This design comes from an exercise in tuning for small area and a short achievable clock period on the open sky130 flow, not from production work. At most, simulation tests tie the RTL to the original design; equivalence was not proved. Some runs may be left out. An edit can pass the tests and still lose a function that they never use. For runs 2 to 5, only the layout was checked, not whether the RTL still works.

run_1/final_worst_path.png
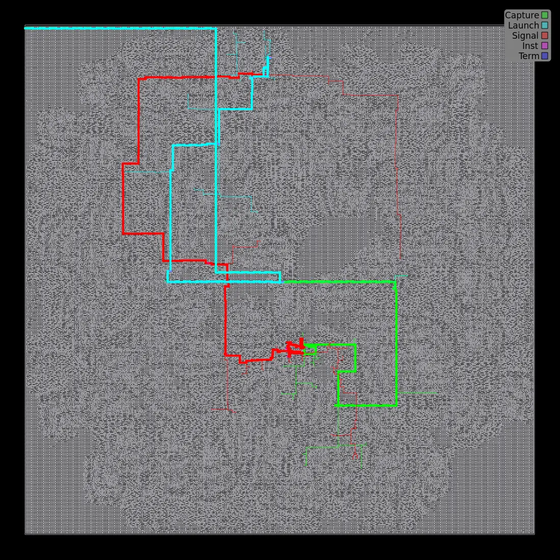
run_1/cell_classes.png
Bar = 200 um. Fill, decap, tap and diode cells in gray.
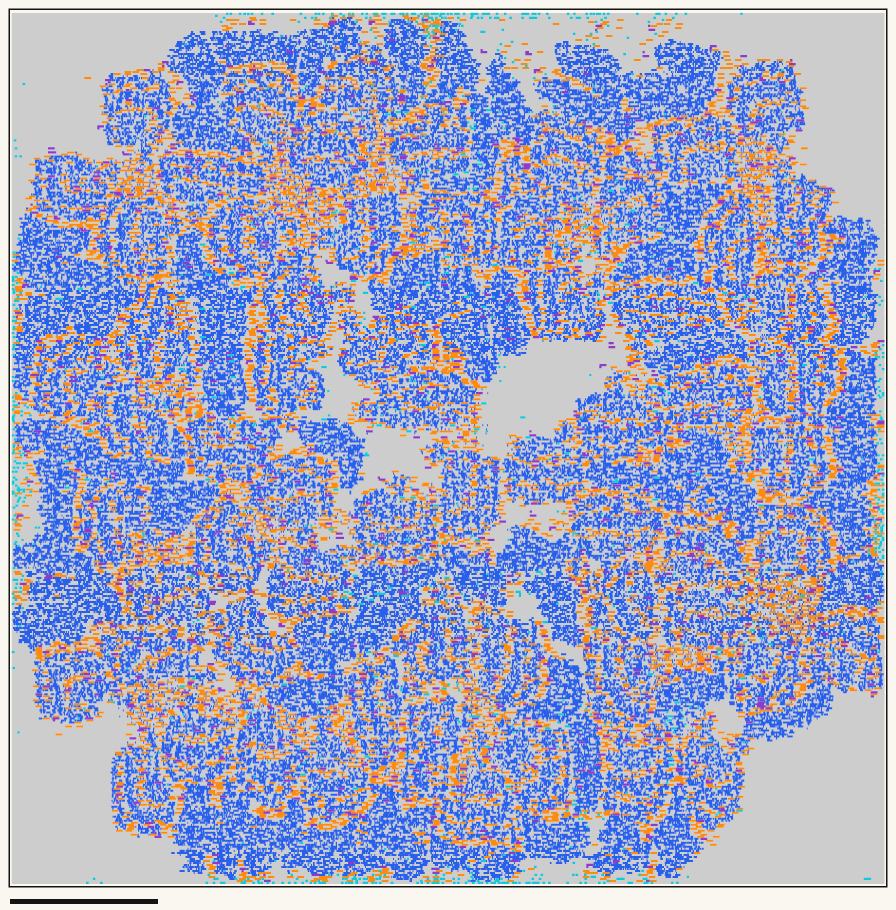
run_1/pins.png
Pins as bars across the die edge, other pins in gray.
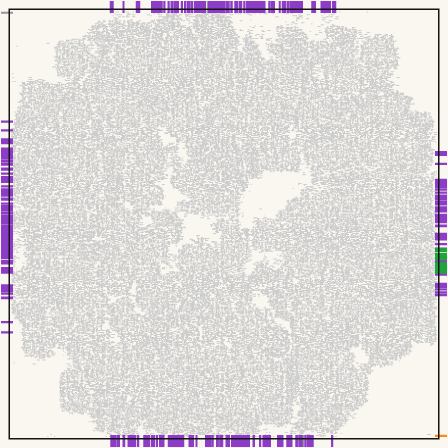
## flow/run.sh

```bash
#!/bin/bash
# synth_recipe.tcl (not shown) runs the flow's synth.tcl, then flattens the netlist and writes it again
# the make line also repeats each setting of config.mk as NAME=value (left out here)
make -C /OpenROAD-flow-scripts/flow DESIGN_CONFIG=/design/flow/config.mk WORK_HOME=/design/flow/orfs CLKGATE_MAP_FILE= SYNTH_SCRIPT=/design/flow/synth_recipe.tcl finish
```

## flow/config.mk

```make
export PLATFORM = sky130hd
export DESIGN_NAME = fc2
export DESIGN_NICKNAME = fc2
export VERILOG_FILES = /design/flow/design.v
export SDC_FILE = /design/flow/constraint.sdc
export NUM_CORES = 8
export LEC_CHECK = 0
export CAP_MARGIN = 20
export CORE_MARGIN = 2
export CORE_UTILIZATION = 45
export SLEW_MARGIN = 20
```

## flow/constraint.sdc

```tcl
create_clock -name core_clock -period 8.0 [get_ports {clk}]
set_input_delay 1.6000 -clock core_clock [delete_from_list [all_inputs] [get_ports {clk}]]
set_output_delay 1.6000 -clock core_clock [all_outputs]
set_load 0.01 [all_outputs]
```

## flow/design.v

```verilog
module fc2_column (
    input clk,
    input rst_n,
    input out_valid,
    input logic signed [7:0] weight,
    input  logic signed [10:0] in_data,
    input  logic signed [7:0] bias,
    input logic [8:0] in_count,
    output logic signed [24:0] sum
);
logic signed[17:0] mul_reg, mul;
logic signed[24:0] sum_n;
logic signed [15:0] bias_extended;
logic signed [10:0] in_data_reg;
logic signed [7:0] weight_reg;
logic signed [7:0] bias_reg;
logic signed [23:0] sum_first, sum_first_n;
assign bias_extended = {bias_reg, 8'b0} ;
always_comb begin
    mul = in_data_reg * weight_reg;
    sum_n = sum;
    if(in_count < 257)begin
        if(in_count == 5 && sum_first)begin
            sum_n = sum_first + mul_reg;
        end else begin
            sum_n = sum + mul_reg;
        end
    end else if(in_count == 257)begin
        sum_n = sum + bias_extended; 
    end else if(in_count == 258)begin
        sum_n = sum>>>8;
        if(sum[7])begin
            if(sum[6:0] || sum[8])begin
                sum_n = (sum>>>8) + 1;
            end
        end
    end else if(in_count == 259)begin
        sum_n = sum;
    end else begin
        sum_n = 0;
    end
end
always_comb begin
    sum_first_n = 0;
    if(in_count >= 257)begin
        sum_first_n = sum_first + mul_reg;
    end
end
always_ff @(posedge clk or negedge rst_n)begin
    if(!rst_n)begin
        mul_reg <= 0;
        sum <= 0;
        in_data_reg <= 0;
        weight_reg <= 0;
        bias_reg <= 0;
        sum_first <= 0;
    end else begin
        mul_reg <= mul;
        sum <= sum_n;
        in_data_reg <= in_data;
        weight_reg <= weight;
        bias_reg <= bias;
        sum_first <= sum_first_n;
    end
end
endmodule
module fc2 (
    input clk,
    input rst_n,
    input logic [511:0] weight ,
    input  logic [10:0] in_data,
    input in_valid,
    output logic out_valid,
    output logic [15:0] sum
);
logic signed [15:0] sum_temp [0:63], sum_temp_n[0:63];
logic signed [24:0] sum_wire [0:63];
logic signed [15:0] sum_n;
logic out_valid_n;
logic [8:0] in_count, in_count_n;    
logic [8:0] count[0:63], count_n[0:63];  
logic [7:0] out_count, out_count_n;  
localparam logic [511:0] BIAS_FLAT = {
    8'h24, 8'h0E, 8'h01, 8'h02, 8'h1F, 8'h12, 8'hFE, 8'hEF,
    8'h1A, 8'hE5, 8'h08, 8'h19, 8'h3E, 8'hD0, 8'h25, 8'h07,
    8'h12, 8'hF0, 8'hBC, 8'hF6, 8'hFF, 8'h06, 8'hF7, 8'hFD,
    8'h0E, 8'h01, 8'hD4, 8'hE7, 8'hF4, 8'hE0, 8'hD1, 8'h3E,
    8'h09, 8'h20, 8'hC6, 8'hFA, 8'hFD, 8'h17, 8'hF4, 8'hF0,
    8'h12, 8'h17, 8'hF3, 8'h12, 8'h01, 8'h12, 8'h01, 8'h19,
    8'h23, 8'hB9, 8'hFB, 8'h12, 8'hD8, 8'hB2, 8'h19, 8'hE9,
    8'hE9, 8'h16, 8'h11, 8'hC5, 8'h1C, 8'h01, 8'h26, 8'hD8
};
typedef enum logic [1:0] {
    IDLE,
    INPUT,
    OUTPUT
} state_t;
state_t state, state_n;
genvar i;
generate
    for (i = 0; i < 64; i = i + 1) begin          
        fc2_column fc (
            .clk(clk),
            .rst_n (rst_n),
            .weight (weight[(8*i)+7:8*i]),
            .in_data (in_data),
            .out_valid (out_valid),
            .bias(BIAS_FLAT[(63-i)*8 +: 8]),
            .in_count(count[i]),
            .sum (sum_wire[i])
        );    
    end
endgenerate
always_comb begin
    if(in_count==260 )begin
        for (int k=0;k<=63;k=k+1) begin
            sum_temp_n[k]=sum_wire[k];
        end
    end else begin
        for (int k=0;k<63;k=k+1) begin
            sum_temp_n[k]=sum_temp[k+1];
        end
        sum_temp_n[63] = 25'b0;
    end
end
always_comb begin
    case (state)
        IDLE:  state_n = (in_valid)?        INPUT : state;
        INPUT: state_n = (in_count == 260)?  OUTPUT : state;
        OUTPUT: state_n = (out_count == 64)? INPUT : state;
        default: state_n = IDLE;
    endcase
end
always_comb begin
    in_count_n = in_count;
    for (int j=0;j<64;j=j+1) begin
        count_n[j]=count[j];
    end
    out_count_n = out_count;
    out_valid_n = out_valid; 
    sum_n = 0;
    case (state)
        IDLE: begin
            in_count_n = 0;
            out_count_n = 0;
            out_valid_n = 0;
            sum_n = 0;
            for (int j=0;j<64;j=j+1) begin
                count_n[j]=0;
            end
        end
        INPUT: begin
            if (in_count == 260) begin
                out_valid_n = 0;
                in_count_n = 5;
                for (int j=0;j<64;j=j+1) begin
                    count_n[j]=5;
                end
            end else begin
                in_count_n = in_count + 1;
                for (int j=0;j<64;j=j+1) begin
                    count_n[j]=count[j]+1;
                end
            end
        end
        OUTPUT: begin
            in_count_n = in_count + 1;
            out_valid_n = 1'b1;
            out_count_n = out_count + 1;
            sum_n = sum_temp[0];
            for (int j=0;j<64;j=j+1) begin
                count_n[j]=count[j] + 1;
            end
            if (out_count == 64) begin
                out_count_n = 0;
                out_valid_n = 0;
            end 
        end
    endcase
end
always_ff @(posedge clk or negedge rst_n) begin
    if (!rst_n) begin
        state <= IDLE;
        in_count <= 0;
        for (int j=0;j<64;j=j+1) begin
            count[j]<=0;
        end
        out_count <= 0;
        out_valid <= 1'b0; 
        sum<=0;
        for (int j=0;j<64;j=j+1) begin
            sum_temp[j]<=0;
        end
    end else begin
        state <= state_n;
        in_count <= in_count_n;
        for (int j=0;j<64;j=j+1) begin
            count[j]<=count_n[j];
        end
        out_count <= out_count_n;
        out_valid <= out_valid_n;
        sum <= sum_n;
        for (int j=0;j<64;j=j+1) begin
            sum_temp[j] <= sum_temp_n[j];
        end
    end
end
endmodule
```

==> results.cfg, run 1 <==
[clock_tree]
cts_setup_buffers = 0
cts_made_buffers = 808
ctsHoldBuffers = 0
clock_latency_ns = 1.29

[drt]
detailroute.wirelength.met2_mm = 864
met3_wirelength_mm = 86.0
detail_route.drc_violations = 0
via_count = 496000
wl_mm = 1840
wire_per_inst_um = 20.4
post_detailed_route_via_to_cell_ratio = 5.50

[placement]
placedCellCount = 88000
hpwlAfterDp_mm = 1410

[sta]
timing.fmax_mhz = 155
final.min_clock_period_ns = 6.45
total_count_of_max_transition_violations_in_the_final_report = 0
worst_slew_pin_slew_ns = 1.41
holdWs_ns = 0.390

[worst_setup_path]
reg2reg_depth = 22
cp-end-kind = register
startpoint_type = register
crit_fanout = 46
worst_ep_required_ns = 9.10
data_arrival_time_of_the_critical_path_ns = 7.55

[worst_hold_path]
timing.hold.worst_path_depth = 2
hold_path_class = reg2reg

[status]
run_status = timing/DRC/antenna clean

[job]
timing.max_cap.violations = 0

[yosys]
synthDominantAreaCellType = sky130_fd_sc_hd__dfrtp_1
postSynth.asyncResetShare_pct = 100
post_synth_edffs = 0
syn_inst = 71000

[die]
design.die.area_um2 = 1410000
initial_core_util_pct = 45.1
design.portCount = 543

[global_routing]
grt.overflow.total = 0
number_of_global_route_vias_before_repair = 494000
grt_antenna_before_repair = 179

[layout]
area_delta_synth_final_pct = 8.95
layout.cells.most_common = sky130_fd_sc_hd__nand2_1
final_layout_size_suffix_gt1_share_pct = 5.88
## Picture notes: final_worst_path.png
total negative slack for setup checks: 0 ns
utilization of the core after routing: 49.2%
worst setup margin: 1.55 ns
Final Non-Filler Cells: 90.2k

## Picture notes: cell_classes.png
legend:
  cyan:
    class: other buffers and delay cells
    cells: 1176
    share_of_their_area: 1.8%
  purple:
    class: clock drivers and dummy loads
    cells: 1499
    share_of_their_area: 4.4%
  orange:
    class: flip-flops
    cells: 6448
    share_of_their_area: 24%
  blue:
    class: all other logic
    cells: 61856
    share_of_their_area: 69%
sequential share of cell area: 23.5%
FP Rows: 434
finished layout cell area: 686000 um2
area of the core region: 1400000 um2

## Picture notes: pins.png
legend:
  orange:
    port: rst_n
    pins: 1
    direction: input
    edge: right
  purple:
    port: weight
    pins: 512
    direction: input
    edge: 152 bottom, 150 top, 126 left, 84 right
  green:
    port: sum
    pins: 16
    direction: output
    edge: right
count of buffers inserted at the top-level ports: 542
Die Span X: 1.19 mm

==> run 1: cell usage after synthesis (all sizes together), types with 1271 or more instances <==
cell,instances
o21ai,3200
and2,3725
nand2,7625
a21o,1271
mux2,1619
xnor2,3109
fa,4636
ha,5890
xor2,2466
dfrtp,6448
clkbuf,2676
a21oi,3541
nor2,5473
inv,7556
==> run 1: metrics by stage <==
| stage | setup WS (ns) | area, um2 |
|---|---|---|
| after detailed placement | 1.64 | 656000 |
| after global placement | 1.68 | 656000 |
| after global routing | 1.23 | 686000 |
| after floorplan | 0.787 | 630000 |
| final | 1.55 | 686000 |
| after CTS | 1.54 | 685000 |
==> run 1: final timing paths <==
path / startpoint / endpoint / slack (ns)
setup / recovery: genblk1[51].fc.in_data_reg[4] / genblk1[25].fc.mul_reg[17] / 1.55
hold / removal: sum_temp[43][13] / sum_temp[42][13] / 0.39
setup reg to reg: genblk1[51].fc.in_data_reg[4] / genblk1[25].fc.mul_reg[17] / 1.55
hold reg to reg: sum_temp[43][13] / sum_temp[42][13] / 0.39
max in group asynchronous: rst_n / genblk1[37].fc.sum_first[23] / 5.31
min in group asynchronous: rst_n / genblk1[27].fc.sum_first[20] / 0.45
==> run 1: routing by layer <==
metal / vias to the layer above / GRT usage [%]
met5: - / 0
met4: 20 / 10.1
met2: 11300 / 42.6
met3: 2569 / 2.71
met1: 244000 / 34.7
li1: 238000 / -
==> run 1: critical path: stages, from the launching register on <==
cell and delay, ns:
sky130_fd_sc_hd__dfrtp_4 1.01, sky130_fd_sc_hd__buf_12 0.28, sky130_fd_sc_hd__buf_12 0.24, sky130_fd_sc_hd__buf_4 0.23, sky130_fd_sc_hd__nand2_1 0.09, sky130_fd_sc_hd__fa_1 0.57
sky130_fd_sc_hd__inv_1 0.04, sky130_fd_sc_hd__ha_1 0.28, sky130_fd_sc_hd__inv_1 0.07, sky130_fd_sc_hd__fa_1 0.42, sky130_fd_sc_hd__fa_1 0.50, sky130_fd_sc_hd__inv_1 0.05
sky130_fd_sc_hd__ha_1 0.31, sky130_fd_sc_hd__a21oi_1 0.23, sky130_fd_sc_hd__o21bai_1 0.09, sky130_fd_sc_hd__a21oi_1 0.23, sky130_fd_sc_hd__o21bai_1 0.09, sky130_fd_sc_hd__a21oi_1 0.20
sky130_fd_sc_hd__o21ai_0 0.13, sky130_fd_sc_hd__or4_1 0.43, sky130_fd_sc_hd__a41o_1 0.24, sky130_fd_sc_hd__a21oi_1 0.23, sky130_fd_sc_hd__xnor2_1 0.14
==> run 1: cells by family after synthesis <==
group,after synthesis,share of synthesized area (%)
compound gates,12900,13.0
xor+xnor,5575,7.75
fa+ha+maj,10500,26.4
buf+inv,10300,6.17
flops,6448,25.6
mux,1834,3.24
other cells,1,0.000595
simple gates,23500,17.8
==> run 1: final cells by class <==
| cell class | count | area [um2] |
|---|---|---|
| Antenna cell | 658 | 1650 |
| Clock buffer | 1077 | 22900 |
| Clock inverter | 422 | 6140 |
| Fill cell | 133000 | 710000 |
| Inverter | 7609 | 28600 |
| Multi-Input combinational cell | 54200 | 430000 |
| Sequential cell | 6448 | 161000 |
| Tap cell | 18500 | 23200 |
| Timing Repair Buffer | 1176 | 12000 |
run_1/pdn.png
Bar = 200 um. Pins as bars on the die edge.
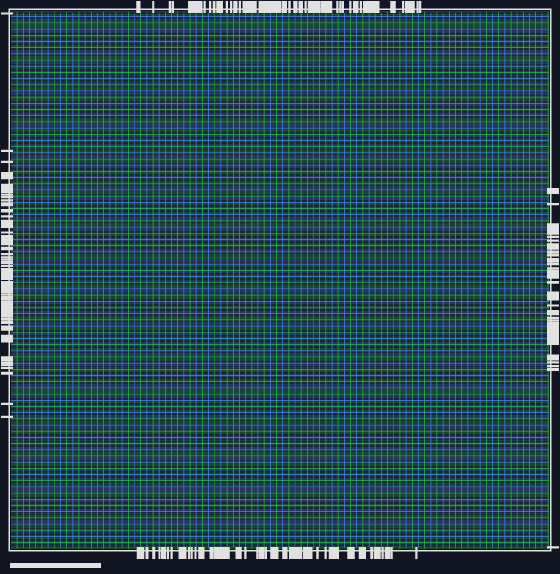

==> inputs of run 2 (changes only) <==
==> flow/design.v (replaced) <==
module fc2_column #(
    parameter logic [7:0] BIAS = 8'h00
) (
    input  logic              clk,
    input  logic [7:0]        weight,
    input  logic signed [10:0] x,
    input  logic              first,
    output logic [15:0]       res
);
    localparam logic [23:0] INIT = {{8{BIAS[7]}}, BIAS, 8'h80};
    logic signed [7:0] w_r;
    logic [17:0] p_r;
    logic [23:0] acc;
    logic signed [18:0] prod;
    assign prod = x * w_r;
    always_ff @(posedge clk) begin
        w_r <= weight;
        p_r <= {~prod[17], prod[16:0]};
        acc <= (first ? INIT : acc) + {6'd0, p_r};
    end
    assign res = {acc[23:9], acc[8] & (|acc[7:0])};
endmodule
module fc2 (
    input clk,
    input rst_n,
    input logic [511:0] weight ,
    input  logic [10:0] in_data,
    input in_valid,
    output logic out_valid,
    output logic [15:0] sum
);
localparam logic [511:0] BIAS_FLAT = {
    8'h24, 8'h0E, 8'h01, 8'h02, 8'h1F, 8'h12, 8'hFE, 8'hEF,
    8'h1A, 8'hE5, 8'h08, 8'h19, 8'h3E, 8'hD0, 8'h25, 8'h07,
    8'h12, 8'hF0, 8'hBC, 8'hF6, 8'hFF, 8'h06, 8'hF7, 8'hFD,
    8'h0E, 8'h01, 8'hD4, 8'hE7, 8'hF4, 8'hE0, 8'hD1, 8'h3E,
    8'h09, 8'h20, 8'hC6, 8'hFA, 8'hFD, 8'h17, 8'hF4, 8'hF0,
    8'h12, 8'h17, 8'hF3, 8'h12, 8'h01, 8'h12, 8'h01, 8'h19,
    8'h23, 8'hB9, 8'hFB, 8'h12, 8'hD8, 8'hB2, 8'h19, 8'hE9,
    8'hE9, 8'h16, 8'h11, 8'hC5, 8'h1C, 8'h01, 8'h26, 8'hD8
};
logic       run, primed;
logic [7:0] ph;
logic       load;
always_ff @(posedge clk or negedge rst_n) begin
    if (!rst_n) begin
        run <= 1'b0;
        ph <= 8'd0;
        primed <= 1'b0;
        out_valid <= 1'b0;
    end else begin
        if (in_valid) run <= 1'b1;
        if (run) ph <= ph + 8'd1;
        if (run && ph == 8'd255) primed <= 1'b1;
        out_valid <= primed && (ph >= 8'd5) && (ph <= 8'd68);
    end
end
assign load = (ph == 8'd1);
logic signed [10:0] x_r;
always_ff @(posedge clk) x_r <= in_data;
logic [15:0] res [0:63];
genvar i;
generate
    for (i = 0; i < 64; i = i + 1) begin : col
        fc2_column #(.BIAS(BIAS_FLAT[(63-i)*8 +: 8])) fc (
            .clk(clk),
            .weight(weight[8*i +: 8]),
            .x(x_r),
            .first(load),
            .res(res[i])
        );
    end
endgenerate
logic [15:0] sr [0:67];
always_ff @(posedge clk) begin
    for (int k = 0; k < 4; k = k + 1) sr[k] <= sr[k+1];
    for (int k = 4; k < 67; k = k + 1) sr[k] <= load ? res[k-4] : sr[k+1];
    sr[67] <= load ? res[63] : 16'd0;
end
assign sum = sr[0];
endmodule
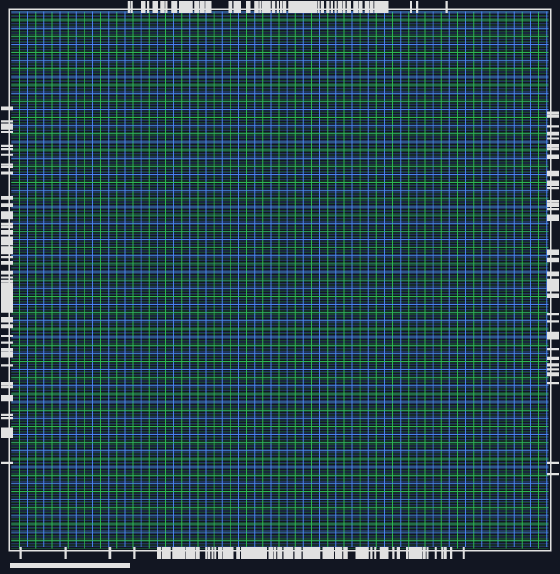
run_2/pdn.png
Bar = 200 um. Pins as bars on the die edge.
legend:
  green:
    net: VSS
  blue:
    net: VDD
rows: 330
met1 rails: 331
signal pins: 543
Die Span X: 904 um
die height: 904 um
area of the core region: 807000 um2

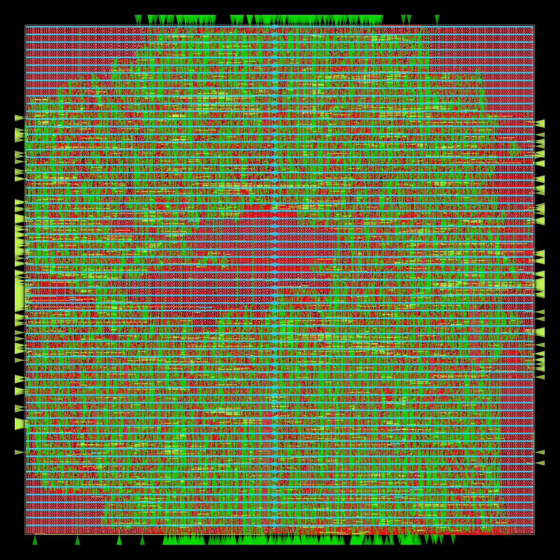
run_2/final_all.png
# IOs: 543
finished layout cell area: 400000 um2
Routed WL: 915 mm

==> run 2 against run 1 <==
Area after synthesis fell by 42%. Critical endpoint is now col[35].fc.p_r[16]. Critical path depth fell by 2. Sequential cell count fell by 2138. Highest routed layer unchanged. Utilization rose by 0.37 points. Still clean on timing, DRC and antenna. Die area fell by 42%.
==> results.cfg, run 2 <==
[worst_hold_path]
hold_path_class = reg2reg
hold_start = sr[3][8]
min_to = sr[2][8]
timing.hold.worst_path_depth = 0

[global_routing]
grt.met2_usage_pct = 37.7
grt_most_used_layer = met2
grt_antenna_before_repair = 90
grt.overflow.total = 0
gr-usage-met1_pct = 30.7
grt_first_pass_wirelength_mm = 1480
grt_start_max_net_pins = 206
number_of_global_route_vias_before_repair = 273000

[worst_setup_path]
reg2reg_depth = 20
reg2reg_setup_slack_ns = 2.05
critical_path.reg2reg.startpoint = x_r[3]
worst_ep_required_ns = 8.99
crit_fanout = 42
regToRegEndpoint = col[35].fc.p_r[16]
data_arrival_time_of_the_critical_path_ns = 6.94
cp-end-kind = register
startpoint_type = register

[layout]
layout.cells.most_common = sky130_fd_sc_hd__inv_1
finalCoreUtilization_pct = 49.5
area_delta_synth_final_pct = 9.75
final_layout_size_suffix_gt1_share_pct = 3.45

[drt]
final_antenna_net_count = 0
detail_route.drc_violations = 0
wire_per_inst_um = 17.7
drtIter0Drc = 13300

[yosys]
compound_gate_fraction_of_synth_area_pct = 7.54
largest_family_of_logic_cells_by_synthesized_area = adder cells
synth_most_common_cell = sky130_fd_sc_hd__inv_1
synth_xor_area_share_pct = 5.30
post_synth_most_frequent_cells = 6539 x sky130_fd_sc_hd__inv_1, 5245 x sky130_fd_sc_hd__nand2_1, 4544 x sky130_fd_sc_hd__fa_1, 4321 x sky130_fd_sc_hd__and2_1, 4299 x sky130_fd_sc_hd__dfxtp_1
synthAdderAreaFrac_pct = 36.2
post_synth_edffs = 0
synthDominantAreaCellType = sky130_fd_sc_hd__fa_1
postSynth.asyncResetShare_pct = 0.255
yosysWarningCount = 49
synth_mux_area_share_pct = 0.0526
syn_inst = 40600
yosys.area_share.simple_pct = 18.8
synth.avg_cell_area_um2 = 8.97

[clock_tree]
cts_setup_buffers = 0
cts_made_buffers = 535
ctsHoldBuffers = 0
clock_latency_ns = 1.11
resize_count_post_cts = 0

[job]
timing.max_cap.violations = 0

[sta]
total_count_of_max_transition_violations_in_the_final_report = 0
holdWs_ns = 0.318
final.min_clock_period_ns = 5.95
timing.max_slew.rel_slack_pct = 27.6
setup-tns-final_ns = 0
worst_slew_pin_slew_ns = 1.09
timing.fmax_mhz = 168

[placement]
portBuffers = 542
hpwlAfterDp_mm = 708

[die]
fp_rows = 330
design.die.area_um2 = 816000
initial_core_util_pct = 45.1

[status]
run_status = timing/DRC/antenna clean
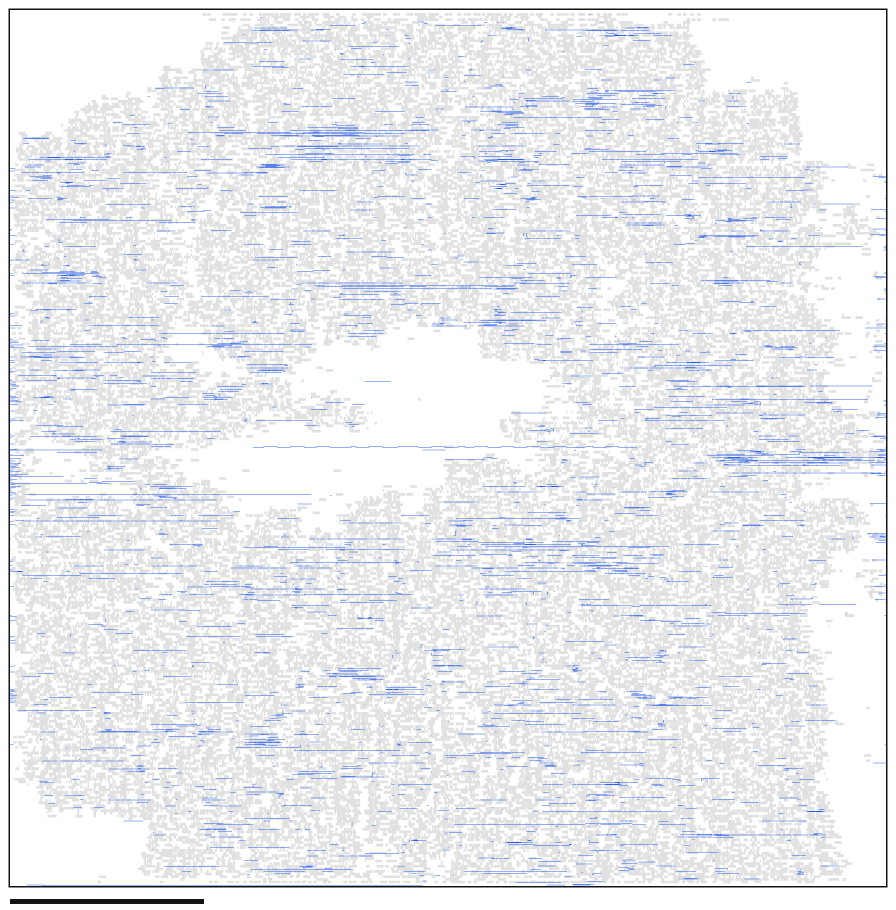
run_2/met3.png
Bar = 200 um.
main direction: horizontal
wire length on this layer: 40.2 mm
nets with wire on the layer: 1612
share of all routed wire: 4.4%
longest straight run: 391 um
via count: 260k
met3 usage: 2.61%

[run 2: final cells by class]
cell class / count / area, um2
Clock buffer: 707 / 15100
Fill cell: 76100 / 407000
Inverter: 6592 / 24700
Timing Repair Buffer: 805 / 8540
Tap cell: 10800 / 13500
Sequential cell: 4310 / 86400
Antenna cell: 134 / 335
Clock inverter: 265 / 3760
Multi-Input combinational cell: 28200 / 247000
[run 2: logic make-up after synthesis]
logic type | count (synthesis)
xor+xnor | 2202
compound gates | 4244
flops | 4310
buf+inv | 8101
fa+ha+maj | 7811
mux | 19
simple gates | 13900
[run 2: layer usage]
layer	up-vias	part of all wire, %
li1	126000	-
met1	129000	46
met2	4819	47
met3	1146	4.4
met4	16	3.0
met5	-	0.012
[run 2: worst max-delay path by stage]
stage                        from                  to  slack, ns  cells past startpoint
final                      x_r[3]  col[35].fc.p_r[16]       2.05                     20
after floorplan           x_r[10]  col[22].fc.p_r[17]       2.47                     21
after CTS                  x_r[3]  col[35].fc.p_r[16]       2.03                     20
after global placement     x_r[6]  col[39].fc.p_r[17]       2.01                     19
after global routing       x_r[3]  col[35].fc.p_r[16]       1.61                     20
after detailed placement   x_r[3]  col[35].fc.p_r[16]       2.08                     20
[run 2: per-stage QoR]
step,cell area (um2),instances,setup slack [ns]
after global placement,380000,50700,2.01
after detailed placement,380000,50700,2.08
after floorplan,364000,40600,2.47
after global routing,400000,51800,1.61
final,400000,51800,2.05
after CTS,399000,51700,2.03
[run 2: worst max-delay path, cell delays in order, from the launching register on]
cell,delay (ns)
sky130_fd_sc_hd__dfxtp_4,1.00
sky130_fd_sc_hd__buf_12,0.38
sky130_fd_sc_hd__buf_4,0.30
sky130_fd_sc_hd__nand2_1,0.11
sky130_fd_sc_hd__fa_1,0.43
sky130_fd_sc_hd__inv_1,0.07
sky130_fd_sc_hd__fa_1,0.40
sky130_fd_sc_hd__inv_1,0.09
sky130_fd_sc_hd__fa_1,0.41
sky130_fd_sc_hd__fa_1,0.50
sky130_fd_sc_hd__inv_1,0.04
sky130_fd_sc_hd__ha_1,0.30
sky130_fd_sc_hd__nor2b_1,0.14
sky130_fd_sc_hd__o21ai_0,0.20
sky130_fd_sc_hd__a21boi_0,0.17
sky130_fd_sc_hd__o21a_1,0.20
sky130_fd_sc_hd__o21ai_0,0.26
sky130_fd_sc_hd__nand2b_1,0.13
sky130_fd_sc_hd__a41oi_1,0.29
sky130_fd_sc_hd__a21oi_1,0.12
sky130_fd_sc_hd__xor2_1,0.24
run_2/final_worst_path.png
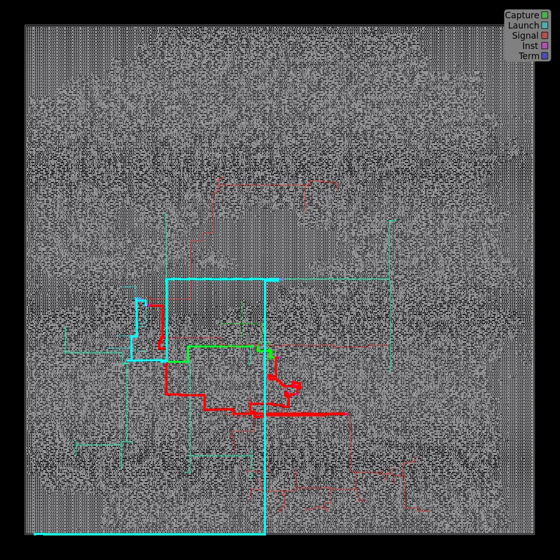

==> run 3: a larger rewrite; changed files in full <==
==> flow/design.v <==
module fc2_column #(
    parameter logic [7:0] BIAS = 8'h00
) (
    input  logic        clk,
    input  logic [7:0]  weight,
    input  logic [10:0] x,
    input  logic        xmin,
    input  logic        first,
    output logic [15:0] res
);
    localparam logic [23:0] INIT = {{8{BIAS[7]}}, BIAS, 8'h80} + 24'd5767168;
    logic [7:0] w;
    logic [23:0] acc_s, acc_c;
    logic [23:0] s_in, c_in, sa, sb, r;
    logic ovf;
    logic one0, two0, neg0;
    logic pp1;
    logic pp2;
    logic pp3;
    logic pp4;
    logic pp5;
    logic pp6;
    logic pp7;
    logic pp8;
    logic pp9;
    logic pp10;
    logic pp11;
    logic pp12;
    logic one1, two1, neg1;
    logic pp13;
    logic pp14;
    logic pp15;
    logic pp16;
    logic pp17;
    logic pp18;
    logic pp19;
    logic pp20;
    logic pp21;
    logic pp22;
    logic pp23;
    logic pp24;
    logic one2, two2, neg2;
    logic pp25;
    logic pp26;
    logic pp27;
    logic pp28;
    logic pp29;
    logic pp30;
    logic pp31;
    logic pp32;
    logic pp33;
    logic pp34;
    logic pp35;
    logic pp36;
    logic one3, two3, neg3;
    logic pp37;
    logic pp38;
    logic pp39;
    logic pp40;
    logic pp41;
    logic pp42;
    logic pp43;
    logic pp44;
    logic pp45;
    logic pp46;
    logic pp47;
    logic pp48;
    logic s49;
    logic c50;
    logic s51;
    logic c52;
    logic s53;
    logic c54;
    logic s55;
    logic c56;
    logic s57;
    logic c58;
    logic s59;
    logic c60;
    logic s61;
    logic c62;
    logic s63;
    logic c64;
    logic s65;
    logic c66;
    logic s67;
    logic c68;
    logic s69;
    logic c70;
    logic s71;
    logic c72;
    logic s73;
    logic c74;
    logic s75;
    logic c76;
    logic s77;
    logic c78;
    logic s79;
    logic c80;
    logic s81;
    logic c82;
    logic s83;
    logic c84;
    logic s85;
    logic c86;
    logic s87;
    logic c88;
    logic s89;
    logic c90;
    logic s91;
    logic c92;
    logic s93;
    logic c94;
    logic s95;
    logic c96;
    logic s97;
    logic c98;
    logic s99;
    logic c100;
    logic s101;
    logic c102;
    logic s103;
    logic c104;
    logic s105;
    logic c106;
    logic s107;
    logic c108;
    logic s109;
    logic c110;
    logic s111;
    logic c112;
    logic s113;
    logic c114;
    logic s115;
    logic c116;
    logic s117;
    logic c118;
    logic s119;
    logic c120;
    logic s121;
    logic c122;
    logic s123;
    logic c124;
    logic s125;
    logic c126;
    logic s127;
    logic c128;
    logic s129;
    logic c130;
    logic s131;
    logic c132;
    logic s133;
    logic c134;
    logic s135;
    logic c136;
    logic s137;
    logic c138;
    logic s139;
    logic c140;
    logic s141;
    logic c142;
    logic s143;
    logic c144;
    logic s145;
    logic c146;
    logic s147;
    logic c148;
    logic s149;
    logic c150;
    logic s151;
    logic c152;
    logic s153;
    logic c154;
    logic s155;
    logic c156;
    logic s157;
    logic c158;
    logic s159;
    logic c160;
    logic s161;
    logic c162;
    logic s163;
    logic c164;
    logic s165;
    logic c166;
    logic s167;
    logic c168;
    logic s169;
    logic c170;
    logic s171;
    logic c172;
    logic s173;
    logic c174;
    logic s175;
    logic c176;
    logic s177;
    logic c178;
    logic s179;
    logic c180;
    logic s181;
    logic c182;
    logic s183;
    logic c184;
    logic s185;
    logic c186;
    logic s187;
    logic c188;
    logic s189;
    logic c190;
    logic s191;
    logic c192;
    logic s193;
    logic p194;
    logic p195;
    logic p196;
    logic p197;
    logic p198;
    logic p199;
    logic p200;
    logic p201;
    logic p202;
    logic p203;
    logic p204;
    logic p205;
    logic p206;
    logic p207;
    logic p208;
    logic p209;
    logic p210;
    logic p211;
    logic p212;
    logic p213;
    logic p214;
    logic p215;
    logic p216;
    logic p217;
    logic g218;
    logic g219;
    logic g220;
    logic g221;
    logic g222;
    logic g223;
    logic g224;
    logic g225;
    logic g226;
    logic g227;
    logic g228;
    logic g229;
    logic g230;
    logic g231;
    logic g232;
    logic g233;
    logic g234;
    logic g235;
    logic g236;
    logic g237;
    logic g238;
    logic g239;
    logic g240;
    logic g241;
    logic gg242;
    logic pp_243;
    logic gg244;
    logic pp_245;
    logic gg246;
    logic pp_247;
    logic gg248;
    logic pp_249;
    logic gg250;
    logic pp_251;
    logic gg252;
    logic pp_253;
    logic gg254;
    logic pp_255;
    logic gg256;
    logic pp_257;
    logic gg258;
    logic pp_259;
    logic gg260;
    logic pp_261;
    logic gg262;
    logic pp_263;
    logic gg264;
    logic pp_265;
    logic gg266;
    logic pp_267;
    logic gg268;
    logic pp_269;
    logic gg270;
    logic pp_271;
    logic gg272;
    logic pp_273;
    logic gg274;
    logic pp_275;
    logic gg276;
    logic pp_277;
    logic gg278;
    logic pp_279;
    logic gg280;
    logic pp_281;
    logic gg282;
    logic pp_283;
    logic gg284;
    logic pp_285;
    logic gg286;
    logic pp_287;
    logic gg288;
    logic pp_289;
    logic gg290;
    logic pp_291;
    logic gg292;
    logic pp_293;
    logic gg294;
    logic pp_295;
    logic gg296;
    logic pp_297;
    logic gg298;
    logic pp_299;
    logic gg300;
    logic pp_301;
    logic gg302;
    logic pp_303;
    logic gg304;
    logic pp_305;
    logic gg306;
    logic pp_307;
    logic gg308;
    logic pp_309;
    logic gg310;
    logic pp_311;
    logic gg312;
    logic pp_313;
    logic gg314;
    logic pp_315;
    logic gg316;
    logic pp_317;
    logic gg318;
    logic pp_319;
    logic gg320;
    logic pp_321;
    logic gg322;
    logic pp_323;
    logic gg324;
    logic pp_325;
    logic gg326;
    logic pp_327;
    logic gg328;
    logic pp_329;
    logic gg330;
    logic pp_331;
    logic gg332;
    logic pp_333;
    logic gg334;
    logic pp_335;
    logic gg336;
    logic pp_337;
    logic ys338;
    logic ys339;
    logic ys340;
    logic ys341;
    logic ys342;
    logic ys343;
    logic ys344;
    logic ys345;
    logic ys346;
    logic ys347;
    logic ys348;
    logic ys349;
    logic ys350;
    logic ys351;
    logic ys352;
    logic ys353;
    logic ys354;
    logic ys355;
    logic ys356;
    logic ys357;
    logic ys358;
    logic ys359;
    logic ys360;
    assign one0 = w[0];
    assign two0 = w[1] & ~w[0];
    assign neg0 = w[1];
    assign pp1 = ((one0 & x[0]) ^ neg0);
    assign pp2 = (((one0 & x[1]) | (two0 & x[0])) ^ neg0);
    assign pp3 = (((one0 & x[2]) | (two0 & x[1])) ^ neg0);
    assign pp4 = (((one0 & x[3]) | (two0 & x[2])) ^ neg0);
    assign pp5 = (((one0 & x[4]) | (two0 & x[3])) ^ neg0);
    assign pp6 = (((one0 & x[5]) | (two0 & x[4])) ^ neg0);
    assign pp7 = (((one0 & x[6]) | (two0 & x[5])) ^ neg0);
    assign pp8 = (((one0 & x[7]) | (two0 & x[6])) ^ neg0);
    assign pp9 = (((one0 & x[8]) | (two0 & x[7])) ^ neg0);
    assign pp10 = (((one0 & x[9]) | (two0 & x[8])) ^ neg0);
    assign pp11 = (((one0 & x[10]) | (two0 & x[9])) ^ neg0);
    assign pp12 = ~(((one0 & x[10]) | (two0 & x[10])) ^ neg0);
    assign one1 = w[2] ^ w[1];
    assign two1 = (w[3] & ~w[2] & ~w[1]) | (~w[3] & w[2] & w[1]);
    assign neg1 = w[3];
    assign pp13 = ((one1 & x[0]) ^ neg1);
    assign pp14 = (((one1 & x[1]) | (two1 & x[0])) ^ neg1);
    assign pp15 = (((one1 & x[2]) | (two1 & x[1])) ^ neg1);
    assign pp16 = (((one1 & x[3]) | (two1 & x[2])) ^ neg1);
    assign pp17 = (((one1 & x[4]) | (two1 & x[3])) ^ neg1);
    assign pp18 = (((one1 & x[5]) | (two1 & x[4])) ^ neg1);
    assign pp19 = (((one1 & x[6]) | (two1 & x[5])) ^ neg1);
    assign pp20 = (((one1 & x[7]) | (two1 & x[6])) ^ neg1);
    assign pp21 = (((one1 & x[8]) | (two1 & x[7])) ^ neg1);
    assign pp22 = (((one1 & x[9]) | (two1 & x[8])) ^ neg1);
    assign pp23 = (((one1 & x[10]) | (two1 & x[9])) ^ neg1);
    assign pp24 = ~(((one1 & x[10]) | (two1 & x[10])) ^ neg1);
    assign one2 = w[4] ^ w[3];
    assign two2 = (w[5] & ~w[4] & ~w[3]) | (~w[5] & w[4] & w[3]);
    assign neg2 = w[5];
    assign pp25 = ((one2 & x[0]) ^ neg2);
    assign pp26 = (((one2 & x[1]) | (two2 & x[0])) ^ neg2);
    assign pp27 = (((one2 & x[2]) | (two2 & x[1])) ^ neg2);
    assign pp28 = (((one2 & x[3]) | (two2 & x[2])) ^ neg2);
    assign pp29 = (((one2 & x[4]) | (two2 & x[3])) ^ neg2);
    assign pp30 = (((one2 & x[5]) | (two2 & x[4])) ^ neg2);
    assign pp31 = (((one2 & x[6]) | (two2 & x[5])) ^ neg2);
    assign pp32 = (((one2 & x[7]) | (two2 & x[6])) ^ neg2);
    assign pp33 = (((one2 & x[8]) | (two2 & x[7])) ^ neg2);
    assign pp34 = (((one2 & x[9]) | (two2 & x[8])) ^ neg2);
    assign pp35 = (((one2 & x[10]) | (two2 & x[9])) ^ neg2);
    assign pp36 = ~(((one2 & x[10]) | (two2 & x[10])) ^ neg2);
    assign one3 = w[6] ^ w[5];
    assign two3 = (w[7] & ~w[6] & ~w[5]) | (~w[7] & w[6] & w[5]);
    assign neg3 = w[7];
    assign pp37 = ((one3 & x[0]) ^ neg3);
    assign pp38 = (((one3 & x[1]) | (two3 & x[0])) ^ neg3);
    assign pp39 = (((one3 & x[2]) | (two3 & x[1])) ^ neg3);
    assign pp40 = (((one3 & x[3]) | (two3 & x[2])) ^ neg3);
    assign pp41 = (((one3 & x[4]) | (two3 & x[3])) ^ neg3);
    assign pp42 = (((one3 & x[5]) | (two3 & x[4])) ^ neg3);
    assign pp43 = (((one3 & x[6]) | (two3 & x[5])) ^ neg3);
    assign pp44 = (((one3 & x[7]) | (two3 & x[6])) ^ neg3);
    assign pp45 = (((one3 & x[8]) | (two3 & x[7])) ^ neg3);
    assign pp46 = (((one3 & x[9]) | (two3 & x[8])) ^ neg3);
    assign pp47 = (((one3 & x[10]) | (two3 & x[9])) ^ neg3);
    assign pp48 = ~(((one3 & x[10]) | (two3 & x[10])) ^ neg3);
    assign ovf = xmin & (w == 8'h80);
    assign s_in = first ? INIT : acc_s;
    assign c_in = first ? 24'd0 : acc_c;
    assign s49 = neg3 ^ s_in[6];
    assign c50 = neg3 & s_in[6];
    assign s51 = s_in[7] ^ c_in[7];
    assign c52 = s_in[7] & c_in[7];
    assign s53 = s_in[8] ^ c_in[8];
    assign c54 = s_in[8] & c_in[8];
    assign s55 = s_in[9] ^ c_in[9];
    assign c56 = s_in[9] & c_in[9];
    assign s57 = s_in[10] ^ c_in[10];
    assign c58 = s_in[10] & c_in[10];
    assign s59 = s_in[11] ^ c_in[11];
    assign c60 = s_in[11] & c_in[11];
    assign s61 = neg1 ^ s_in[2];
    assign c62 = neg1 & s_in[2];
    assign s63 = s_in[3] ^ c_in[3];
    assign c64 = s_in[3] & c_in[3];
    assign s65 = neg2 ^ s_in[4] ^ c_in[4];
    assign c66 = (neg2 & s_in[4]) | (c_in[4] & (neg2 ^ s_in[4]));
    assign s67 = pp5 ^ pp15;
    assign c68 = pp5 & pp15;
    assign s69 = s_in[5] ^ c_in[5] ^ pp6;
    assign c70 = (s_in[5] & c_in[5]) | (pp6 & (s_in[5] ^ c_in[5]));
    assign s71 = pp16 ^ pp26;
    assign c72 = pp16 & pp26;
    assign s73 = c_in[6] ^ pp7 ^ pp17;
    assign c74 = (c_in[6] & pp7) | (pp17 & (c_in[6] ^ pp7));
    assign s75 = pp27 ^ pp37 ^ s49;
    assign c76 = (pp27 & pp37) | (s49 & (pp27 ^ pp37));
    assign s77 = c50 ^ pp8 ^ pp18;
    assign c78 = (c50 & pp8) | (pp18 & (c50 ^ pp8));
    assign s79 = pp28 ^ pp38 ^ s51;
    assign c80 = (pp28 & pp38) | (s51 & (pp28 ^ pp38));
    assign s81 = c52 ^ pp9 ^ pp19;
    assign c82 = (c52 & pp9) | (pp19 & (c52 ^ pp9));
    assign s83 = pp29 ^ pp39 ^ s53;
    assign c84 = (pp29 & pp39) | (s53 & (pp29 ^ pp39));
    assign s85 = c54 ^ pp10 ^ pp20;
    assign c86 = (c54 & pp10) | (pp20 & (c54 ^ pp10));
    assign s87 = pp30 ^ pp40 ^ s55;
    assign c88 = (pp30 & pp40) | (s55 & (pp30 ^ pp40));
    assign s89 = c56 ^ pp11 ^ pp21;
    assign c90 = (c56 & pp11) | (pp21 & (c56 ^ pp11));
    assign s91 = pp31 ^ pp41 ^ s57;
    assign c92 = (pp31 & pp41) | (s57 & (pp31 ^ pp41));
    assign s93 = c58 ^ pp12 ^ pp22;
    assign c94 = (c58 & pp12) | (pp22 & (c58 ^ pp12));
    assign s95 = pp32 ^ pp42 ^ s59;
    assign c96 = (pp32 & pp42) | (s59 & (pp32 ^ pp42));
    assign s97 = s_in[12] ^ c_in[12] ^ c60;
    assign c98 = (s_in[12] & c_in[12]) | (c60 & (s_in[12] ^ c_in[12]));
    assign s99 = pp23 ^ pp33 ^ pp43;
    assign c100 = (pp23 & pp33) | (pp43 & (pp23 ^ pp33));
    assign s101 = s_in[13] ^ c_in[13] ^ pp24;
    assign c102 = (s_in[13] & c_in[13]) | (pp24 & (s_in[13] ^ c_in[13]));
    assign s103 = pp34 ^ pp44;
    assign c104 = pp34 & pp44;
    assign s105 = s_in[14] ^ c_in[14] ^ pp35;
    assign c106 = (s_in[14] & c_in[14]) | (pp35 & (s_in[14] ^ c_in[14]));
    assign s107 = s_in[15] ^ c_in[15];
    assign c108 = s_in[15] & c_in[15];
    assign s109 = neg0 ^ s_in[0];
    assign c110 = neg0 & s_in[0];
    assign s111 = s_in[1] ^ c_in[1];
    assign c112 = s_in[1] & c_in[1];
    assign s113 = c_in[2] ^ pp3 ^ pp13;
    assign c114 = (c_in[2] & pp3) | (pp13 & (c_in[2] ^ pp3));
    assign s115 = c62 ^ pp4 ^ pp14;
    assign c116 = (c62 & pp4) | (pp14 & (c62 ^ pp4));
    assign s117 = c64 ^ pp25 ^ s65;
    assign c118 = (c64 & pp25) | (s65 & (c64 ^ pp25));
    assign s119 = c66 ^ c68 ^ s71;
    assign c120 = (c66 & c68) | (s71 & (c66 ^ c68));
    assign s121 = c72 ^ c70 ^ s73;
    assign c122 = (c72 & c70) | (s73 & (c72 ^ c70));
    assign s123 = c74 ^ s77 ^ c76;
    assign c124 = (c74 & s77) | (c76 & (c74 ^ s77));
    assign s125 = c78 ^ s81 ^ c80;
    assign c126 = (c78 & s81) | (c80 & (c78 ^ s81));
    assign s127 = c82 ^ s85 ^ c84;
    assign c128 = (c82 & s85) | (c84 & (c82 ^ s85));
    assign s129 = c86 ^ s89 ^ c88;
    assign c130 = (c86 & s89) | (c88 & (c86 ^ s89));
    assign s131 = c90 ^ s93 ^ c92;
    assign c132 = (c90 & s93) | (c92 & (c90 ^ s93));
    assign s133 = c94 ^ s97 ^ s99;
    assign c134 = (c94 & s97) | (s99 & (c94 ^ s97));
    assign s135 = s103 ^ c98 ^ c100;
    assign c136 = (s103 & c98) | (c100 & (s103 ^ c98));
    assign s137 = pp45 ^ c104 ^ c102;
    assign c138 = (pp45 & c104) | (c102 & (pp45 ^ c104));
    assign s139 = pp36 ^ pp46 ^ s107;
    assign c140 = (pp36 & pp46) | (s107 & (pp36 ^ pp46));
    assign s141 = s_in[16] ^ c_in[16] ^ c108;
    assign c142 = (s_in[16] & c_in[16]) | (c108 & (s_in[16] ^ c_in[16]));
    assign s143 = s_in[17] ^ c_in[17];
    assign c144 = s_in[17] & c_in[17];
    assign s145 = s_in[18] ^ c_in[18];
    assign c146 = s_in[18] & c_in[18];
    assign s147 = c_in[0] ^ pp1;
    assign c148 = c_in[0] & pp1;
    assign s149 = c110 ^ pp2 ^ s111;
    assign c150 = (c110 & pp2) | (s111 & (c110 ^ pp2));
    assign s151 = c112 ^ s61 ^ s113;
    assign c152 = (c112 & s61) | (s113 & (c112 ^ s61));
    assign s153 = s63 ^ c114 ^ s115;
    assign c154 = (s63 & c114) | (s115 & (s63 ^ c114));
    assign s155 = s67 ^ c116 ^ s117;
    assign c156 = (s67 & c116) | (s117 & (s67 ^ c116));
    assign s157 = s69 ^ c118 ^ s119;
    assign c158 = (s69 & c118) | (s119 & (s69 ^ c118));
    assign s159 = s75 ^ c120 ^ s121;
    assign c160 = (s75 & c120) | (s121 & (s75 ^ c120));
    assign s161 = s79 ^ c122 ^ s123;
    assign c162 = (s79 & c122) | (s123 & (s79 ^ c122));
    assign s163 = s83 ^ c124 ^ s125;
    assign c164 = (s83 & c124) | (s125 & (s83 ^ c124));
    assign s165 = s87 ^ c126 ^ s127;
    assign c166 = (s87 & c126) | (s127 & (s87 ^ c126));
    assign s167 = s91 ^ c128 ^ s129;
    assign c168 = (s91 & c128) | (s129 & (s91 ^ c128));
    assign s169 = s95 ^ c130 ^ s131;
    assign c170 = (s95 & c130) | (s131 & (s95 ^ c130));
    assign s171 = c96 ^ c132 ^ s133;
    assign c172 = (c96 & c132) | (s133 & (c96 ^ c132));
    assign s173 = s101 ^ c134 ^ s135;
    assign c174 = (s101 & c134) | (s135 & (s101 ^ c134));
    assign s175 = s105 ^ c136 ^ s137;
    assign c176 = (s105 & c136) | (s137 & (s105 ^ c136));
    assign s177 = c106 ^ s139 ^ c138;
    assign c178 = (c106 & s139) | (c138 & (c106 ^ s139));
    assign s179 = pp47 ^ s141 ^ c140;
    assign c180 = (pp47 & s141) | (c140 & (pp47 ^ s141));
    assign s181 = pp48 ^ s143 ^ c142;
    assign c182 = (pp48 & s143) | (c142 & (pp48 ^ s143));
    assign s183 = ~ovf ^ c144 ^ s145;
    assign c184 = (~ovf & c144) | (s145 & (~ovf ^ c144));
    assign s185 = s_in[19] ^ c_in[19] ^ c146;
    assign c186 = (s_in[19] & c_in[19]) | (c146 & (s_in[19] ^ c_in[19]));
    assign s187 = s_in[20] ^ c_in[20];
    assign c188 = s_in[20] & c_in[20];
    assign s189 = s_in[21] ^ c_in[21];
    assign c190 = s_in[21] & c_in[21];
    assign s191 = s_in[22] ^ c_in[22];
    assign c192 = s_in[22] & c_in[22];
    assign s193 = s_in[23] ^ c_in[23];
    assign sa = {c192, c190, c188, c186, c184, c182, c180, c178, c176, c174, c172, c170, c168, c166, c164, c162, c160, c158, c156, c154, c152, c150, c148, s109};
    assign sb = {s193, s191, s189, s187, s185, s183, s181, s179, s177, s175, s173, s171, s169, s167, s165, s163, s161, s159, s157, s155, s153, s151, s149, s147};
    assign p194 = acc_s[0] ^ acc_c[0];
    assign p195 = acc_s[1] ^ acc_c[1];
    assign p196 = acc_s[2] ^ acc_c[2];
    assign p197 = acc_s[3] ^ acc_c[3];
    assign p198 = acc_s[4] ^ acc_c[4];
    assign p199 = acc_s[5] ^ acc_c[5];
    assign p200 = acc_s[6] ^ acc_c[6];
    assign p201 = acc_s[7] ^ acc_c[7];
    assign p202 = acc_s[8] ^ acc_c[8];
    assign p203 = acc_s[9] ^ acc_c[9];
    assign p204 = acc_s[10] ^ acc_c[10];
    assign p205 = acc_s[11] ^ acc_c[11];
    assign p206 = acc_s[12] ^ acc_c[12];
    assign p207 = acc_s[13] ^ acc_c[13];
    assign p208 = acc_s[14] ^ acc_c[14];
    assign p209 = acc_s[15] ^ acc_c[15];
    assign p210 = acc_s[16] ^ acc_c[16];
    assign p211 = acc_s[17] ^ acc_c[17];
    assign p212 = acc_s[18] ^ acc_c[18];
    assign p213 = acc_s[19] ^ acc_c[19];
    assign p214 = acc_s[20] ^ acc_c[20];
    assign p215 = acc_s[21] ^ acc_c[21];
    assign p216 = acc_s[22] ^ acc_c[22];
    assign p217 = acc_s[23] ^ acc_c[23];
    assign g218 = acc_s[0] & acc_c[0];
    assign g219 = acc_s[1] & acc_c[1];
    assign g220 = acc_s[2] & acc_c[2];
    assign g221 = acc_s[3] & acc_c[3];
    assign g222 = acc_s[4] & acc_c[4];
    assign g223 = acc_s[5] & acc_c[5];
    assign g224 = acc_s[6] & acc_c[6];
    assign g225 = acc_s[7] & acc_c[7];
    assign g226 = acc_s[8] & acc_c[8];
    assign g227 = acc_s[9] & acc_c[9];
    assign g228 = acc_s[10] & acc_c[10];
    assign g229 = acc_s[11] & acc_c[11];
    assign g230 = acc_s[12] & acc_c[12];
    assign g231 = acc_s[13] & acc_c[13];
    assign g232 = acc_s[14] & acc_c[14];
    assign g233 = acc_s[15] & acc_c[15];
    assign g234 = acc_s[16] & acc_c[16];
    assign g235 = acc_s[17] & acc_c[17];
    assign g236 = acc_s[18] & acc_c[18];
    assign g237 = acc_s[19] & acc_c[19];
    assign g238 = acc_s[20] & acc_c[20];
    assign g239 = acc_s[21] & acc_c[21];
    assign g240 = acc_s[22] & acc_c[22];
    assign g241 = acc_s[23] & acc_c[23];
    assign gg242 = g219 | (p195 & g218);
    assign pp_243 = p195 & p194;
    assign gg244 = g221 | (p197 & g220);
    assign pp_245 = p197 & p196;
    assign gg246 = g223 | (p199 & g222);
    assign pp_247 = p199 & p198;
    assign gg248 = g225 | (p201 & g224);
    assign pp_249 = p201 & p200;
    assign gg250 = g227 | (p203 & g226);
    assign pp_251 = p203 & p202;
    assign gg252 = g229 | (p205 & g228);
    assign pp_253 = p205 & p204;
    assign gg254 = g231 | (p207 & g230);
    assign pp_255 = p207 & p206;
    assign gg256 = g233 | (p209 & g232);
    assign pp_257 = p209 & p208;
    assign gg258 = g235 | (p211 & g234);
    assign pp_259 = p211 & p210;
    assign gg260 = g237 | (p213 & g236);
    assign pp_261 = p213 & p212;
    assign gg262 = g239 | (p215 & g238);
    assign pp_263 = p215 & p214;
    assign gg264 = g220 | (p196 & gg242);
    assign pp_265 = p196 & pp_243;
    assign gg266 = gg244 | (pp_245 & gg242);
    assign pp_267 = pp_245 & pp_243;
    assign gg268 = g224 | (p200 & gg246);
    assign pp_269 = p200 & pp_247;
    assign gg270 = gg248 | (pp_249 & gg246);
    assign pp_271 = pp_249 & pp_247;
    assign gg272 = g228 | (p204 & gg250);
    assign pp_273 = p204 & pp_251;
    assign gg274 = gg252 | (pp_253 & gg250);
    assign pp_275 = pp_253 & pp_251;
    assign gg276 = g232 | (p208 & gg254);
    assign pp_277 = p208 & pp_255;
    assign gg278 = gg256 | (pp_257 & gg254);
    assign pp_279 = pp_257 & pp_255;
    assign gg280 = g236 | (p212 & gg258);
    assign pp_281 = p212 & pp_259;
    assign gg282 = gg260 | (pp_261 & gg258);
    assign pp_283 = pp_261 & pp_259;
    assign gg284 = g240 | (p216 & gg262);
    assign pp_285 = p216 & pp_263;
    assign gg286 = g222 | (p198 & gg266);
    assign pp_287 = p198 & pp_267;
    assign gg288 = gg246 | (pp_247 & gg266);
    assign pp_289 = pp_247 & pp_267;
    assign gg290 = gg268 | (pp_269 & gg266);
    assign pp_291 = pp_269 & pp_267;
    assign gg292 = gg270 | (pp_271 & gg266);
    assign pp_293 = pp_271 & pp_267;
    assign gg294 = g230 | (p206 & gg274);
    assign pp_295 = p206 & pp_275;
    assign gg296 = gg254 | (pp_255 & gg274);
    assign pp_297 = pp_255 & pp_275;
    assign gg298 = gg276 | (pp_277 & gg274);
    assign pp_299 = pp_277 & pp_275;
    assign gg300 = gg278 | (pp_279 & gg274);
    assign pp_301 = pp_279 & pp_275;
    assign gg302 = g238 | (p214 & gg282);
    assign pp_303 = p214 & pp_283;
    assign gg304 = gg262 | (pp_263 & gg282);
    assign pp_305 = pp_263 & pp_283;
    assign gg306 = gg284 | (pp_285 & gg282);
    assign pp_307 = pp_285 & pp_283;
    assign gg308 = g226 | (p202 & gg292);
    assign pp_309 = p202 & pp_293;
    assign gg310 = gg250 | (pp_251 & gg292);
    assign pp_311 = pp_251 & pp_293;
    assign gg312 = gg272 | (pp_273 & gg292);
    assign pp_313 = pp_273 & pp_293;
    assign gg314 = gg274 | (pp_275 & gg292);
    assign pp_315 = pp_275 & pp_293;
    assign gg316 = gg294 | (pp_295 & gg292);
    assign pp_317 = pp_295 & pp_293;
    assign gg318 = gg296 | (pp_297 & gg292);
    assign pp_319 = pp_297 & pp_293;
    assign gg320 = gg298 | (pp_299 & gg292);
    assign pp_321 = pp_299 & pp_293;
    assign gg322 = gg300 | (pp_301 & gg292);
    assign pp_323 = pp_301 & pp_293;
    assign gg324 = g234 | (p210 & gg322);
    assign pp_325 = p210 & pp_323;
    assign gg326 = gg258 | (pp_259 & gg322);
    assign pp_327 = pp_259 & pp_323;
    assign gg328 = gg280 | (pp_281 & gg322);
    assign pp_329 = pp_281 & pp_323;
    assign gg330 = gg282 | (pp_283 & gg322);
    assign pp_331 = pp_283 & pp_323;
    assign gg332 = gg302 | (pp_303 & gg322);
    assign pp_333 = pp_303 & pp_323;
    assign gg334 = gg304 | (pp_305 & gg322);
    assign pp_335 = pp_305 & pp_323;
    assign gg336 = gg306 | (pp_307 & gg322);
    assign pp_337 = pp_307 & pp_323;
    assign ys338 = p195 ^ g218;
    assign ys339 = p196 ^ gg242;
    assign ys340 = p197 ^ gg264;
    assign ys341 = p198 ^ gg266;
    assign ys342 = p199 ^ gg286;
    assign ys343 = p200 ^ gg288;
    assign ys344 = p201 ^ gg290;
    assign ys345 = p202 ^ gg292;
    assign ys346 = p203 ^ gg308;
    assign ys347 = p204 ^ gg310;
    assign ys348 = p205 ^ gg312;
    assign ys349 = p206 ^ gg314;
    assign ys350 = p207 ^ gg316;
    assign ys351 = p208 ^ gg318;
    assign ys352 = p209 ^ gg320;
    assign ys353 = p210 ^ gg322;
    assign ys354 = p211 ^ gg324;
    assign ys355 = p212 ^ gg326;
    assign ys356 = p213 ^ gg328;
    assign ys357 = p214 ^ gg330;
    assign ys358 = p215 ^ gg332;
    assign ys359 = p216 ^ gg334;
    assign ys360 = p217 ^ gg336;
    assign r = {ys360, ys359, ys358, ys357, ys356, ys355, ys354, ys353, ys352, ys351, ys350, ys349, ys348, ys347, ys346, ys345, ys344, ys343, ys342, ys341, ys340, ys339, ys338, p194};
    always_ff @(posedge clk) begin
        w <= weight;
        acc_s <= sa;
        acc_c <= sb;
    end
    assign res = {r[23:9], r[8] & (|r[7:0])};
endmodule
module fc2 (
    input clk,
    input rst_n,
    input logic [511:0] weight ,
    input  logic [10:0] in_data,
    input in_valid,
    output logic out_valid,
    output logic [15:0] sum
);
localparam logic [511:0] BIAS_FLAT = {
    8'h24, 8'h0E, 8'h01, 8'h02, 8'h1F, 8'h12, 8'hFE, 8'hEF,
    8'h1A, 8'hE5, 8'h08, 8'h19, 8'h3E, 8'hD0, 8'h25, 8'h07,
    8'h12, 8'hF0, 8'hBC, 8'hF6, 8'hFF, 8'h06, 8'hF7, 8'hFD,
    8'h0E, 8'h01, 8'hD4, 8'hE7, 8'hF4, 8'hE0, 8'hD1, 8'h3E,
    8'h09, 8'h20, 8'hC6, 8'hFA, 8'hFD, 8'h17, 8'hF4, 8'hF0,
    8'h12, 8'h17, 8'hF3, 8'h12, 8'h01, 8'h12, 8'h01, 8'h19,
    8'h23, 8'hB9, 8'hFB, 8'h12, 8'hD8, 8'hB2, 8'h19, 8'hE9,
    8'hE9, 8'h16, 8'h11, 8'hC5, 8'h1C, 8'h01, 8'h26, 8'hD8
};
logic       run, primed;
logic [7:0] ph;
logic       load;
always_ff @(posedge clk or negedge rst_n) begin
    if (!rst_n) begin
        run <= 1'b0;
        ph <= 8'd255;
        primed <= 1'b0;
        out_valid <= 1'b0;
    end else begin
        if (in_valid) run <= 1'b1;
        if (run || in_valid) ph <= ph + 8'd1;
        if (run && ph == 8'd255) primed <= 1'b1;
        out_valid <= primed && (ph >= 8'd5) && (ph <= 8'd68);
    end
end
assign load = (ph == 8'd0);
logic [10:0] x_r;
logic        xmin_r;
always_ff @(posedge clk) begin
    x_r <= in_data;
    xmin_r <= (in_data == 11'h400);
end
logic [15:0] res [0:63];
genvar i;
generate
    for (i = 0; i < 64; i = i + 1) begin : col
        fc2_column #(.BIAS(BIAS_FLAT[(63-i)*8 +: 8])) fc (
            .clk(clk),
            .weight(weight[8*i +: 8]),
            .x(x_r),
            .xmin(xmin_r),
            .first(load),
            .res(res[i])
        );
    end
endgenerate
logic [15:0] sr [0:68];
always_ff @(posedge clk) begin
    for (int k = 0; k < 5; k = k + 1) sr[k] <= sr[k+1];
    for (int k = 5; k < 68; k = k + 1) sr[k] <= load ? res[k-5] : sr[k+1];
    sr[68] <= load ? res[63] : 16'd0;
end
assign sum = sr[0];
endmodule
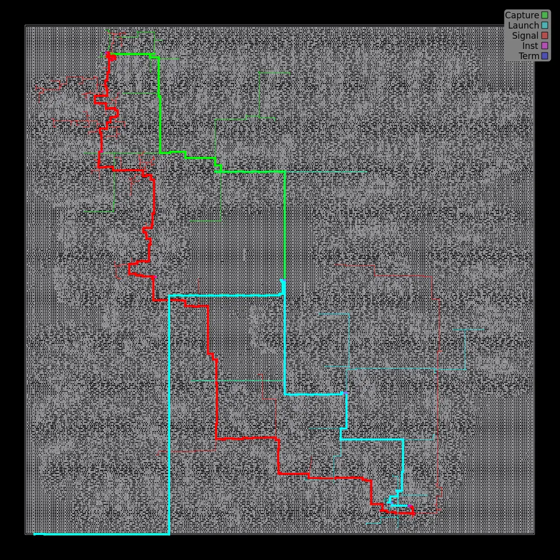
run_3/final_worst_path.png
worst setup margin: 3.11 ns
Final Non-Filler Cells: 50.2k

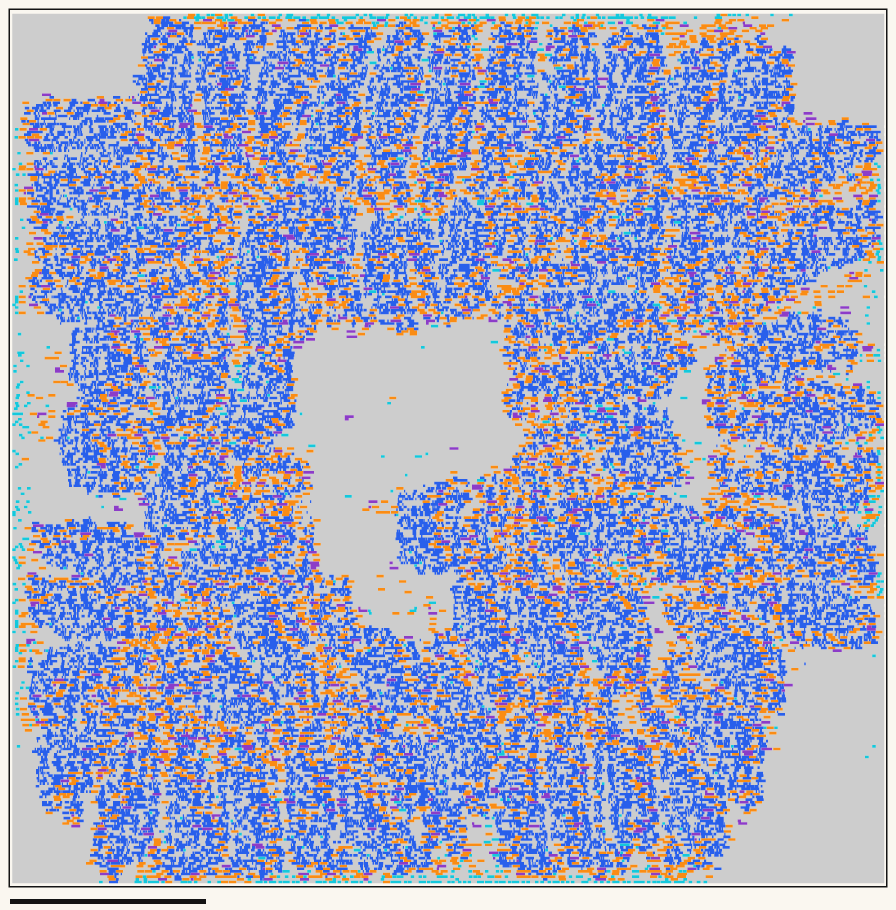
run_3/cell_classes.png
Bar = 200 um. Fill, decap, tap and diode cells in gray.
legend:
  blue:
    class: all other logic
    cells: 32782
    share_of_their_area: 67%
  purple:
    class: clock drivers and dummy loads
    cells: 1048
    share_of_their_area: 5.3%
  cyan:
    class: other buffers and delay cells
    cells: 968
    share_of_their_area: 2.6%
  orange:
    class: flip-flops
    cells: 4711
    share_of_their_area: 25%
area of the core region: 793000 um2
FP Rows: 327
finished layout cell area: 390000 um2

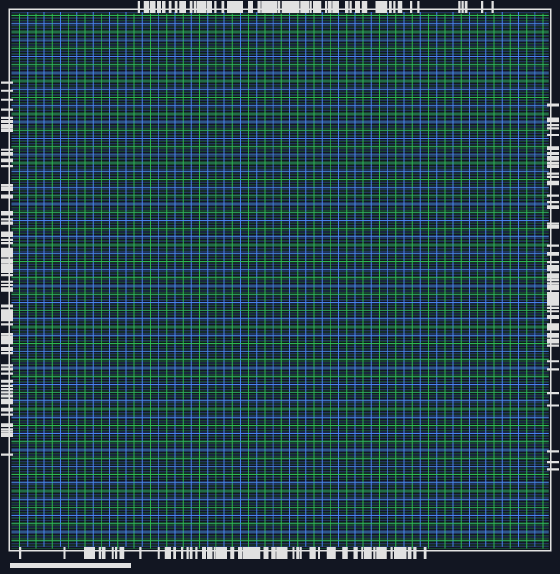
run_3/pdn.png
Bar = 200 um. Pins as bars on the die edge.
legend:
  blue:
    net: VDD
  green:
    net: VSS
met5 straps: 65
met4 straps: 65
rows: 327
signal pins: 543
met1 rails: 328
die height: 896 um
Die Span X: 896 um

==> run 3 against run 2 <==
Still clean. Clock-buffer cell count is 76 higher. Via count up 5.2%. Utilization decreased by 0.41 points. Die area is 1.7% lower. Critical path type unchanged.
==> results.cfg, run 3 <==
[status]
run_status = timing/DRC/antenna clean

[drt]
wire_per_inst_um = 19.7
drtIter0Drc = 20900
wl_mm = 989
met1Wirelength_mm = 438
detail_route.drc_violations = 0
via_count = 274000

[placement]
portBuffers = 542
hpwlAfterDp_mm = 724

[die]
design.portCount = 543
initial_core_util_pct = 45.1
design.die.area_um2 = 803000

[worst_setup_path]
worst_ep_required_ns = 8.98
cp-end-kind = register
regToRegEndpoint = col[19].fc.acc_c[7]
reg2reg_depth = 12
data_arrival_time_of_the_critical_path_ns = 5.87
reg2reg_setup_slack_ns = 3.11

[sta]
total_count_of_max_transition_violations_in_the_final_report = 0
timing.fmax_mhz = 204
final.min_clock_period_ns = 4.89
worst_slew_pin_slew_ns = 1.20
timing.max_slew.rel_slack_pct = 20.1
setup-tns-final_ns = 0

[job]
timing.max_cap.violations = 0

[global_routing]
grt_antenna_before_repair = 100
grt.overflow.total = 0
grt_first_pass_wirelength_mm = 1570
number_of_global_route_vias_before_repair = 275000
grt_start_max_net_pins = 175

[yosys]
synthDominantAreaCellType = sky130_fd_sc_hd__dfxtp_1
post_synth_edffs = 0
synth_most_common_cell = sky130_fd_sc_hd__nand2_1
synth.avg_cell_area_um2 = 8.79
yosysWarningCount = 49
postSynth.asyncResetShare_pct = 0.233
post_synth_most_frequent_cells = 5683 x sky130_fd_sc_hd__nand2_1, 4700 x sky130_fd_sc_hd__dfxtp_1, 3889 x sky130_fd_sc_hd__inv_1, 3648 x sky130_fd_sc_hd__fa_1, 3007 x sky130_fd_sc_hd__clkbuf_1

[worst_hold_path]
timing.hold.worst_path_depth = 0
min_to = sr[1][2]
hold_path_class = reg2reg

[clock_tree]
resize_count_post_cts = 0

[layout]
layout.cells.most_common = sky130_fd_sc_hd__nand2_1
final_layout_size_suffix_gt1_share_pct = 4.16
run 3: cell types whose count changed in the layout (fill, tap and decap cells not counted), moves of 1028 or more:
cell | previous run | this run
sky130_fd_sc_hd__inv_1 | 6539 | 3889
sky130_fd_sc_hd__and2_1 | 4321 | 2205
sky130_fd_sc_hd__a22oi_1 | 5 | 1201
sky130_fd_sc_hd__a221oi_1 | 7 | 1133
sky130_fd_sc_hd__o21ai_0 | 814 | 1887
sky130_fd_sc_hd__a21oi_1 | 1332 | 2360
run 3: logic make-up after synthesis:
family                     synth area share, %
AOI/OAI and AO/OA                         14.8
xor gates and xnor gates                  3.51
adders and majority gates                 30.3
buffers and inverters                     7.49
DFF                                       26.4
muxes                                     2.40
and+or+nand+nor                           15.1
run 3: worst max path at each step:
stage	cells past startpoint	end	slack (ns)	start
2_1_floorplan	17	col[12].fc.acc_c[7]	3.81	ph[0]
3_3_place_gp	13	col[53].fc.acc_c[9]	2.82	ph[0]
3_5_place_dp	14	col[20].fc.acc_c[8]	3.14	ph[0]
4_1_cts	14	col[19].fc.acc_c[7]	3.12	ph[0]
5_1_grt	14	col[19].fc.acc_c[7]	2.87	ph[0]
6_report	12	col[19].fc.acc_c[7]	3.11	ph[4]
run 3: layout make-up:
class                           instances  area, um2
Clock buffer                          783      16300
Fill cell                           73600     403000
Tap cell                            10500      13200
Antenna cell                          154        385
Clock inverter                        265       3800
Sequential cell                      4711      94400
Inverter                             3891      14600
Timing Repair Buffer                  968       9860
Multi-Input combinational cell      28900     237000
run 3: metrics by stage:
step / hold WS, ns / util (%) / setup slack, ns / cells / instance area, um2
final: 0.314 / 49.1 / 3.11 / 50200 / 390000
after detailed placement: 0.312 / 46.5 / 3.14 / 49000 / 369000
after global placement: 0.310 / 46.5 / 2.82 / 49000 / 369000
after global routing: 0.318 / 49.1 / 2.87 / 50100 / 389000
after floorplan: 0.310 / - / 3.81 / 40700 / 358000
after CTS: 0.317 / 49.1 / 3.12 / 50000 / 389000
run 3: metal layers:
layer,global-route usage [%],vias up
met2,39.6,7619
met4,9.31,22
li1,-,131000
met5,0,-
met3,2.79,1534
met1,33.0,134000
run 3: critical path, stage by stage (launching register included):
cell	delay [ns]
sky130_fd_sc_hd__dfstp_2	0.39
sky130_fd_sc_hd__or3_1	0.43
sky130_fd_sc_hd__or4_4	0.77
sky130_fd_sc_hd__buf_16	0.27
sky130_fd_sc_hd__buf_12	0.27
sky130_fd_sc_hd__buf_12	0.33
sky130_fd_sc_hd__and2_1	0.27
sky130_fd_sc_hd__ha_1	0.19
sky130_fd_sc_hd__inv_1	0.07
sky130_fd_sc_hd__fa_1	0.41
sky130_fd_sc_hd__fa_1	0.53
sky130_fd_sc_hd__inv_1	0.05
sky130_fd_sc_hd__fa_1	0.43
run_3/final_all.png
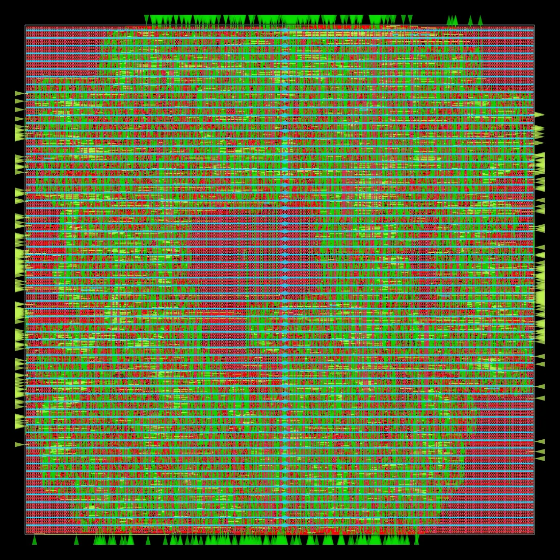

## Run 4: files that changed since run 3, shown whole
==> flow/design.v <==
module fc2_column #(
    parameter logic [7:0] BIAS = 8'h00
) (
    input  logic        clk,
    input  logic [7:0]  weight,
    input  logic [10:0] x,
    input  logic        xmin,
    input  logic        first,
    output logic [15:0] res
);
    localparam logic [23:0] INIT = {{8{BIAS[7]}}, BIAS, 8'h80} + 24'd294912;
    logic [7:0] w;
    logic [23:0] acc;
    logic [23:0] acc_in, sa, sb, acc_d;
    logic ovf;
    logic pp1;
    logic pp2;
    logic pp3;
    logic pp4;
    logic pp5;
    logic pp6;
    logic pp7;
    logic pp8;
    logic pp9;
    logic pp10;
    logic pp11;
    logic pp12;
    logic pp13;
    logic pp14;
    logic pp15;
    logic pp16;
    logic pp17;
    logic pp18;
    logic pp19;
    logic pp20;
    logic pp21;
    logic pp22;
    logic pp23;
    logic pp24;
    logic pp25;
    logic pp26;
    logic pp27;
    logic pp28;
    logic pp29;
    logic pp30;
    logic pp31;
    logic pp32;
    logic pp33;
    logic pp34;
    logic pp35;
    logic pp36;
    logic pp37;
    logic pp38;
    logic pp39;
    logic pp40;
    logic pp41;
    logic pp42;
    logic pp43;
    logic pp44;
    logic pp45;
    logic pp46;
    logic pp47;
    logic pp48;
    logic pp49;
    logic pp50;
    logic pp51;
    logic pp52;
    logic pp53;
    logic pp54;
    logic pp55;
    logic pp56;
    logic pp57;
    logic pp58;
    logic pp59;
    logic pp60;
    logic pp61;
    logic pp62;
    logic pp63;
    logic pp64;
    logic pp65;
    logic pp66;
    logic pp67;
    logic pp68;
    logic pp69;
    logic pp70;
    logic pp71;
    logic pp72;
    logic pp73;
    logic pp74;
    logic pp75;
    logic pp76;
    logic pp77;
    logic pp78;
    logic pp79;
    logic pp80;
    logic pp81;
    logic pp82;
    logic pp83;
    logic pp84;
    logic pp85;
    logic pp86;
    logic pp87;
    logic pp88;
    logic s89;
    logic c90;
    logic s91;
    logic c92;
    logic s93;
    logic c94;
    logic s95;
    logic c96;
    logic s97;
    logic c98;
    logic s99;
    logic c100;
    logic s101;
    logic c102;
    logic s103;
    logic c104;
    logic s105;
    logic c106;
    logic s107;
    logic c108;
    logic s109;
    logic c110;
    logic s111;
    logic c112;
    logic s113;
    logic c114;
    logic s115;
    logic c116;
    logic s117;
    logic c118;
    logic s119;
    logic c120;
    logic s121;
    logic c122;
    logic s123;
    logic c124;
    logic s125;
    logic c126;
    logic s127;
    logic c128;
    logic s129;
    logic c130;
    logic s131;
    logic c132;
    logic s133;
    logic c134;
    logic s135;
    logic c136;
    logic s137;
    logic c138;
    logic s139;
    logic c140;
    logic s141;
    logic c142;
    logic s143;
    logic c144;
    logic s145;
    logic c146;
    logic s147;
    logic c148;
    logic s149;
    logic c150;
    logic s151;
    logic c152;
    logic s153;
    logic c154;
    logic s155;
    logic c156;
    logic s157;
    logic c158;
    logic s159;
    logic c160;
    logic s161;
    logic c162;
    logic s163;
    logic c164;
    logic s165;
    logic c166;
    logic s167;
    logic c168;
    logic s169;
    logic c170;
    logic s171;
    logic c172;
    logic s173;
    logic c174;
    logic s175;
    logic c176;
    logic s177;
    logic c178;
    logic s179;
    logic c180;
    logic s181;
    logic c182;
    logic s183;
    logic c184;
    logic s185;
    logic c186;
    logic s187;
    logic c188;
    logic s189;
    logic c190;
    logic s191;
    logic c192;
    logic s193;
    logic c194;
    logic s195;
    logic c196;
    logic s197;
    logic c198;
    logic s199;
    logic c200;
    logic s201;
    logic c202;
    logic s203;
    logic c204;
    logic s205;
    logic c206;
    logic s207;
    logic c208;
    logic s209;
    logic c210;
    logic s211;
    logic c212;
    logic s213;
    logic c214;
    logic s215;
    logic c216;
    logic s217;
    logic c218;
    logic s219;
    logic c220;
    logic s221;
    logic c222;
    logic s223;
    logic c224;
    logic s225;
    logic c226;
    logic s227;
    logic c228;
    logic s229;
    logic c230;
    logic s231;
    logic c232;
    logic s233;
    logic c234;
    logic s235;
    logic c236;
    logic s237;
    logic c238;
    logic s239;
    logic c240;
    logic s241;
    logic c242;
    logic s243;
    logic c244;
    logic p245;
    logic p246;
    logic p247;
    logic p248;
    logic p249;
    logic p250;
    logic p251;
    logic p252;
    logic p253;
    logic p254;
    logic p255;
    logic p256;
    logic p257;
    logic p258;
    logic p259;
    logic p260;
    logic p261;
    logic p262;
    logic p263;
    logic p264;
    logic p265;
    logic p266;
    logic p267;
    logic p268;
    logic g269;
    logic g270;
    logic g271;
    logic g272;
    logic g273;
    logic g274;
    logic g275;
    logic g276;
    logic g277;
    logic g278;
    logic g279;
    logic g280;
    logic g281;
    logic g282;
    logic g283;
    logic g284;
    logic g285;
    logic g286;
    logic g287;
    logic g288;
    logic g289;
    logic g290;
    logic g291;
    logic g292;
    logic gg293;
    logic pp_294;
    logic gg295;
    logic pp_296;
    logic gg297;
    logic pp_298;
    logic gg299;
    logic pp_300;
    logic gg301;
    logic pp_302;
    logic gg303;
    logic pp_304;
    logic gg305;
    logic pp_306;
    logic gg307;
    logic pp_308;
    logic gg309;
    logic pp_310;
    logic gg311;
    logic pp_312;
    logic gg313;
    logic pp_314;
    logic gg315;
    logic pp_316;
    logic gg317;
    logic pp_318;
    logic gg319;
    logic pp_320;
    logic gg321;
    logic pp_322;
    logic gg323;
    logic pp_324;
    logic gg325;
    logic pp_326;
    logic gg327;
    logic pp_328;
    logic gg329;
    logic pp_330;
    logic gg331;
    logic pp_332;
    logic gg333;
    logic pp_334;
    logic gg335;
    logic pp_336;
    logic gg337;
    logic pp_338;
    logic gg339;
    logic pp_340;
    logic gg341;
    logic pp_342;
    logic gg343;
    logic pp_344;
    logic gg345;
    logic pp_346;
    logic gg347;
    logic pp_348;
    logic gg349;
    logic pp_350;
    logic gg351;
    logic pp_352;
    logic gg353;
    logic pp_354;
    logic gg355;
    logic pp_356;
    logic gg357;
    logic pp_358;
    logic gg359;
    logic pp_360;
    logic gg361;
    logic pp_362;
    logic gg363;
    logic pp_364;
    logic gg365;
    logic pp_366;
    logic gg367;
    logic pp_368;
    logic gg369;
    logic pp_370;
    logic gg371;
    logic pp_372;
    logic gg373;
    logic pp_374;
    logic gg375;
    logic pp_376;
    logic gg377;
    logic pp_378;
    logic gg379;
    logic pp_380;
    logic gg381;
    logic pp_382;
    logic gg383;
    logic pp_384;
    logic gg385;
    logic pp_386;
    logic gg387;
    logic pp_388;
    logic ys389;
    logic ys390;
    logic ys391;
    logic ys392;
    logic ys393;
    logic ys394;
    logic ys395;
    logic ys396;
    logic ys397;
    logic ys398;
    logic ys399;
    logic ys400;
    logic ys401;
    logic ys402;
    logic ys403;
    logic ys404;
    logic ys405;
    logic ys406;
    logic ys407;
    logic ys408;
    logic ys409;
    logic ys410;
    logic ys411;
    assign w = weight;
    assign pp1 = x[0] & w[0];
    assign pp2 = x[0] & w[1];
    assign pp3 = x[0] & w[2];
    assign pp4 = x[0] & w[3];
    assign pp5 = x[0] & w[4];
    assign pp6 = x[0] & w[5];
    assign pp7 = x[0] & w[6];
    assign pp8 = ~(x[0] & w[7]);
    assign pp9 = x[1] & w[0];
    assign pp10 = x[1] & w[1];
    assign pp11 = x[1] & w[2];
    assign pp12 = x[1] & w[3];
    assign pp13 = x[1] & w[4];
    assign pp14 = x[1] & w[5];
    assign pp15 = x[1] & w[6];
    assign pp16 = ~(x[1] & w[7]);
    assign pp17 = x[2] & w[0];
    assign pp18 = x[2] & w[1];
    assign pp19 = x[2] & w[2];
    assign pp20 = x[2] & w[3];
    assign pp21 = x[2] & w[4];
    assign pp22 = x[2] & w[5];
    assign pp23 = x[2] & w[6];
    assign pp24 = ~(x[2] & w[7]);
    assign pp25 = x[3] & w[0];
    assign pp26 = x[3] & w[1];
    assign pp27 = x[3] & w[2];
    assign pp28 = x[3] & w[3];
    assign pp29 = x[3] & w[4];
    assign pp30 = x[3] & w[5];
    assign pp31 = x[3] & w[6];
    assign pp32 = ~(x[3] & w[7]);
    assign pp33 = x[4] & w[0];
    assign pp34 = x[4] & w[1];
    assign pp35 = x[4] & w[2];
    assign pp36 = x[4] & w[3];
    assign pp37 = x[4] & w[4];
    assign pp38 = x[4] & w[5];
    assign pp39 = x[4] & w[6];
    assign pp40 = ~(x[4] & w[7]);
    assign pp41 = x[5] & w[0];
    assign pp42 = x[5] & w[1];
    assign pp43 = x[5] & w[2];
    assign pp44 = x[5] & w[3];
    assign pp45 = x[5] & w[4];
    assign pp46 = x[5] & w[5];
    assign pp47 = x[5] & w[6];
    assign pp48 = ~(x[5] & w[7]);
    assign pp49 = x[6] & w[0];
    assign pp50 = x[6] & w[1];
    assign pp51 = x[6] & w[2];
    assign pp52 = x[6] & w[3];
    assign pp53 = x[6] & w[4];
    assign pp54 = x[6] & w[5];
    assign pp55 = x[6] & w[6];
    assign pp56 = ~(x[6] & w[7]);
    assign pp57 = x[7] & w[0];
    assign pp58 = x[7] & w[1];
    assign pp59 = x[7] & w[2];
    assign pp60 = x[7] & w[3];
    assign pp61 = x[7] & w[4];
    assign pp62 = x[7] & w[5];
    assign pp63 = x[7] & w[6];
    assign pp64 = ~(x[7] & w[7]);
    assign pp65 = x[8] & w[0];
    assign pp66 = x[8] & w[1];
    assign pp67 = x[8] & w[2];
    assign pp68 = x[8] & w[3];
    assign pp69 = x[8] & w[4];
    assign pp70 = x[8] & w[5];
    assign pp71 = x[8] & w[6];
    assign pp72 = ~(x[8] & w[7]);
    assign pp73 = x[9] & w[0];
    assign pp74 = x[9] & w[1];
    assign pp75 = x[9] & w[2];
    assign pp76 = x[9] & w[3];
    assign pp77 = x[9] & w[4];
    assign pp78 = x[9] & w[5];
    assign pp79 = x[9] & w[6];
    assign pp80 = ~(x[9] & w[7]);
    assign pp81 = ~(x[10] & w[0]);
    assign pp82 = ~(x[10] & w[1]);
    assign pp83 = ~(x[10] & w[2]);
    assign pp84 = ~(x[10] & w[3]);
    assign pp85 = ~(x[10] & w[4]);
    assign pp86 = ~(x[10] & w[5]);
    assign pp87 = ~(x[10] & w[6]);
    assign pp88 = x[10] & w[7];
    assign ovf = xmin & (w == 8'h80);
    assign acc_in = first ? INIT : acc;
    assign s89 = pp6 ^ pp13;
    assign c90 = pp6 & pp13;
    assign s91 = pp7 ^ pp14 ^ pp21;
    assign c92 = (pp7 & pp14) | (pp21 & (pp7 ^ pp14));
    assign s93 = pp28 ^ pp35;
    assign c94 = pp28 & pp35;
    assign s95 = pp8 ^ pp15 ^ pp22;
    assign c96 = (pp8 & pp15) | (pp22 & (pp8 ^ pp15));
    assign s97 = pp29 ^ pp36 ^ pp43;
    assign c98 = (pp29 & pp36) | (pp43 & (pp29 ^ pp36));
    assign s99 = pp50 ^ pp57;
    assign c100 = pp50 & pp57;
    assign s101 = pp16 ^ pp23 ^ pp30;
    assign c102 = (pp16 & pp23) | (pp30 & (pp16 ^ pp23));
    assign s103 = pp37 ^ pp44 ^ pp51;
    assign c104 = (pp37 & pp44) | (pp51 & (pp37 ^ pp44));
    assign s105 = pp58 ^ pp65 ^ acc_in[8];
    assign c106 = (pp58 & pp65) | (acc_in[8] & (pp58 ^ pp65));
    assign s107 = pp24 ^ pp31 ^ pp38;
    assign c108 = (pp24 & pp31) | (pp38 & (pp24 ^ pp31));
    assign s109 = pp45 ^ pp52 ^ pp59;
    assign c110 = (pp45 & pp52) | (pp59 & (pp45 ^ pp52));
    assign s111 = pp66 ^ pp73 ^ acc_in[9];
    assign c112 = (pp66 & pp73) | (acc_in[9] & (pp66 ^ pp73));
    assign s113 = pp32 ^ pp39 ^ pp46;
    assign c114 = (pp32 & pp39) | (pp46 & (pp32 ^ pp39));
    assign s115 = pp53 ^ pp60 ^ pp67;
    assign c116 = (pp53 & pp60) | (pp67 & (pp53 ^ pp60));
    assign s117 = pp74 ^ pp81 ^ acc_in[10];
    assign c118 = (pp74 & pp81) | (acc_in[10] & (pp74 ^ pp81));
    assign s119 = pp40 ^ pp47 ^ pp54;
    assign c120 = (pp40 & pp47) | (pp54 & (pp40 ^ pp47));
    assign s121 = pp61 ^ pp68 ^ pp75;
    assign c122 = (pp61 & pp68) | (pp75 & (pp61 ^ pp68));
    assign s123 = pp82 ^ acc_in[11];
    assign c124 = pp82 & acc_in[11];
    assign s125 = pp48 ^ pp55 ^ pp62;
    assign c126 = (pp48 & pp55) | (pp62 & (pp48 ^ pp55));
    assign s127 = pp69 ^ pp76 ^ pp83;
    assign c128 = (pp69 & pp76) | (pp83 & (pp69 ^ pp76));
    assign s129 = pp56 ^ pp63 ^ pp70;
    assign c130 = (pp56 & pp63) | (pp70 & (pp56 ^ pp63));
    assign s131 = pp4 ^ pp11;
    assign c132 = pp4 & pp11;
    assign s133 = pp5 ^ pp12 ^ pp19;
    assign c134 = (pp5 & pp12) | (pp19 & (pp5 ^ pp12));
    assign s135 = pp26 ^ pp33;
    assign c136 = pp26 & pp33;
    assign s137 = pp20 ^ pp27 ^ pp34;
    assign c138 = (pp20 & pp27) | (pp34 & (pp20 ^ pp27));
    assign s139 = pp41 ^ acc_in[5] ^ s89;
    assign c140 = (pp41 & acc_in[5]) | (s89 & (pp41 ^ acc_in[5]));
    assign s141 = pp42 ^ pp49 ^ acc_in[6];
    assign c142 = (pp42 & pp49) | (acc_in[6] & (pp42 ^ pp49));
    assign s143 = c90 ^ s93 ^ s91;
    assign c144 = (c90 & s93) | (s91 & (c90 ^ s93));
    assign s145 = acc_in[7] ^ c94 ^ s99;
    assign c146 = (acc_in[7] & c94) | (s99 & (acc_in[7] ^ c94));
    assign s147 = c92 ^ s95 ^ s97;
    assign c148 = (c92 & s95) | (s97 & (c92 ^ s95));
    assign s149 = c100 ^ c96 ^ c98;
    assign c150 = (c100 & c96) | (c98 & (c100 ^ c96));
    assign s151 = s101 ^ s103 ^ s105;
    assign c152 = (s101 & s103) | (s105 & (s101 ^ s103));
    assign s153 = c102 ^ c104 ^ c106;
    assign c154 = (c102 & c104) | (c106 & (c102 ^ c104));
    assign s155 = s107 ^ s109 ^ s111;
    assign c156 = (s107 & s109) | (s111 & (s107 ^ s109));
    assign s157 = c108 ^ c110 ^ c112;
    assign c158 = (c108 & c110) | (c112 & (c108 ^ c110));
    assign s159 = s113 ^ s115 ^ s117;
    assign c160 = (s113 & s115) | (s117 & (s113 ^ s115));
    assign s161 = s123 ^ c114 ^ c116;
    assign c162 = (s123 & c114) | (c116 & (s123 ^ c114));
    assign s163 = c118 ^ s119 ^ s121;
    assign c164 = (c118 & s119) | (s121 & (c118 ^ s119));
    assign s165 = acc_in[12] ^ c124 ^ c120;
    assign c166 = (acc_in[12] & c124) | (c120 & (acc_in[12] ^ c124));
    assign s167 = c122 ^ s125 ^ s127;
    assign c168 = (c122 & s125) | (s127 & (c122 ^ s125));
    assign s169 = pp77 ^ pp84 ^ acc_in[13];
    assign c170 = (pp77 & pp84) | (acc_in[13] & (pp77 ^ pp84));
    assign s171 = c126 ^ c128 ^ s129;
    assign c172 = (c126 & c128) | (s129 & (c126 ^ c128));
    assign s173 = pp64 ^ pp71 ^ pp78;
    assign c174 = (pp64 & pp71) | (pp78 & (pp64 ^ pp71));
    assign s175 = pp85 ^ acc_in[14] ^ c130;
    assign c176 = (pp85 & acc_in[14]) | (c130 & (pp85 ^ acc_in[14]));
    assign s177 = pp72 ^ pp79 ^ pp86;
    assign c178 = (pp72 & pp79) | (pp86 & (pp72 ^ pp79));
    assign s179 = pp3 ^ pp10;
    assign c180 = pp3 & pp10;
    assign s181 = pp18 ^ pp25 ^ acc_in[3];
    assign c182 = (pp18 & pp25) | (acc_in[3] & (pp18 ^ pp25));
    assign s183 = acc_in[4] ^ c132 ^ s135;
    assign c184 = (acc_in[4] & c132) | (s135 & (acc_in[4] ^ c132));
    assign s185 = c136 ^ c134 ^ s137;
    assign c186 = (c136 & c134) | (s137 & (c136 ^ c134));
    assign s187 = c138 ^ s141 ^ c140;
    assign c188 = (c138 & s141) | (c140 & (c138 ^ s141));
    assign s189 = c142 ^ s145 ^ c144;
    assign c190 = (c142 & s145) | (c144 & (c142 ^ s145));
    assign s191 = c146 ^ s149 ^ c148;
    assign c192 = (c146 & s149) | (c148 & (c146 ^ s149));
    assign s193 = c150 ^ s153 ^ c152;
    assign c194 = (c150 & s153) | (c152 & (c150 ^ s153));
    assign s195 = c154 ^ s157 ^ c156;
    assign c196 = (c154 & s157) | (c156 & (c154 ^ s157));
    assign s197 = c158 ^ s161 ^ c160;
    assign c198 = (c158 & s161) | (c160 & (c158 ^ s161));
    assign s199 = c162 ^ s165 ^ c164;
    assign c200 = (c162 & s165) | (c164 & (c162 ^ s165));
    assign s201 = s169 ^ c166 ^ c168;
    assign c202 = (s169 & c166) | (c168 & (s169 ^ c166));
    assign s203 = c170 ^ s173 ^ s175;
    assign c204 = (c170 & s173) | (s175 & (c170 ^ s173));
    assign s205 = acc_in[15] ^ c174 ^ s177;
    assign c206 = (acc_in[15] & c174) | (s177 & (acc_in[15] ^ c174));
    assign s207 = pp80 ^ pp87 ^ acc_in[16];
    assign c208 = (pp80 & pp87) | (acc_in[16] & (pp80 ^ pp87));
    assign s209 = pp2 ^ pp9;
    assign c210 = pp2 & pp9;
    assign s211 = pp17 ^ acc_in[2] ^ s179;
    assign c212 = (pp17 & acc_in[2]) | (s179 & (pp17 ^ acc_in[2]));
    assign s213 = c180 ^ s131 ^ s181;
    assign c214 = (c180 & s131) | (s181 & (c180 ^ s131));
    assign s215 = c182 ^ s133 ^ s183;
    assign c216 = (c182 & s133) | (s183 & (c182 ^ s133));
    assign s217 = c184 ^ s139 ^ s185;
    assign c218 = (c184 & s139) | (s185 & (c184 ^ s139));
    assign s219 = c186 ^ s143 ^ s187;
    assign c220 = (c186 & s143) | (s187 & (c186 ^ s143));
    assign s221 = s147 ^ c188 ^ s189;
    assign c222 = (s147 & c188) | (s189 & (s147 ^ c188));
    assign s223 = s151 ^ c190 ^ s191;
    assign c224 = (s151 & c190) | (s191 & (s151 ^ c190));
    assign s225 = s155 ^ c192 ^ s193;
    assign c226 = (s155 & c192) | (s193 & (s155 ^ c192));
    assign s227 = s159 ^ c194 ^ s195;
    assign c228 = (s159 & c194) | (s195 & (s159 ^ c194));
    assign s229 = s163 ^ c196 ^ s197;
    assign c230 = (s163 & c196) | (s197 & (s163 ^ c196));
    assign s231 = s167 ^ c198 ^ s199;
    assign c232 = (s167 & c198) | (s199 & (s167 ^ c198));
    assign s233 = s171 ^ c200 ^ s201;
    assign c234 = (s171 & c200) | (s201 & (s171 ^ c200));
    assign s235 = c172 ^ c202 ^ s203;
    assign c236 = (c172 & c202) | (s203 & (c172 ^ c202));
    assign s237 = c176 ^ s205 ^ c204;
    assign c238 = (c176 & s205) | (c204 & (c176 ^ s205));
    assign s239 = c178 ^ s207 ^ c206;
    assign c240 = (c178 & s207) | (c206 & (c178 ^ s207));
    assign s241 = pp88 ^ acc_in[17] ^ c208;
    assign c242 = (pp88 & acc_in[17]) | (c208 & (pp88 ^ acc_in[17]));
    assign s243 = acc_in[18] ^ ~ovf;
    assign c244 = acc_in[18] & ~ovf;
    assign sa = {acc_in[23], acc_in[22], acc_in[21], acc_in[20], acc_in[19], c242, c240, c238, c236, c234, c232, c230, c228, c226, c224, c222, c220, c218, c216, c214, c212, c210, acc_in[1], pp1};
    assign sb = {1'b0, 1'b0, 1'b0, 1'b0, c244, s243, s241, s239, s237, s235, s233, s231, s229, s227, s225, s223, s221, s219, s217, s215, s213, s211, s209, acc_in[0]};
    assign p245 = sa[0] ^ sb[0];
    assign p246 = sa[1] ^ sb[1];
    assign p247 = sa[2] ^ sb[2];
    assign p248 = sa[3] ^ sb[3];
    assign p249 = sa[4] ^ sb[4];
    assign p250 = sa[5] ^ sb[5];
    assign p251 = sa[6] ^ sb[6];
    assign p252 = sa[7] ^ sb[7];
    assign p253 = sa[8] ^ sb[8];
    assign p254 = sa[9] ^ sb[9];
    assign p255 = sa[10] ^ sb[10];
    assign p256 = sa[11] ^ sb[11];
    assign p257 = sa[12] ^ sb[12];
    assign p258 = sa[13] ^ sb[13];
    assign p259 = sa[14] ^ sb[14];
    assign p260 = sa[15] ^ sb[15];
    assign p261 = sa[16] ^ sb[16];
    assign p262 = sa[17] ^ sb[17];
    assign p263 = sa[18] ^ sb[18];
    assign p264 = sa[19] ^ sb[19];
    assign p265 = sa[20] ^ sb[20];
    assign p266 = sa[21] ^ sb[21];
    assign p267 = sa[22] ^ sb[22];
    assign p268 = sa[23] ^ sb[23];
    assign g269 = sa[0] & sb[0];
    assign g270 = sa[1] & sb[1];
    assign g271 = sa[2] & sb[2];
    assign g272 = sa[3] & sb[3];
    assign g273 = sa[4] & sb[4];
    assign g274 = sa[5] & sb[5];
    assign g275 = sa[6] & sb[6];
    assign g276 = sa[7] & sb[7];
    assign g277 = sa[8] & sb[8];
    assign g278 = sa[9] & sb[9];
    assign g279 = sa[10] & sb[10];
    assign g280 = sa[11] & sb[11];
    assign g281 = sa[12] & sb[12];
    assign g282 = sa[13] & sb[13];
    assign g283 = sa[14] & sb[14];
    assign g284 = sa[15] & sb[15];
    assign g285 = sa[16] & sb[16];
    assign g286 = sa[17] & sb[17];
    assign g287 = sa[18] & sb[18];
    assign g288 = sa[19] & sb[19];
    assign g289 = sa[20] & sb[20];
    assign g290 = sa[21] & sb[21];
    assign g291 = sa[22] & sb[22];
    assign g292 = sa[23] & sb[23];
    assign gg293 = g270 | (p246 & g269);
    assign pp_294 = p246 & p245;
    assign gg295 = g272 | (p248 & g271);
    assign pp_296 = p248 & p247;
    assign gg297 = g274 | (p250 & g273);
    assign pp_298 = p250 & p249;
    assign gg299 = g276 | (p252 & g275);
    assign pp_300 = p252 & p251;
    assign gg301 = g278 | (p254 & g277);
    assign pp_302 = p254 & p253;
    assign gg303 = g280 | (p256 & g279);
    assign pp_304 = p256 & p255;
    assign gg305 = g282 | (p258 & g281);
    assign pp_306 = p258 & p257;
    assign gg307 = g284 | (p260 & g283);
    assign pp_308 = p260 & p259;
    assign gg309 = g286 | (p262 & g285);
    assign pp_310 = p262 & p261;
    assign gg311 = g288 | (p264 & g287);
    assign pp_312 = p264 & p263;
    assign gg313 = g290 | (p266 & g289);
    assign pp_314 = p266 & p265;
    assign gg315 = g271 | (p247 & gg293);
    assign pp_316 = p247 & pp_294;
    assign gg317 = gg295 | (pp_296 & gg293);
    assign pp_318 = pp_296 & pp_294;
    assign gg319 = g275 | (p251 & gg297);
    assign pp_320 = p251 & pp_298;
    assign gg321 = gg299 | (pp_300 & gg297);
    assign pp_322 = pp_300 & pp_298;
    assign gg323 = g279 | (p255 & gg301);
    assign pp_324 = p255 & pp_302;
    assign gg325 = gg303 | (pp_304 & gg301);
    assign pp_326 = pp_304 & pp_302;
    assign gg327 = g283 | (p259 & gg305);
    assign pp_328 = p259 & pp_306;
    assign gg329 = gg307 | (pp_308 & gg305);
    assign pp_330 = pp_308 & pp_306;
    assign gg331 = g287 | (p263 & gg309);
    assign pp_332 = p263 & pp_310;
    assign gg333 = gg311 | (pp_312 & gg309);
    assign pp_334 = pp_312 & pp_310;
    assign gg335 = g291 | (p267 & gg313);
    assign pp_336 = p267 & pp_314;
    assign gg337 = g273 | (p249 & gg317);
    assign pp_338 = p249 & pp_318;
    assign gg339 = gg297 | (pp_298 & gg317);
    assign pp_340 = pp_298 & pp_318;
    assign gg341 = gg319 | (pp_320 & gg317);
    assign pp_342 = pp_320 & pp_318;
    assign gg343 = gg321 | (pp_322 & gg317);
    assign pp_344 = pp_322 & pp_318;
    assign gg345 = g281 | (p257 & gg325);
    assign pp_346 = p257 & pp_326;
    assign gg347 = gg305 | (pp_306 & gg325);
    assign pp_348 = pp_306 & pp_326;
    assign gg349 = gg327 | (pp_328 & gg325);
    assign pp_350 = pp_328 & pp_326;
    assign gg351 = gg329 | (pp_330 & gg325);
    assign pp_352 = pp_330 & pp_326;
    assign gg353 = g289 | (p265 & gg333);
    assign pp_354 = p265 & pp_334;
    assign gg355 = gg313 | (pp_314 & gg333);
    assign pp_356 = pp_314 & pp_334;
    assign gg357 = gg335 | (pp_336 & gg333);
    assign pp_358 = pp_336 & pp_334;
    assign gg359 = g277 | (p253 & gg343);
    assign pp_360 = p253 & pp_344;
    assign gg361 = gg301 | (pp_302 & gg343);
    assign pp_362 = pp_302 & pp_344;
    assign gg363 = gg323 | (pp_324 & gg343);
    assign pp_364 = pp_324 & pp_344;
    assign gg365 = gg325 | (pp_326 & gg343);
    assign pp_366 = pp_326 & pp_344;
    assign gg367 = gg345 | (pp_346 & gg343);
    assign pp_368 = pp_346 & pp_344;
    assign gg369 = gg347 | (pp_348 & gg343);
    assign pp_370 = pp_348 & pp_344;
    assign gg371 = gg349 | (pp_350 & gg343);
    assign pp_372 = pp_350 & pp_344;
    assign gg373 = gg351 | (pp_352 & gg343);
    assign pp_374 = pp_352 & pp_344;
    assign gg375 = g285 | (p261 & gg373);
    assign pp_376 = p261 & pp_374;
    assign gg377 = gg309 | (pp_310 & gg373);
    assign pp_378 = pp_310 & pp_374;
    assign gg379 = gg331 | (pp_332 & gg373);
    assign pp_380 = pp_332 & pp_374;
    assign gg381 = gg333 | (pp_334 & gg373);
    assign pp_382 = pp_334 & pp_374;
    assign gg383 = gg353 | (pp_354 & gg373);
    assign pp_384 = pp_354 & pp_374;
    assign gg385 = gg355 | (pp_356 & gg373);
    assign pp_386 = pp_356 & pp_374;
    assign gg387 = gg357 | (pp_358 & gg373);
    assign pp_388 = pp_358 & pp_374;
    assign ys389 = p246 ^ g269;
    assign ys390 = p247 ^ gg293;
    assign ys391 = p248 ^ gg315;
    assign ys392 = p249 ^ gg317;
    assign ys393 = p250 ^ gg337;
    assign ys394 = p251 ^ gg339;
    assign ys395 = p252 ^ gg341;
    assign ys396 = p253 ^ gg343;
    assign ys397 = p254 ^ gg359;
    assign ys398 = p255 ^ gg361;
    assign ys399 = p256 ^ gg363;
    assign ys400 = p257 ^ gg365;
    assign ys401 = p258 ^ gg367;
    assign ys402 = p259 ^ gg369;
    assign ys403 = p260 ^ gg371;
    assign ys404 = p261 ^ gg373;
    assign ys405 = p262 ^ gg375;
    assign ys406 = p263 ^ gg377;
    assign ys407 = p264 ^ gg379;
    assign ys408 = p265 ^ gg381;
    assign ys409 = p266 ^ gg383;
    assign ys410 = p267 ^ gg385;
    assign ys411 = p268 ^ gg387;
    assign acc_d = {ys411, ys410, ys409, ys408, ys407, ys406, ys405, ys404, ys403, ys402, ys401, ys400, ys399, ys398, ys397, ys396, ys395, ys394, ys393, ys392, ys391, ys390, ys389, p245};
    always_ff @(posedge clk) begin
        acc <= acc_d;
    end
    assign res = {acc[23:9], acc[8] & (|acc[7:0])};
endmodule
module fc2 (
    input clk,
    input rst_n,
    input logic [511:0] weight ,
    input  logic [10:0] in_data,
    input in_valid,
    output logic out_valid,
    output logic [15:0] sum
);
localparam logic [511:0] BIAS_FLAT = {
    8'h24, 8'h0E, 8'h01, 8'h02, 8'h1F, 8'h12, 8'hFE, 8'hEF,
    8'h1A, 8'hE5, 8'h08, 8'h19, 8'h3E, 8'hD0, 8'h25, 8'h07,
    8'h12, 8'hF0, 8'hBC, 8'hF6, 8'hFF, 8'h06, 8'hF7, 8'hFD,
    8'h0E, 8'h01, 8'hD4, 8'hE7, 8'hF4, 8'hE0, 8'hD1, 8'h3E,
    8'h09, 8'h20, 8'hC6, 8'hFA, 8'hFD, 8'h17, 8'hF4, 8'hF0,
    8'h12, 8'h17, 8'hF3, 8'h12, 8'h01, 8'h12, 8'h01, 8'h19,
    8'h23, 8'hB9, 8'hFB, 8'h12, 8'hD8, 8'hB2, 8'h19, 8'hE9,
    8'hE9, 8'h16, 8'h11, 8'hC5, 8'h1C, 8'h01, 8'h26, 8'hD8
};
logic       run, primed;
logic [7:0] ph;
logic       load;
always_ff @(posedge clk or negedge rst_n) begin
    if (!rst_n) begin
        run <= 1'b0;
        ph <= 8'd255;
        primed <= 1'b0;
        out_valid <= 1'b0;
    end else begin
        if (in_valid) run <= 1'b1;
        if (run || in_valid) ph <= ph + 8'd1;
        if (run && ph == 8'd255) primed <= 1'b1;
        out_valid <= primed && (ph >= 8'd5) && (ph <= 8'd68);
    end
end
assign load = (ph == 8'd255);
logic [15:0] res [0:63];
genvar i;
generate
    for (i = 0; i < 64; i = i + 1) begin : col
        fc2_column #(.BIAS(BIAS_FLAT[(63-i)*8 +: 8])) fc (
            .clk(clk),
            .weight(weight[8*i +: 8]),
            .x(in_data),
            .xmin((in_data == 11'h400)),
            .first(load),
            .res(res[i])
        );
    end
endgenerate
logic [15:0] sr [0:69];
always_ff @(posedge clk) begin
    for (int k = 0; k < 6; k = k + 1) sr[k] <= sr[k+1];
    for (int k = 6; k < 69; k = k + 1) sr[k] <= load ? res[k-6] : sr[k+1];
    sr[69] <= load ? res[63] : 16'd0;
end
assign sum = sr[0];
endmodule
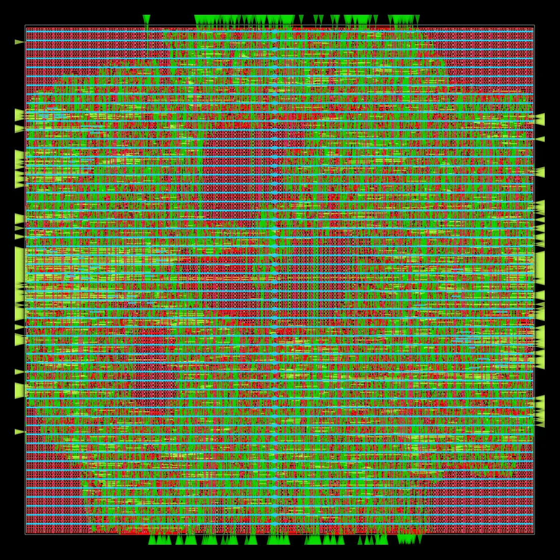
run_4/final_all.png
Die Span X: 774 um
finished layout cell area: 294000 um2
Final Non-Filler Cells: 37.8k
Die Outline Area: 599000 um2
utilization of the core after routing: 49.8%

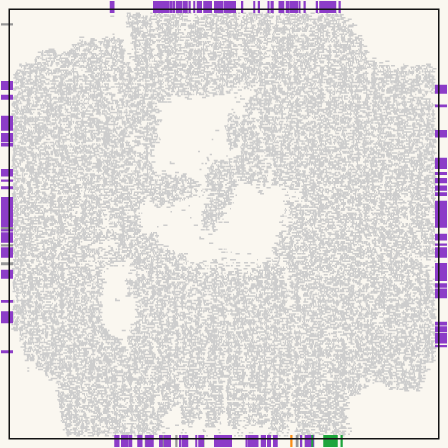
run_4/pins.png
Pins as bars across the die edge, other pins in gray.
legend:
  purple:
    port: weight
    pins: 512
    direction: input
    edge: 135 left, 132 right, 126 bottom, 119 top
  orange:
    port: rst_n
    pins: 1
    direction: input
    edge: bottom
  green:
    port: sum
    pins: 16
    direction: output
    edge: bottom
all pins by edge: 150 bottom, 142 left, 132 right, 119 top
die height: 774 um

==> run 4 against run 3 <==
Critical path type unchanged. Register-to-register slack got worse by 1.8 ns. Critical path depth increased by 10. Clock-buffer cell count decreased by 339. Global-route usage increased by 0.53 points. Final cell count decreased by 25%. Worst setup slack got worse by 1.8 ns.
==> results.cfg, run 4 <==
[layout]
layout.cells.most_common = sky130_fd_sc_hd__nand2_1
layout.cells.most_common_list = 7491 x sky130_fd_sc_hd__nand2_1, 4736 x sky130_fd_sc_hd__fa_1, 4206 x sky130_fd_sc_hd__inv_1, 2656 x sky130_fd_sc_hd__dfxtp_1, 2465 x sky130_fd_sc_hd__and2_1
largest_register_ffs = 1536
area_delta_synth_final_pct = 10.0
final_layout_size_suffix_gt1_share_pct = 3.74
nets = 36700
registers.top_by_ff_count = col.fc.acc

[global_routing]
grt.overflow.total = 0
grt.met2_usage_pct = 42.0
global_route.usage.met3_pct = 3.79
grt_first_pass_wirelength_mm = 1180
grt_start_max_net_pins = 89
gr-usage-met1_pct = 32.6
number_of_global_route_vias_before_repair = 209000
grt_most_used_layer = met2
grt_antenna_before_repair = 168
grt.total_usage_pct = 24.7

[drt]
wl_mm = 732
post_detailed_route_via_to_cell_ratio = 5.12
final_antenna_net_count = 0
firstDrtPassIters = 6
via_count = 193000
drtIter0Drc = 10700
wire_per_inst_um = 19.4
detail_route.drc_violations = 0

[yosys]
postSynthRegisterBits = 2667
syn_inst = 29800
synth.top_cells.by_area = sky130_fd_sc_hd__fa_1 36%, sky130_fd_sc_hd__dfxtp_1 20%, sky130_fd_sc_hd__nand2_1 11%, sky130_fd_sc_hd__ha_1 8.4%, sky130_fd_sc_hd__inv_1 5.9%
portion_of_synthesized_cell_area_occupied_by_the_leading_cell_type_pct = 35.5
synth_most_common_cell = sky130_fd_sc_hd__nand2_1
syn_area_um2 = 267000
yosysWarningCount = 49
synth.avg_cell_area_um2 = 8.95
synthDominantAreaCellType = sky130_fd_sc_hd__fa_1
syn-num-nets = 36900
ys_dominant_reg_cell = sky130_fd_sc_hd__dfxtp_1
postSynth.asyncResetShare_pct = 0.412
yosysSeqAreaShare_pct = 20.0
post_synth_edffs = 0
post_synth_most_frequent_cells = 7491 x sky130_fd_sc_hd__nand2_1, 4736 x sky130_fd_sc_hd__fa_1, 4206 x sky130_fd_sc_hd__inv_1, 2656 x sky130_fd_sc_hd__dfxtp_1, 2465 x sky130_fd_sc_hd__and2_1
synth.lib_cells_used.distinct = 80

[worst_setup_path]
startpoint_type = register
data_arrival_time_of_the_critical_path_ns = 7.49
cp-end-kind = register
timing.critical_path.cells = ha_1, nand3_1, nor2_4, buf_12, buf_12, buf_4, nor2_1, fa_1, fa_1, fa_1, inv_1, fa_1, ha_1, a21oi_1, o21ai_0, a21oi_1, o21ai_1, a211oi_1, o21ai_1, nand4_1, xor2_1, nor2_1
timing_worst_setup_path_type = reg2reg
worst_ep_required_ns = 8.84
worst_path_largest_cell_delay_ns = 0.58
library_cell_contributing_the_largest_single_delay_on_the_critical_path = sky130_fd_sc_hd__nor2_4
critical_path.most_common_cell = sky130_fd_sc_hd__fa_1
crit_fanout = 31

[sta]
timing.max_slew.rel_slack_pct = 35.9
timing.final.hold_violations = 0
setup-tns-final_ns = 0
worst_slew_pin_slew_ns = 0.961
holdWs_ns = 0.320
final-setup-viol-count = 0
fin_skew_ns = 0.0731
final.period_utilization_pct = 83.0
rsz_0062_raised_after_global_routing = no
timing.fmax_mhz = 151
total_count_of_max_transition_violations_in_the_final_report = 0

[clock_tree]
resize_count_post_cts = 0
ctsHoldBuffers = 0
clock_latency_ns = 1.02
root_cell_of_the_clock_tree = sky130_fd_sc_hd__clkbuf_16
cts-root-to-sink-buffers = 4
cts_made_buffers = 338
cts_setup_buffers = 0
path_clk_slew_ns = 0.06
tritoncts_clock_tree = done
cts_num_sinks = 2667
cts_max_level = 5

[placement]
placedCellCount = 37100
hpwlAfterDp_mm = 561
place_congestion = 0.872
dp_slack_ns = 0.529
portBuffers = 542
placed_area_um2 = 282000

[status]
run_status = timing/DRC/antenna clean

[die]
fp_rows = 282
design.portCount = 543
initial_core_util_pct = 45.2
core_um2 = 590000

[job]
timing.max_cap.violations = 0

[worst_hold_path]
hold_path_class = reg2reg
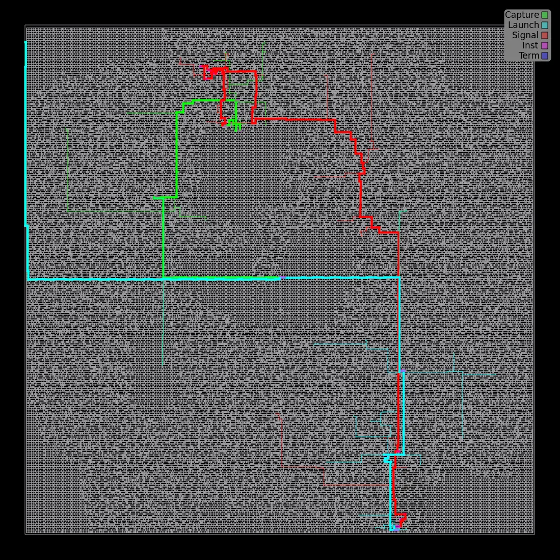
run_4/final_worst_path.png
worst setup margin: 1.36 ns
Min Clock Period, post-route: 6.64 ns

run 4: final cells by class:
| class | count | area, um2 |
|---|---|---|
| diodes | 84 | 210 |
| clock buffers | 444 | 9350 |
| clock inverters | 179 | 2640 |
| fillers | 55400 | 297000 |
| inverters | 4206 | 15800 |
| multi-input cells | 21400 | 192000 |
| flip-flops and latches | 2667 | 53500 |
| well taps | 7810 | 9770 |
| repair buffers | 1023 | 10600 |
run 4: worst paths after layout:
check,startpoint,cells past startpoint,slack (ns),to
worst min-delay path,sr[1][5],0,0.32,sr[0][5]
worst min register to register,sr[1][5],0,0.32,sr[0][5]
max in group asynchronous,rst_n,1,6.70,ph[7]
min in group asynchronous,rst_n,1,0.93,out_valid
worst max-delay path,ph[0],22,1.36,col[41].fc.acc[23]
worst max register to register,ph[0],22,1.36,col[41].fc.acc[23]
run 4: worst max-delay path: cells and delay by family (launching register included):
family                   cells  cell delay (ns)
adder cells (fa/ha/maj)      6             2.33
buffers and inverters        4             0.86
AND/OR/NAND/NOR              5             1.02
flip-flops                   1             0.56
AO/OA/AOI/OAI                6             1.44
XOR/XNOR                     1             0.16
run 4: logic make-up after synthesis:
logic type / Yosys count / synth area share (%)
compound gates: 1663 / 4.08
xor+xnor: 1026 / 3.37
fa+ha+maj: 6531 / 43.9
buf+inv: 5749 / 8.08
flops: 2667 / 20.0
mux: 1 / 0.00375
simple gates: 12200 / 20.5
run 4: routing by layer:
| metal | vias up | share of wire, % |
|---|---|---|
| met5 | - | 0.066 |
| met4 | 78 | 3.2 |
| met3 | 1219 | 6.1 |
| met2 | 5012 | 48 |
| met1 | 97600 | 42 |
| li1 | 89500 | - |
run_4/met3.png
Bar = 200 um.
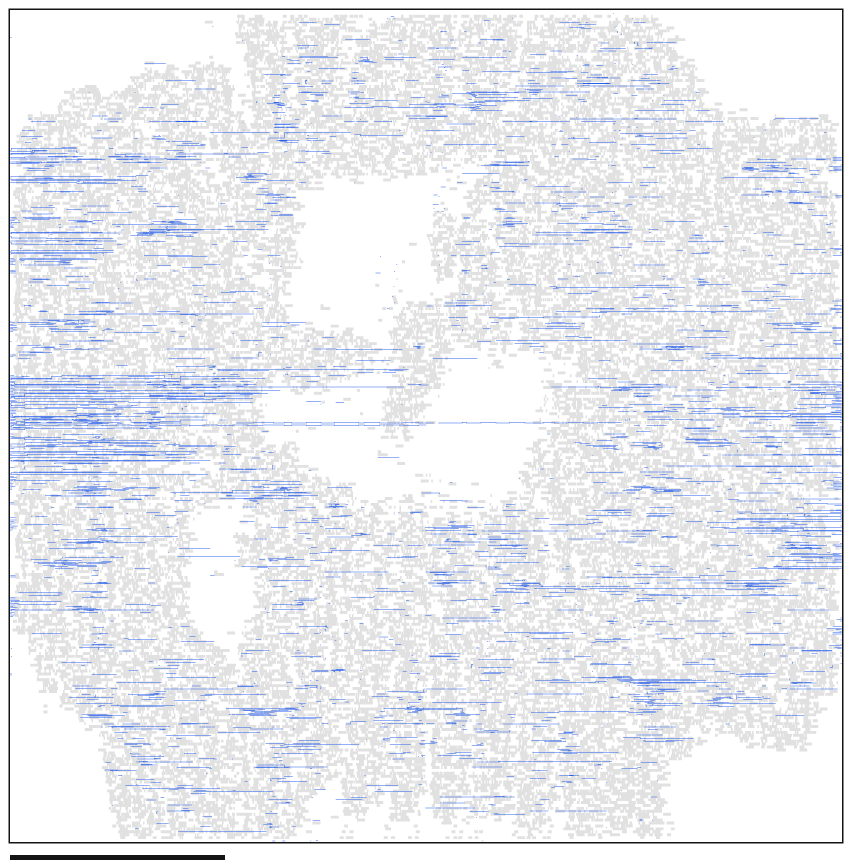

==> run 5: too many edits to list; what changed since run 4 <==
flow/design.v: 906 -> 858 lines; modules unchanged: 0
  fc2_column: edited, 848 -> 771 lines
  fc2_fa: new, 7 lines
  fc2_ha: new, 7 lines
  fc2_han: new, 7 lines
  fc2: edited, 58 -> 66 lines
==> module fc2_fa as of run 5 <==
module fc2_fa (
    input  logic a, b, c,
    output logic s, co
);
    assign s = a ^ b ^ c;
    assign co = (a & b) | (c & (a ^ b));
endmodule
==> module fc2_han as of run 5 <==
module fc2_han (
    input  logic a, b,
    output logic sn, con
);
    assign sn = ~(a ^ b);
    assign con = a | b;
endmodule
==> module fc2_ha as of run 5 <==
module fc2_ha (
    input  logic a, b,
    output logic s, co
);
    assign s = a ^ b;
    assign co = a & b;
endmodule
==> module fc2 as of run 5 <==
module fc2 (
    input clk,
    input rst_n,
    input logic [511:0] weight ,
    input  logic [10:0] in_data,
    input in_valid,
    output logic out_valid,
    output logic [15:0] sum
);
localparam logic [511:0] BIAS_FLAT = {
    8'h24, 8'h0E, 8'h01, 8'h02, 8'h1F, 8'h12, 8'hFE, 8'hEF,
    8'h1A, 8'hE5, 8'h08, 8'h19, 8'h3E, 8'hD0, 8'h25, 8'h07,
    8'h12, 8'hF0, 8'hBC, 8'hF6, 8'hFF, 8'h06, 8'hF7, 8'hFD,
    8'h0E, 8'h01, 8'hD4, 8'hE7, 8'hF4, 8'hE0, 8'hD1, 8'h3E,
    8'h09, 8'h20, 8'hC6, 8'hFA, 8'hFD, 8'h17, 8'hF4, 8'hF0,
    8'h12, 8'h17, 8'hF3, 8'h12, 8'h01, 8'h12, 8'h01, 8'h19,
    8'h23, 8'hB9, 8'hFB, 8'h12, 8'hD8, 8'hB2, 8'h19, 8'hE9,
    8'hE9, 8'h16, 8'h11, 8'hC5, 8'h1C, 8'h01, 8'h26, 8'hD8
};
logic       run, primed;
logic [7:0] ph, ph_n;
logic       load;
assign ph_n = (run || in_valid) ? ph + 8'd1 : ph;
always_ff @(posedge clk or negedge rst_n) begin
    if (!rst_n) begin
        run <= 1'b0;
        ph <= 8'd255;
        load <= 1'b0;
        primed <= 1'b0;
        out_valid <= 1'b0;
    end else begin
        if (in_valid) run <= 1'b1;
        ph <= ph_n;
        load <= (ph_n == 8'd0);
        if (run && ph == 8'd255) primed <= 1'b1;
        out_valid <= primed && (ph >= 8'd5) && (ph <= 8'd68);
    end
end
logic [10:0] x_r;
logic        xmin_r;
always_ff @(posedge clk) begin
    x_r <= in_data;
    xmin_r <= (in_data == 11'h400);
end
logic [15:0] res [0:63];
genvar i;
generate
    for (i = 0; i < 64; i = i + 1) begin : col
        fc2_column #(.BIAS(BIAS_FLAT[(63-i)*8 +: 8])) fc (
            .clk(clk),
            .weight(weight[8*i +: 8]),
            .x(x_r),
            .xmin(xmin_r),
            .first(load),
            .res(res[i])
        );
    end
endgenerate
logic [15:0] sr [0:68];
always_ff @(posedge clk) begin
    for (int k = 0; k < 5; k = k + 1) sr[k] <= sr[k+1];
    for (int k = 5; k < 68; k = k + 1) sr[k] <= load ? res[k-5] : sr[k+1];
    sr[68] <= load ? res[63] : 16'd0;
end
assign sum = sr[0];
endmodule
--- a/flow/config.mk
+++ b/flow/config.mk
@@ -9,3 +9,5 @@
 export CORE_MARGIN = 2
 export CORE_UTILIZATION = 45
+export SETUP_SLACK_MARGIN = 3.5
 export SLEW_MARGIN = 20
+export SYNTH_HIERARCHICAL = 1
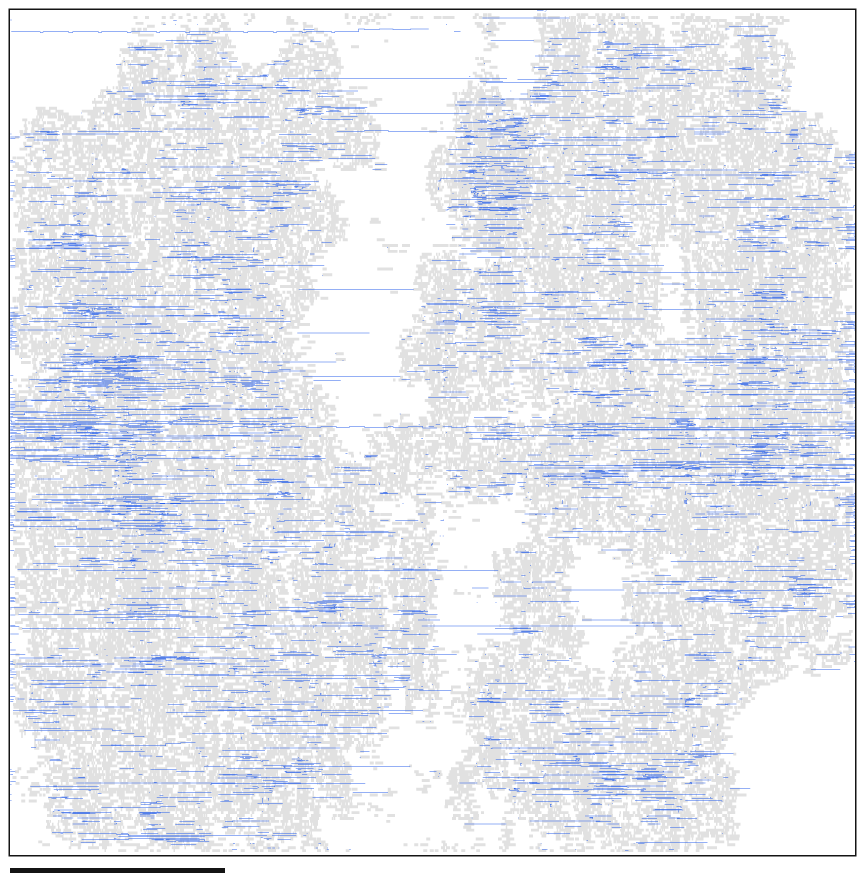
run_5/met3.png
Bar = 200 um.
wire length on this layer: 63.9 mm
longest straight run: 276 um
nets with wire on the layer: 2199
met3 usage: 4.83%
via count: 208k
Routed WL: 924 mm

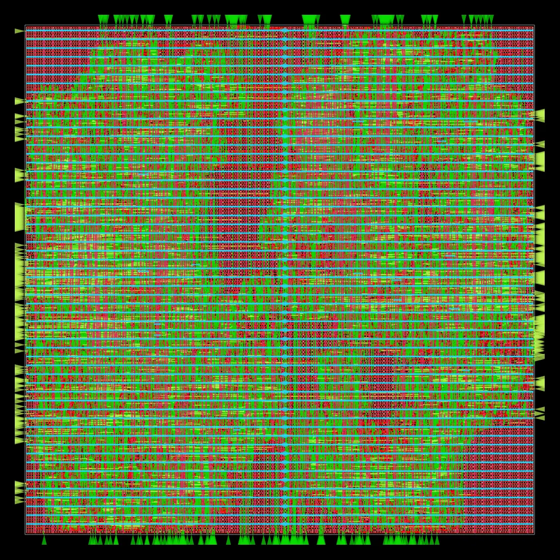
run_5/final_all.png
Die Span X: 786 um
utilization of the core after routing: 58.1%
die height: 786 um
Die Outline Area: 618000 um2
finished layout cell area: 355000 um2

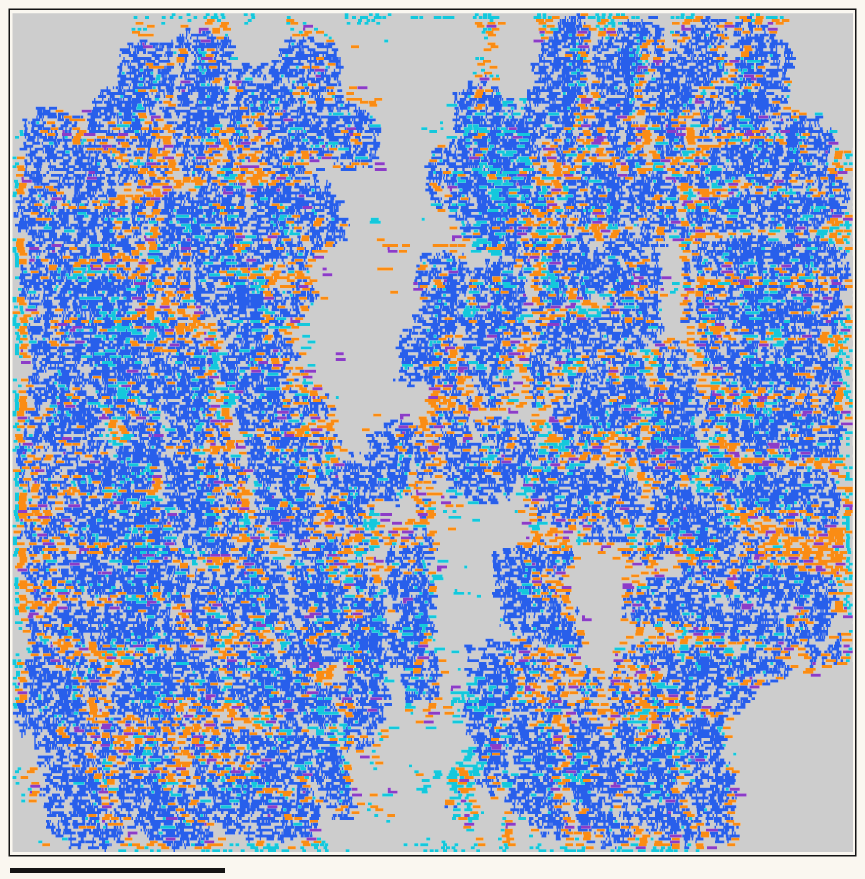
run_5/cell_classes.png
Bar = 200 um. Fill, decap, tap and diode cells in gray.
legend:
  blue:
    class: all other logic
    cells: 23798
    share_of_their_area: 67%
  orange:
    class: flip-flops
    cells: 3176
    share_of_their_area: 18%
  cyan:
    class: other buffers and delay cells
    cells: 3026
    share_of_their_area: 11%
  purple:
    class: clock drivers and dummy loads
    cells: 714
    share_of_their_area: 3.9%
FP Rows: 287
sequential share of cell area: 17.9%
area of the core region: 610000 um2

==> run 5 against run 4 <==
Non-clock buffer count grew 2003. Register-to-register slack better by 1.2 ns. Fmax up 23%. Utilization increased by 8.4 points. Worst setup slack gained 1.2 ns. Largest cell class unchanged. Still clean on timing, DRC and antenna. Critical path type unchanged. Sequential cell count up 509.
==> results.cfg, run 5 <==
[status]
run_status = timing/DRC/antenna clean

[sta]
fin_skew_ns = 0.0817
final-setup-viol-count = 0
timing.fmax_mhz = 185
rsz_0062_raised_after_global_routing = yes
final.period_utilization_pct = 67.7
timing.max_slew.rel_slack_pct = 40.4
timing.final.hold_violations = 0
setup-tns-final_ns = 0
worst_slew_pin_slew_ns = 0.881
total_count_of_max_transition_violations_in_the_final_report = 0
final.min_clock_period_ns = 5.42

[worst_setup_path]
worst_ep_required_ns = 8.90
timing.critical_path.cells = buf_4, buf_6, buf_12, buf_16, buf_8, buf_16, or2_4, fa_2, fa_1, fa_1, fa_1, ha_4, a21oi_4, o21ai_2, a221oi_2, o221ai_2, o32a_1, o21ai_1, or3b_1
crit_fanout = 6
reg2reg_depth = 19
critical_path.most_common_cell = sky130_fd_sc_hd__fa_1
cp-end-kind = register
cell_family_contributing_the_most_delay_on_the_critical_path = adder cells
critical_path.reg2reg.startpoint = load
library_cell_contributing_the_largest_single_delay_on_the_critical_path = sky130_fd_sc_hd__fa_1
regToRegEndpoint = col[10].fc.acc[21]
worst_path_largest_cell_delay_ns = 0.56
timing_worst_setup_path_type = reg2reg
critPathBufInv = 6
startpoint_type = register
reg2reg_setup_slack_ns = 2.58
data_arrival_time_of_the_critical_path_ns = 6.32

[drt]
wire_per_inst_um = 23.8
final_antenna_net_count = 0
firstDrtPassIters = 7
detail_route.drc_violations = 0
post_detailed_route_via_to_cell_ratio = 5.34
drtIter0Drc = 13200

[clock_tree]
cts-root-to-sink-buffers = 4
cts_num_sinks = 3176
clock_latency_ns = 1.05
root_cell_of_the_clock_tree = sky130_fd_sc_hd__clkbuf_16
ctsHoldBuffers = 0
cts_made_buffers = 388
path_clk_slew_ns = 0.06
cts_max_level = 5
tritoncts_clock_tree = done

[worst_hold_path]
hold_start = sr[3][1]
min_to = sr[2][1]
hold_path_class = reg2reg
timing.hold.worst_path_depth = 0

[placement]
place_congestion = 0.877
hpwlAfterDp_mm = 544
portBuffers = 542

[layout]
area_delta_synth_final_pct = 28.9
registers.top_by_ff_count = col.fc.acc
final_layout_size_suffix_gt1_share_pct = 27.8
nets = 37400
layout.cells.most_common_list = 5022 x sky130_fd_sc_hd__nand2_1, 4057 x sky130_fd_sc_hd__inv_1, 3594 x sky130_fd_sc_hd__fa_1, 3152 x sky130_fd_sc_hd__dfxtp_1, 1287 x sky130_fd_sc_hd__buf_4
layout.cells.most_common = sky130_fd_sc_hd__nand2_1
largest_register_ffs = 1536

[yosys]
syn_inst = 28100
synthDominantAreaCellType = sky130_fd_sc_hd__fa_1
syn-num-nets = 35200
postSynthRegisterBits = 3176
synth.top_cells.by_area = sky130_fd_sc_hd__fa_1 34%, sky130_fd_sc_hd__dfxtp_1 23%, sky130_fd_sc_hd__ha_1 8.2%, sky130_fd_sc_hd__nand2_1 7.1%, sky130_fd_sc_hd__inv_1 5.7%
post_synth_most_frequent_cells = 5228 x sky130_fd_sc_hd__nand2_1, 4736 x sky130_fd_sc_hd__fa_1, 4212 x sky130_fd_sc_hd__inv_1, 3164 x sky130_fd_sc_hd__dfxtp_1, 1795 x sky130_fd_sc_hd__ha_1
portion_of_synthesized_cell_area_occupied_by_the_leading_cell_type_pct = 34.4
synth.lib_cells_used.distinct = 68
postSynth.asyncResetShare_pct = 0.378
yosysSeqAreaShare_pct = 23.1
syn_area_um2 = 275000
yosysWarningCount = 55
ys_dominant_reg_cell = sky130_fd_sc_hd__dfxtp_1
synth_most_common_cell = sky130_fd_sc_hd__nand2_1
synth.avg_cell_area_um2 = 9.78
post_synth_edffs = 0

[die]
design.portCount = 543
initial_core_util_pct = 45.1

[job]
timing.max_cap.violations = 0

[global_routing]
grt_first_pass_wirelength_mm = 1350
grt.overflow.total = 0
grt_start_max_net_pins = 93
grt.total_usage_pct = 28.7
grt_antenna_before_repair = 84
number_of_global_route_vias_before_repair = 223000
## run 5: cell count changes after synthesis, moves of 142 or more
cell / change
sky130_fd_sc_hd__nor3_1: +175
sky130_fd_sc_hd__nand2b_1: -142
sky130_fd_sc_hd__or2_2: +473
sky130_fd_sc_hd__mux2_2: +1008
sky130_fd_sc_hd__and2_1: -1233
sky130_fd_sc_hd__dfxtp_1: +508
sky130_fd_sc_hd__nand2_1: -2263
sky130_fd_sc_hd__clkbuf_1: -478
## run 5: timing repair
item	4_1_cts	5_1_grt
pin swaps	1614	1840
gates resized for setup	3698	1993
endpoints found under the setup margin	1032	1027
cloned	231	52
buffers inserted	1230	715
## run 5: through the flow
stage,hold WS [ns],area (um2),util (%),setup slack [ns],std cells
floorplan,0.310,277000,-,1.48,28100
global placement,0.310,291000,47.7,1.73,35900
detailed placement,0.312,291000,47.7,1.92,35900
CTS,0.326,339000,55.5,2.65,38000
global route,0.328,355000,58.1,2.47,38900
finish,0.322,355000,58.1,2.58,38900
## run 5: cell families (layout without fill, tap and decap cells)
group,after synthesis,after routing,synth area share (%)
other,0,90,0
XOR/XNOR,778,778,2.47
multiplexers,1008,1008,4.12
flip-flops,3176,3176,23.1
adder cells (fa/ha/maj),6531,6531,42.6
AO/OA/AOI/OAI,1932,1932,4.78
buffers and inverters,5399,7966,7.45
AND/OR/NAND/NOR,9323,9323,15.5
## run 5: worst register-to-register path: cells and delay by family, from the launching register on
kind	cells	cell delay, ns
flops	1	0.55
compound gates	6	1.22
simple gates	2	0.62
buf+inv	6	0.85
fa+ha+maj	5	2.07
## run 5: worst max path at each step
| stage | start | end | slack, ns | depth (start not counted) |
|---|---|---|---|---|
| final | load | col[10].fc.acc[21] | 2.58 | 19 |
| after global routing | load | col[52].fc.acc[21] | 2.47 | 20 |
| after detailed placement | load | col[50].fc.acc[23] | 1.92 | 17 |
| after floorplan | load | col[25].fc.acc[21] | 1.48 | 16 |
| after global placement | load | col[25].fc.acc[21] | 1.73 | 17 |
| after CTS | load | col[57].fc.acc[21] | 2.65 | 18 |
## run 5: layout make-up
class | count | area, um2
Antenna cell | 90 | 225
Clock inverter | 221 | 2830
Tap cell | 8092 | 10100
Fill cell | 49800 | 256000
Timing Repair Buffer | 3026 | 37900
Sequential cell | 3176 | 63700
Multi-Input combinational cell | 19600 | 213000
Clock buffer | 493 | 10700
Inverter | 4226 | 16200
## run 5: per-module statistics from Yosys, one instance, submodules excluded, a selection
module	cells inside	area, um2	times used	flops+latches
fc2	2320	35200	1	1128
fc2_fa	1	20.0	4416	0
fc2_han	5	27.5	576	0
## run 5: metal layers
metal,GRT usage [%],up-vias,wire (um)
met5,0,-,187
met4,15.4,32,65800
met3,4.83,2381,63900
met2,48.7,7330,446000
met1,34.9,106000,349000
li1,-,91800,-

## separate check: timing with driven ports
How much do the figures lean on ideal ports? The routed layouts below were timed once more, with nothing changed but the port constraints.
Step 1 assumes that a clkbuf_16 drives the clock port and a buf_2 every other input.
Step 2 times the ports against the registers' clock, not the clock port: input delays grow and output delays shrink by t, the midpoint of the rising clock arrivals with the driver on.
a / b / c = no drivers / after step 1 / after step 2; a / b = the first two.
| run | t, ns | setup WS [ns] | worst hold slack (ns) | worst setup path after step 2 | worst data-port slew with drivers (ns) |
|---|---|---|---|---|---|
| run 1 | 1.404 | 1.546 / 1.546 / 1.546 | 0.390 / 0.359 / 0.390 | register to register | 0.64 |
| run 2 | 1.220 | 2.047 / 2.047 / 2.047 | 0.318 / 0.318 / 0.318 | register to register | 0.24 |
| run 3 | 1.248 | 3.108 / 3.108 / 3.108 | 0.314 / 0.314 / 0.314 | register to register | 0.43 |
| run 4 | 1.113 | 1.357 / 1.357 / 0.385 | 0.320 / 0.320 / 0.320 | input to register | 0.29 |
| run 5 | 1.147 | 2.582 / 2.582 / 2.582 | 0.322 / 0.322 / 0.322 | register to register | 0.34 |
After both steps setup and hold are still met in every run listed. For run 4, which loses most, drivers alone change the setup slack by 0.000 ns; drivers and shift together by -0.972 ns.
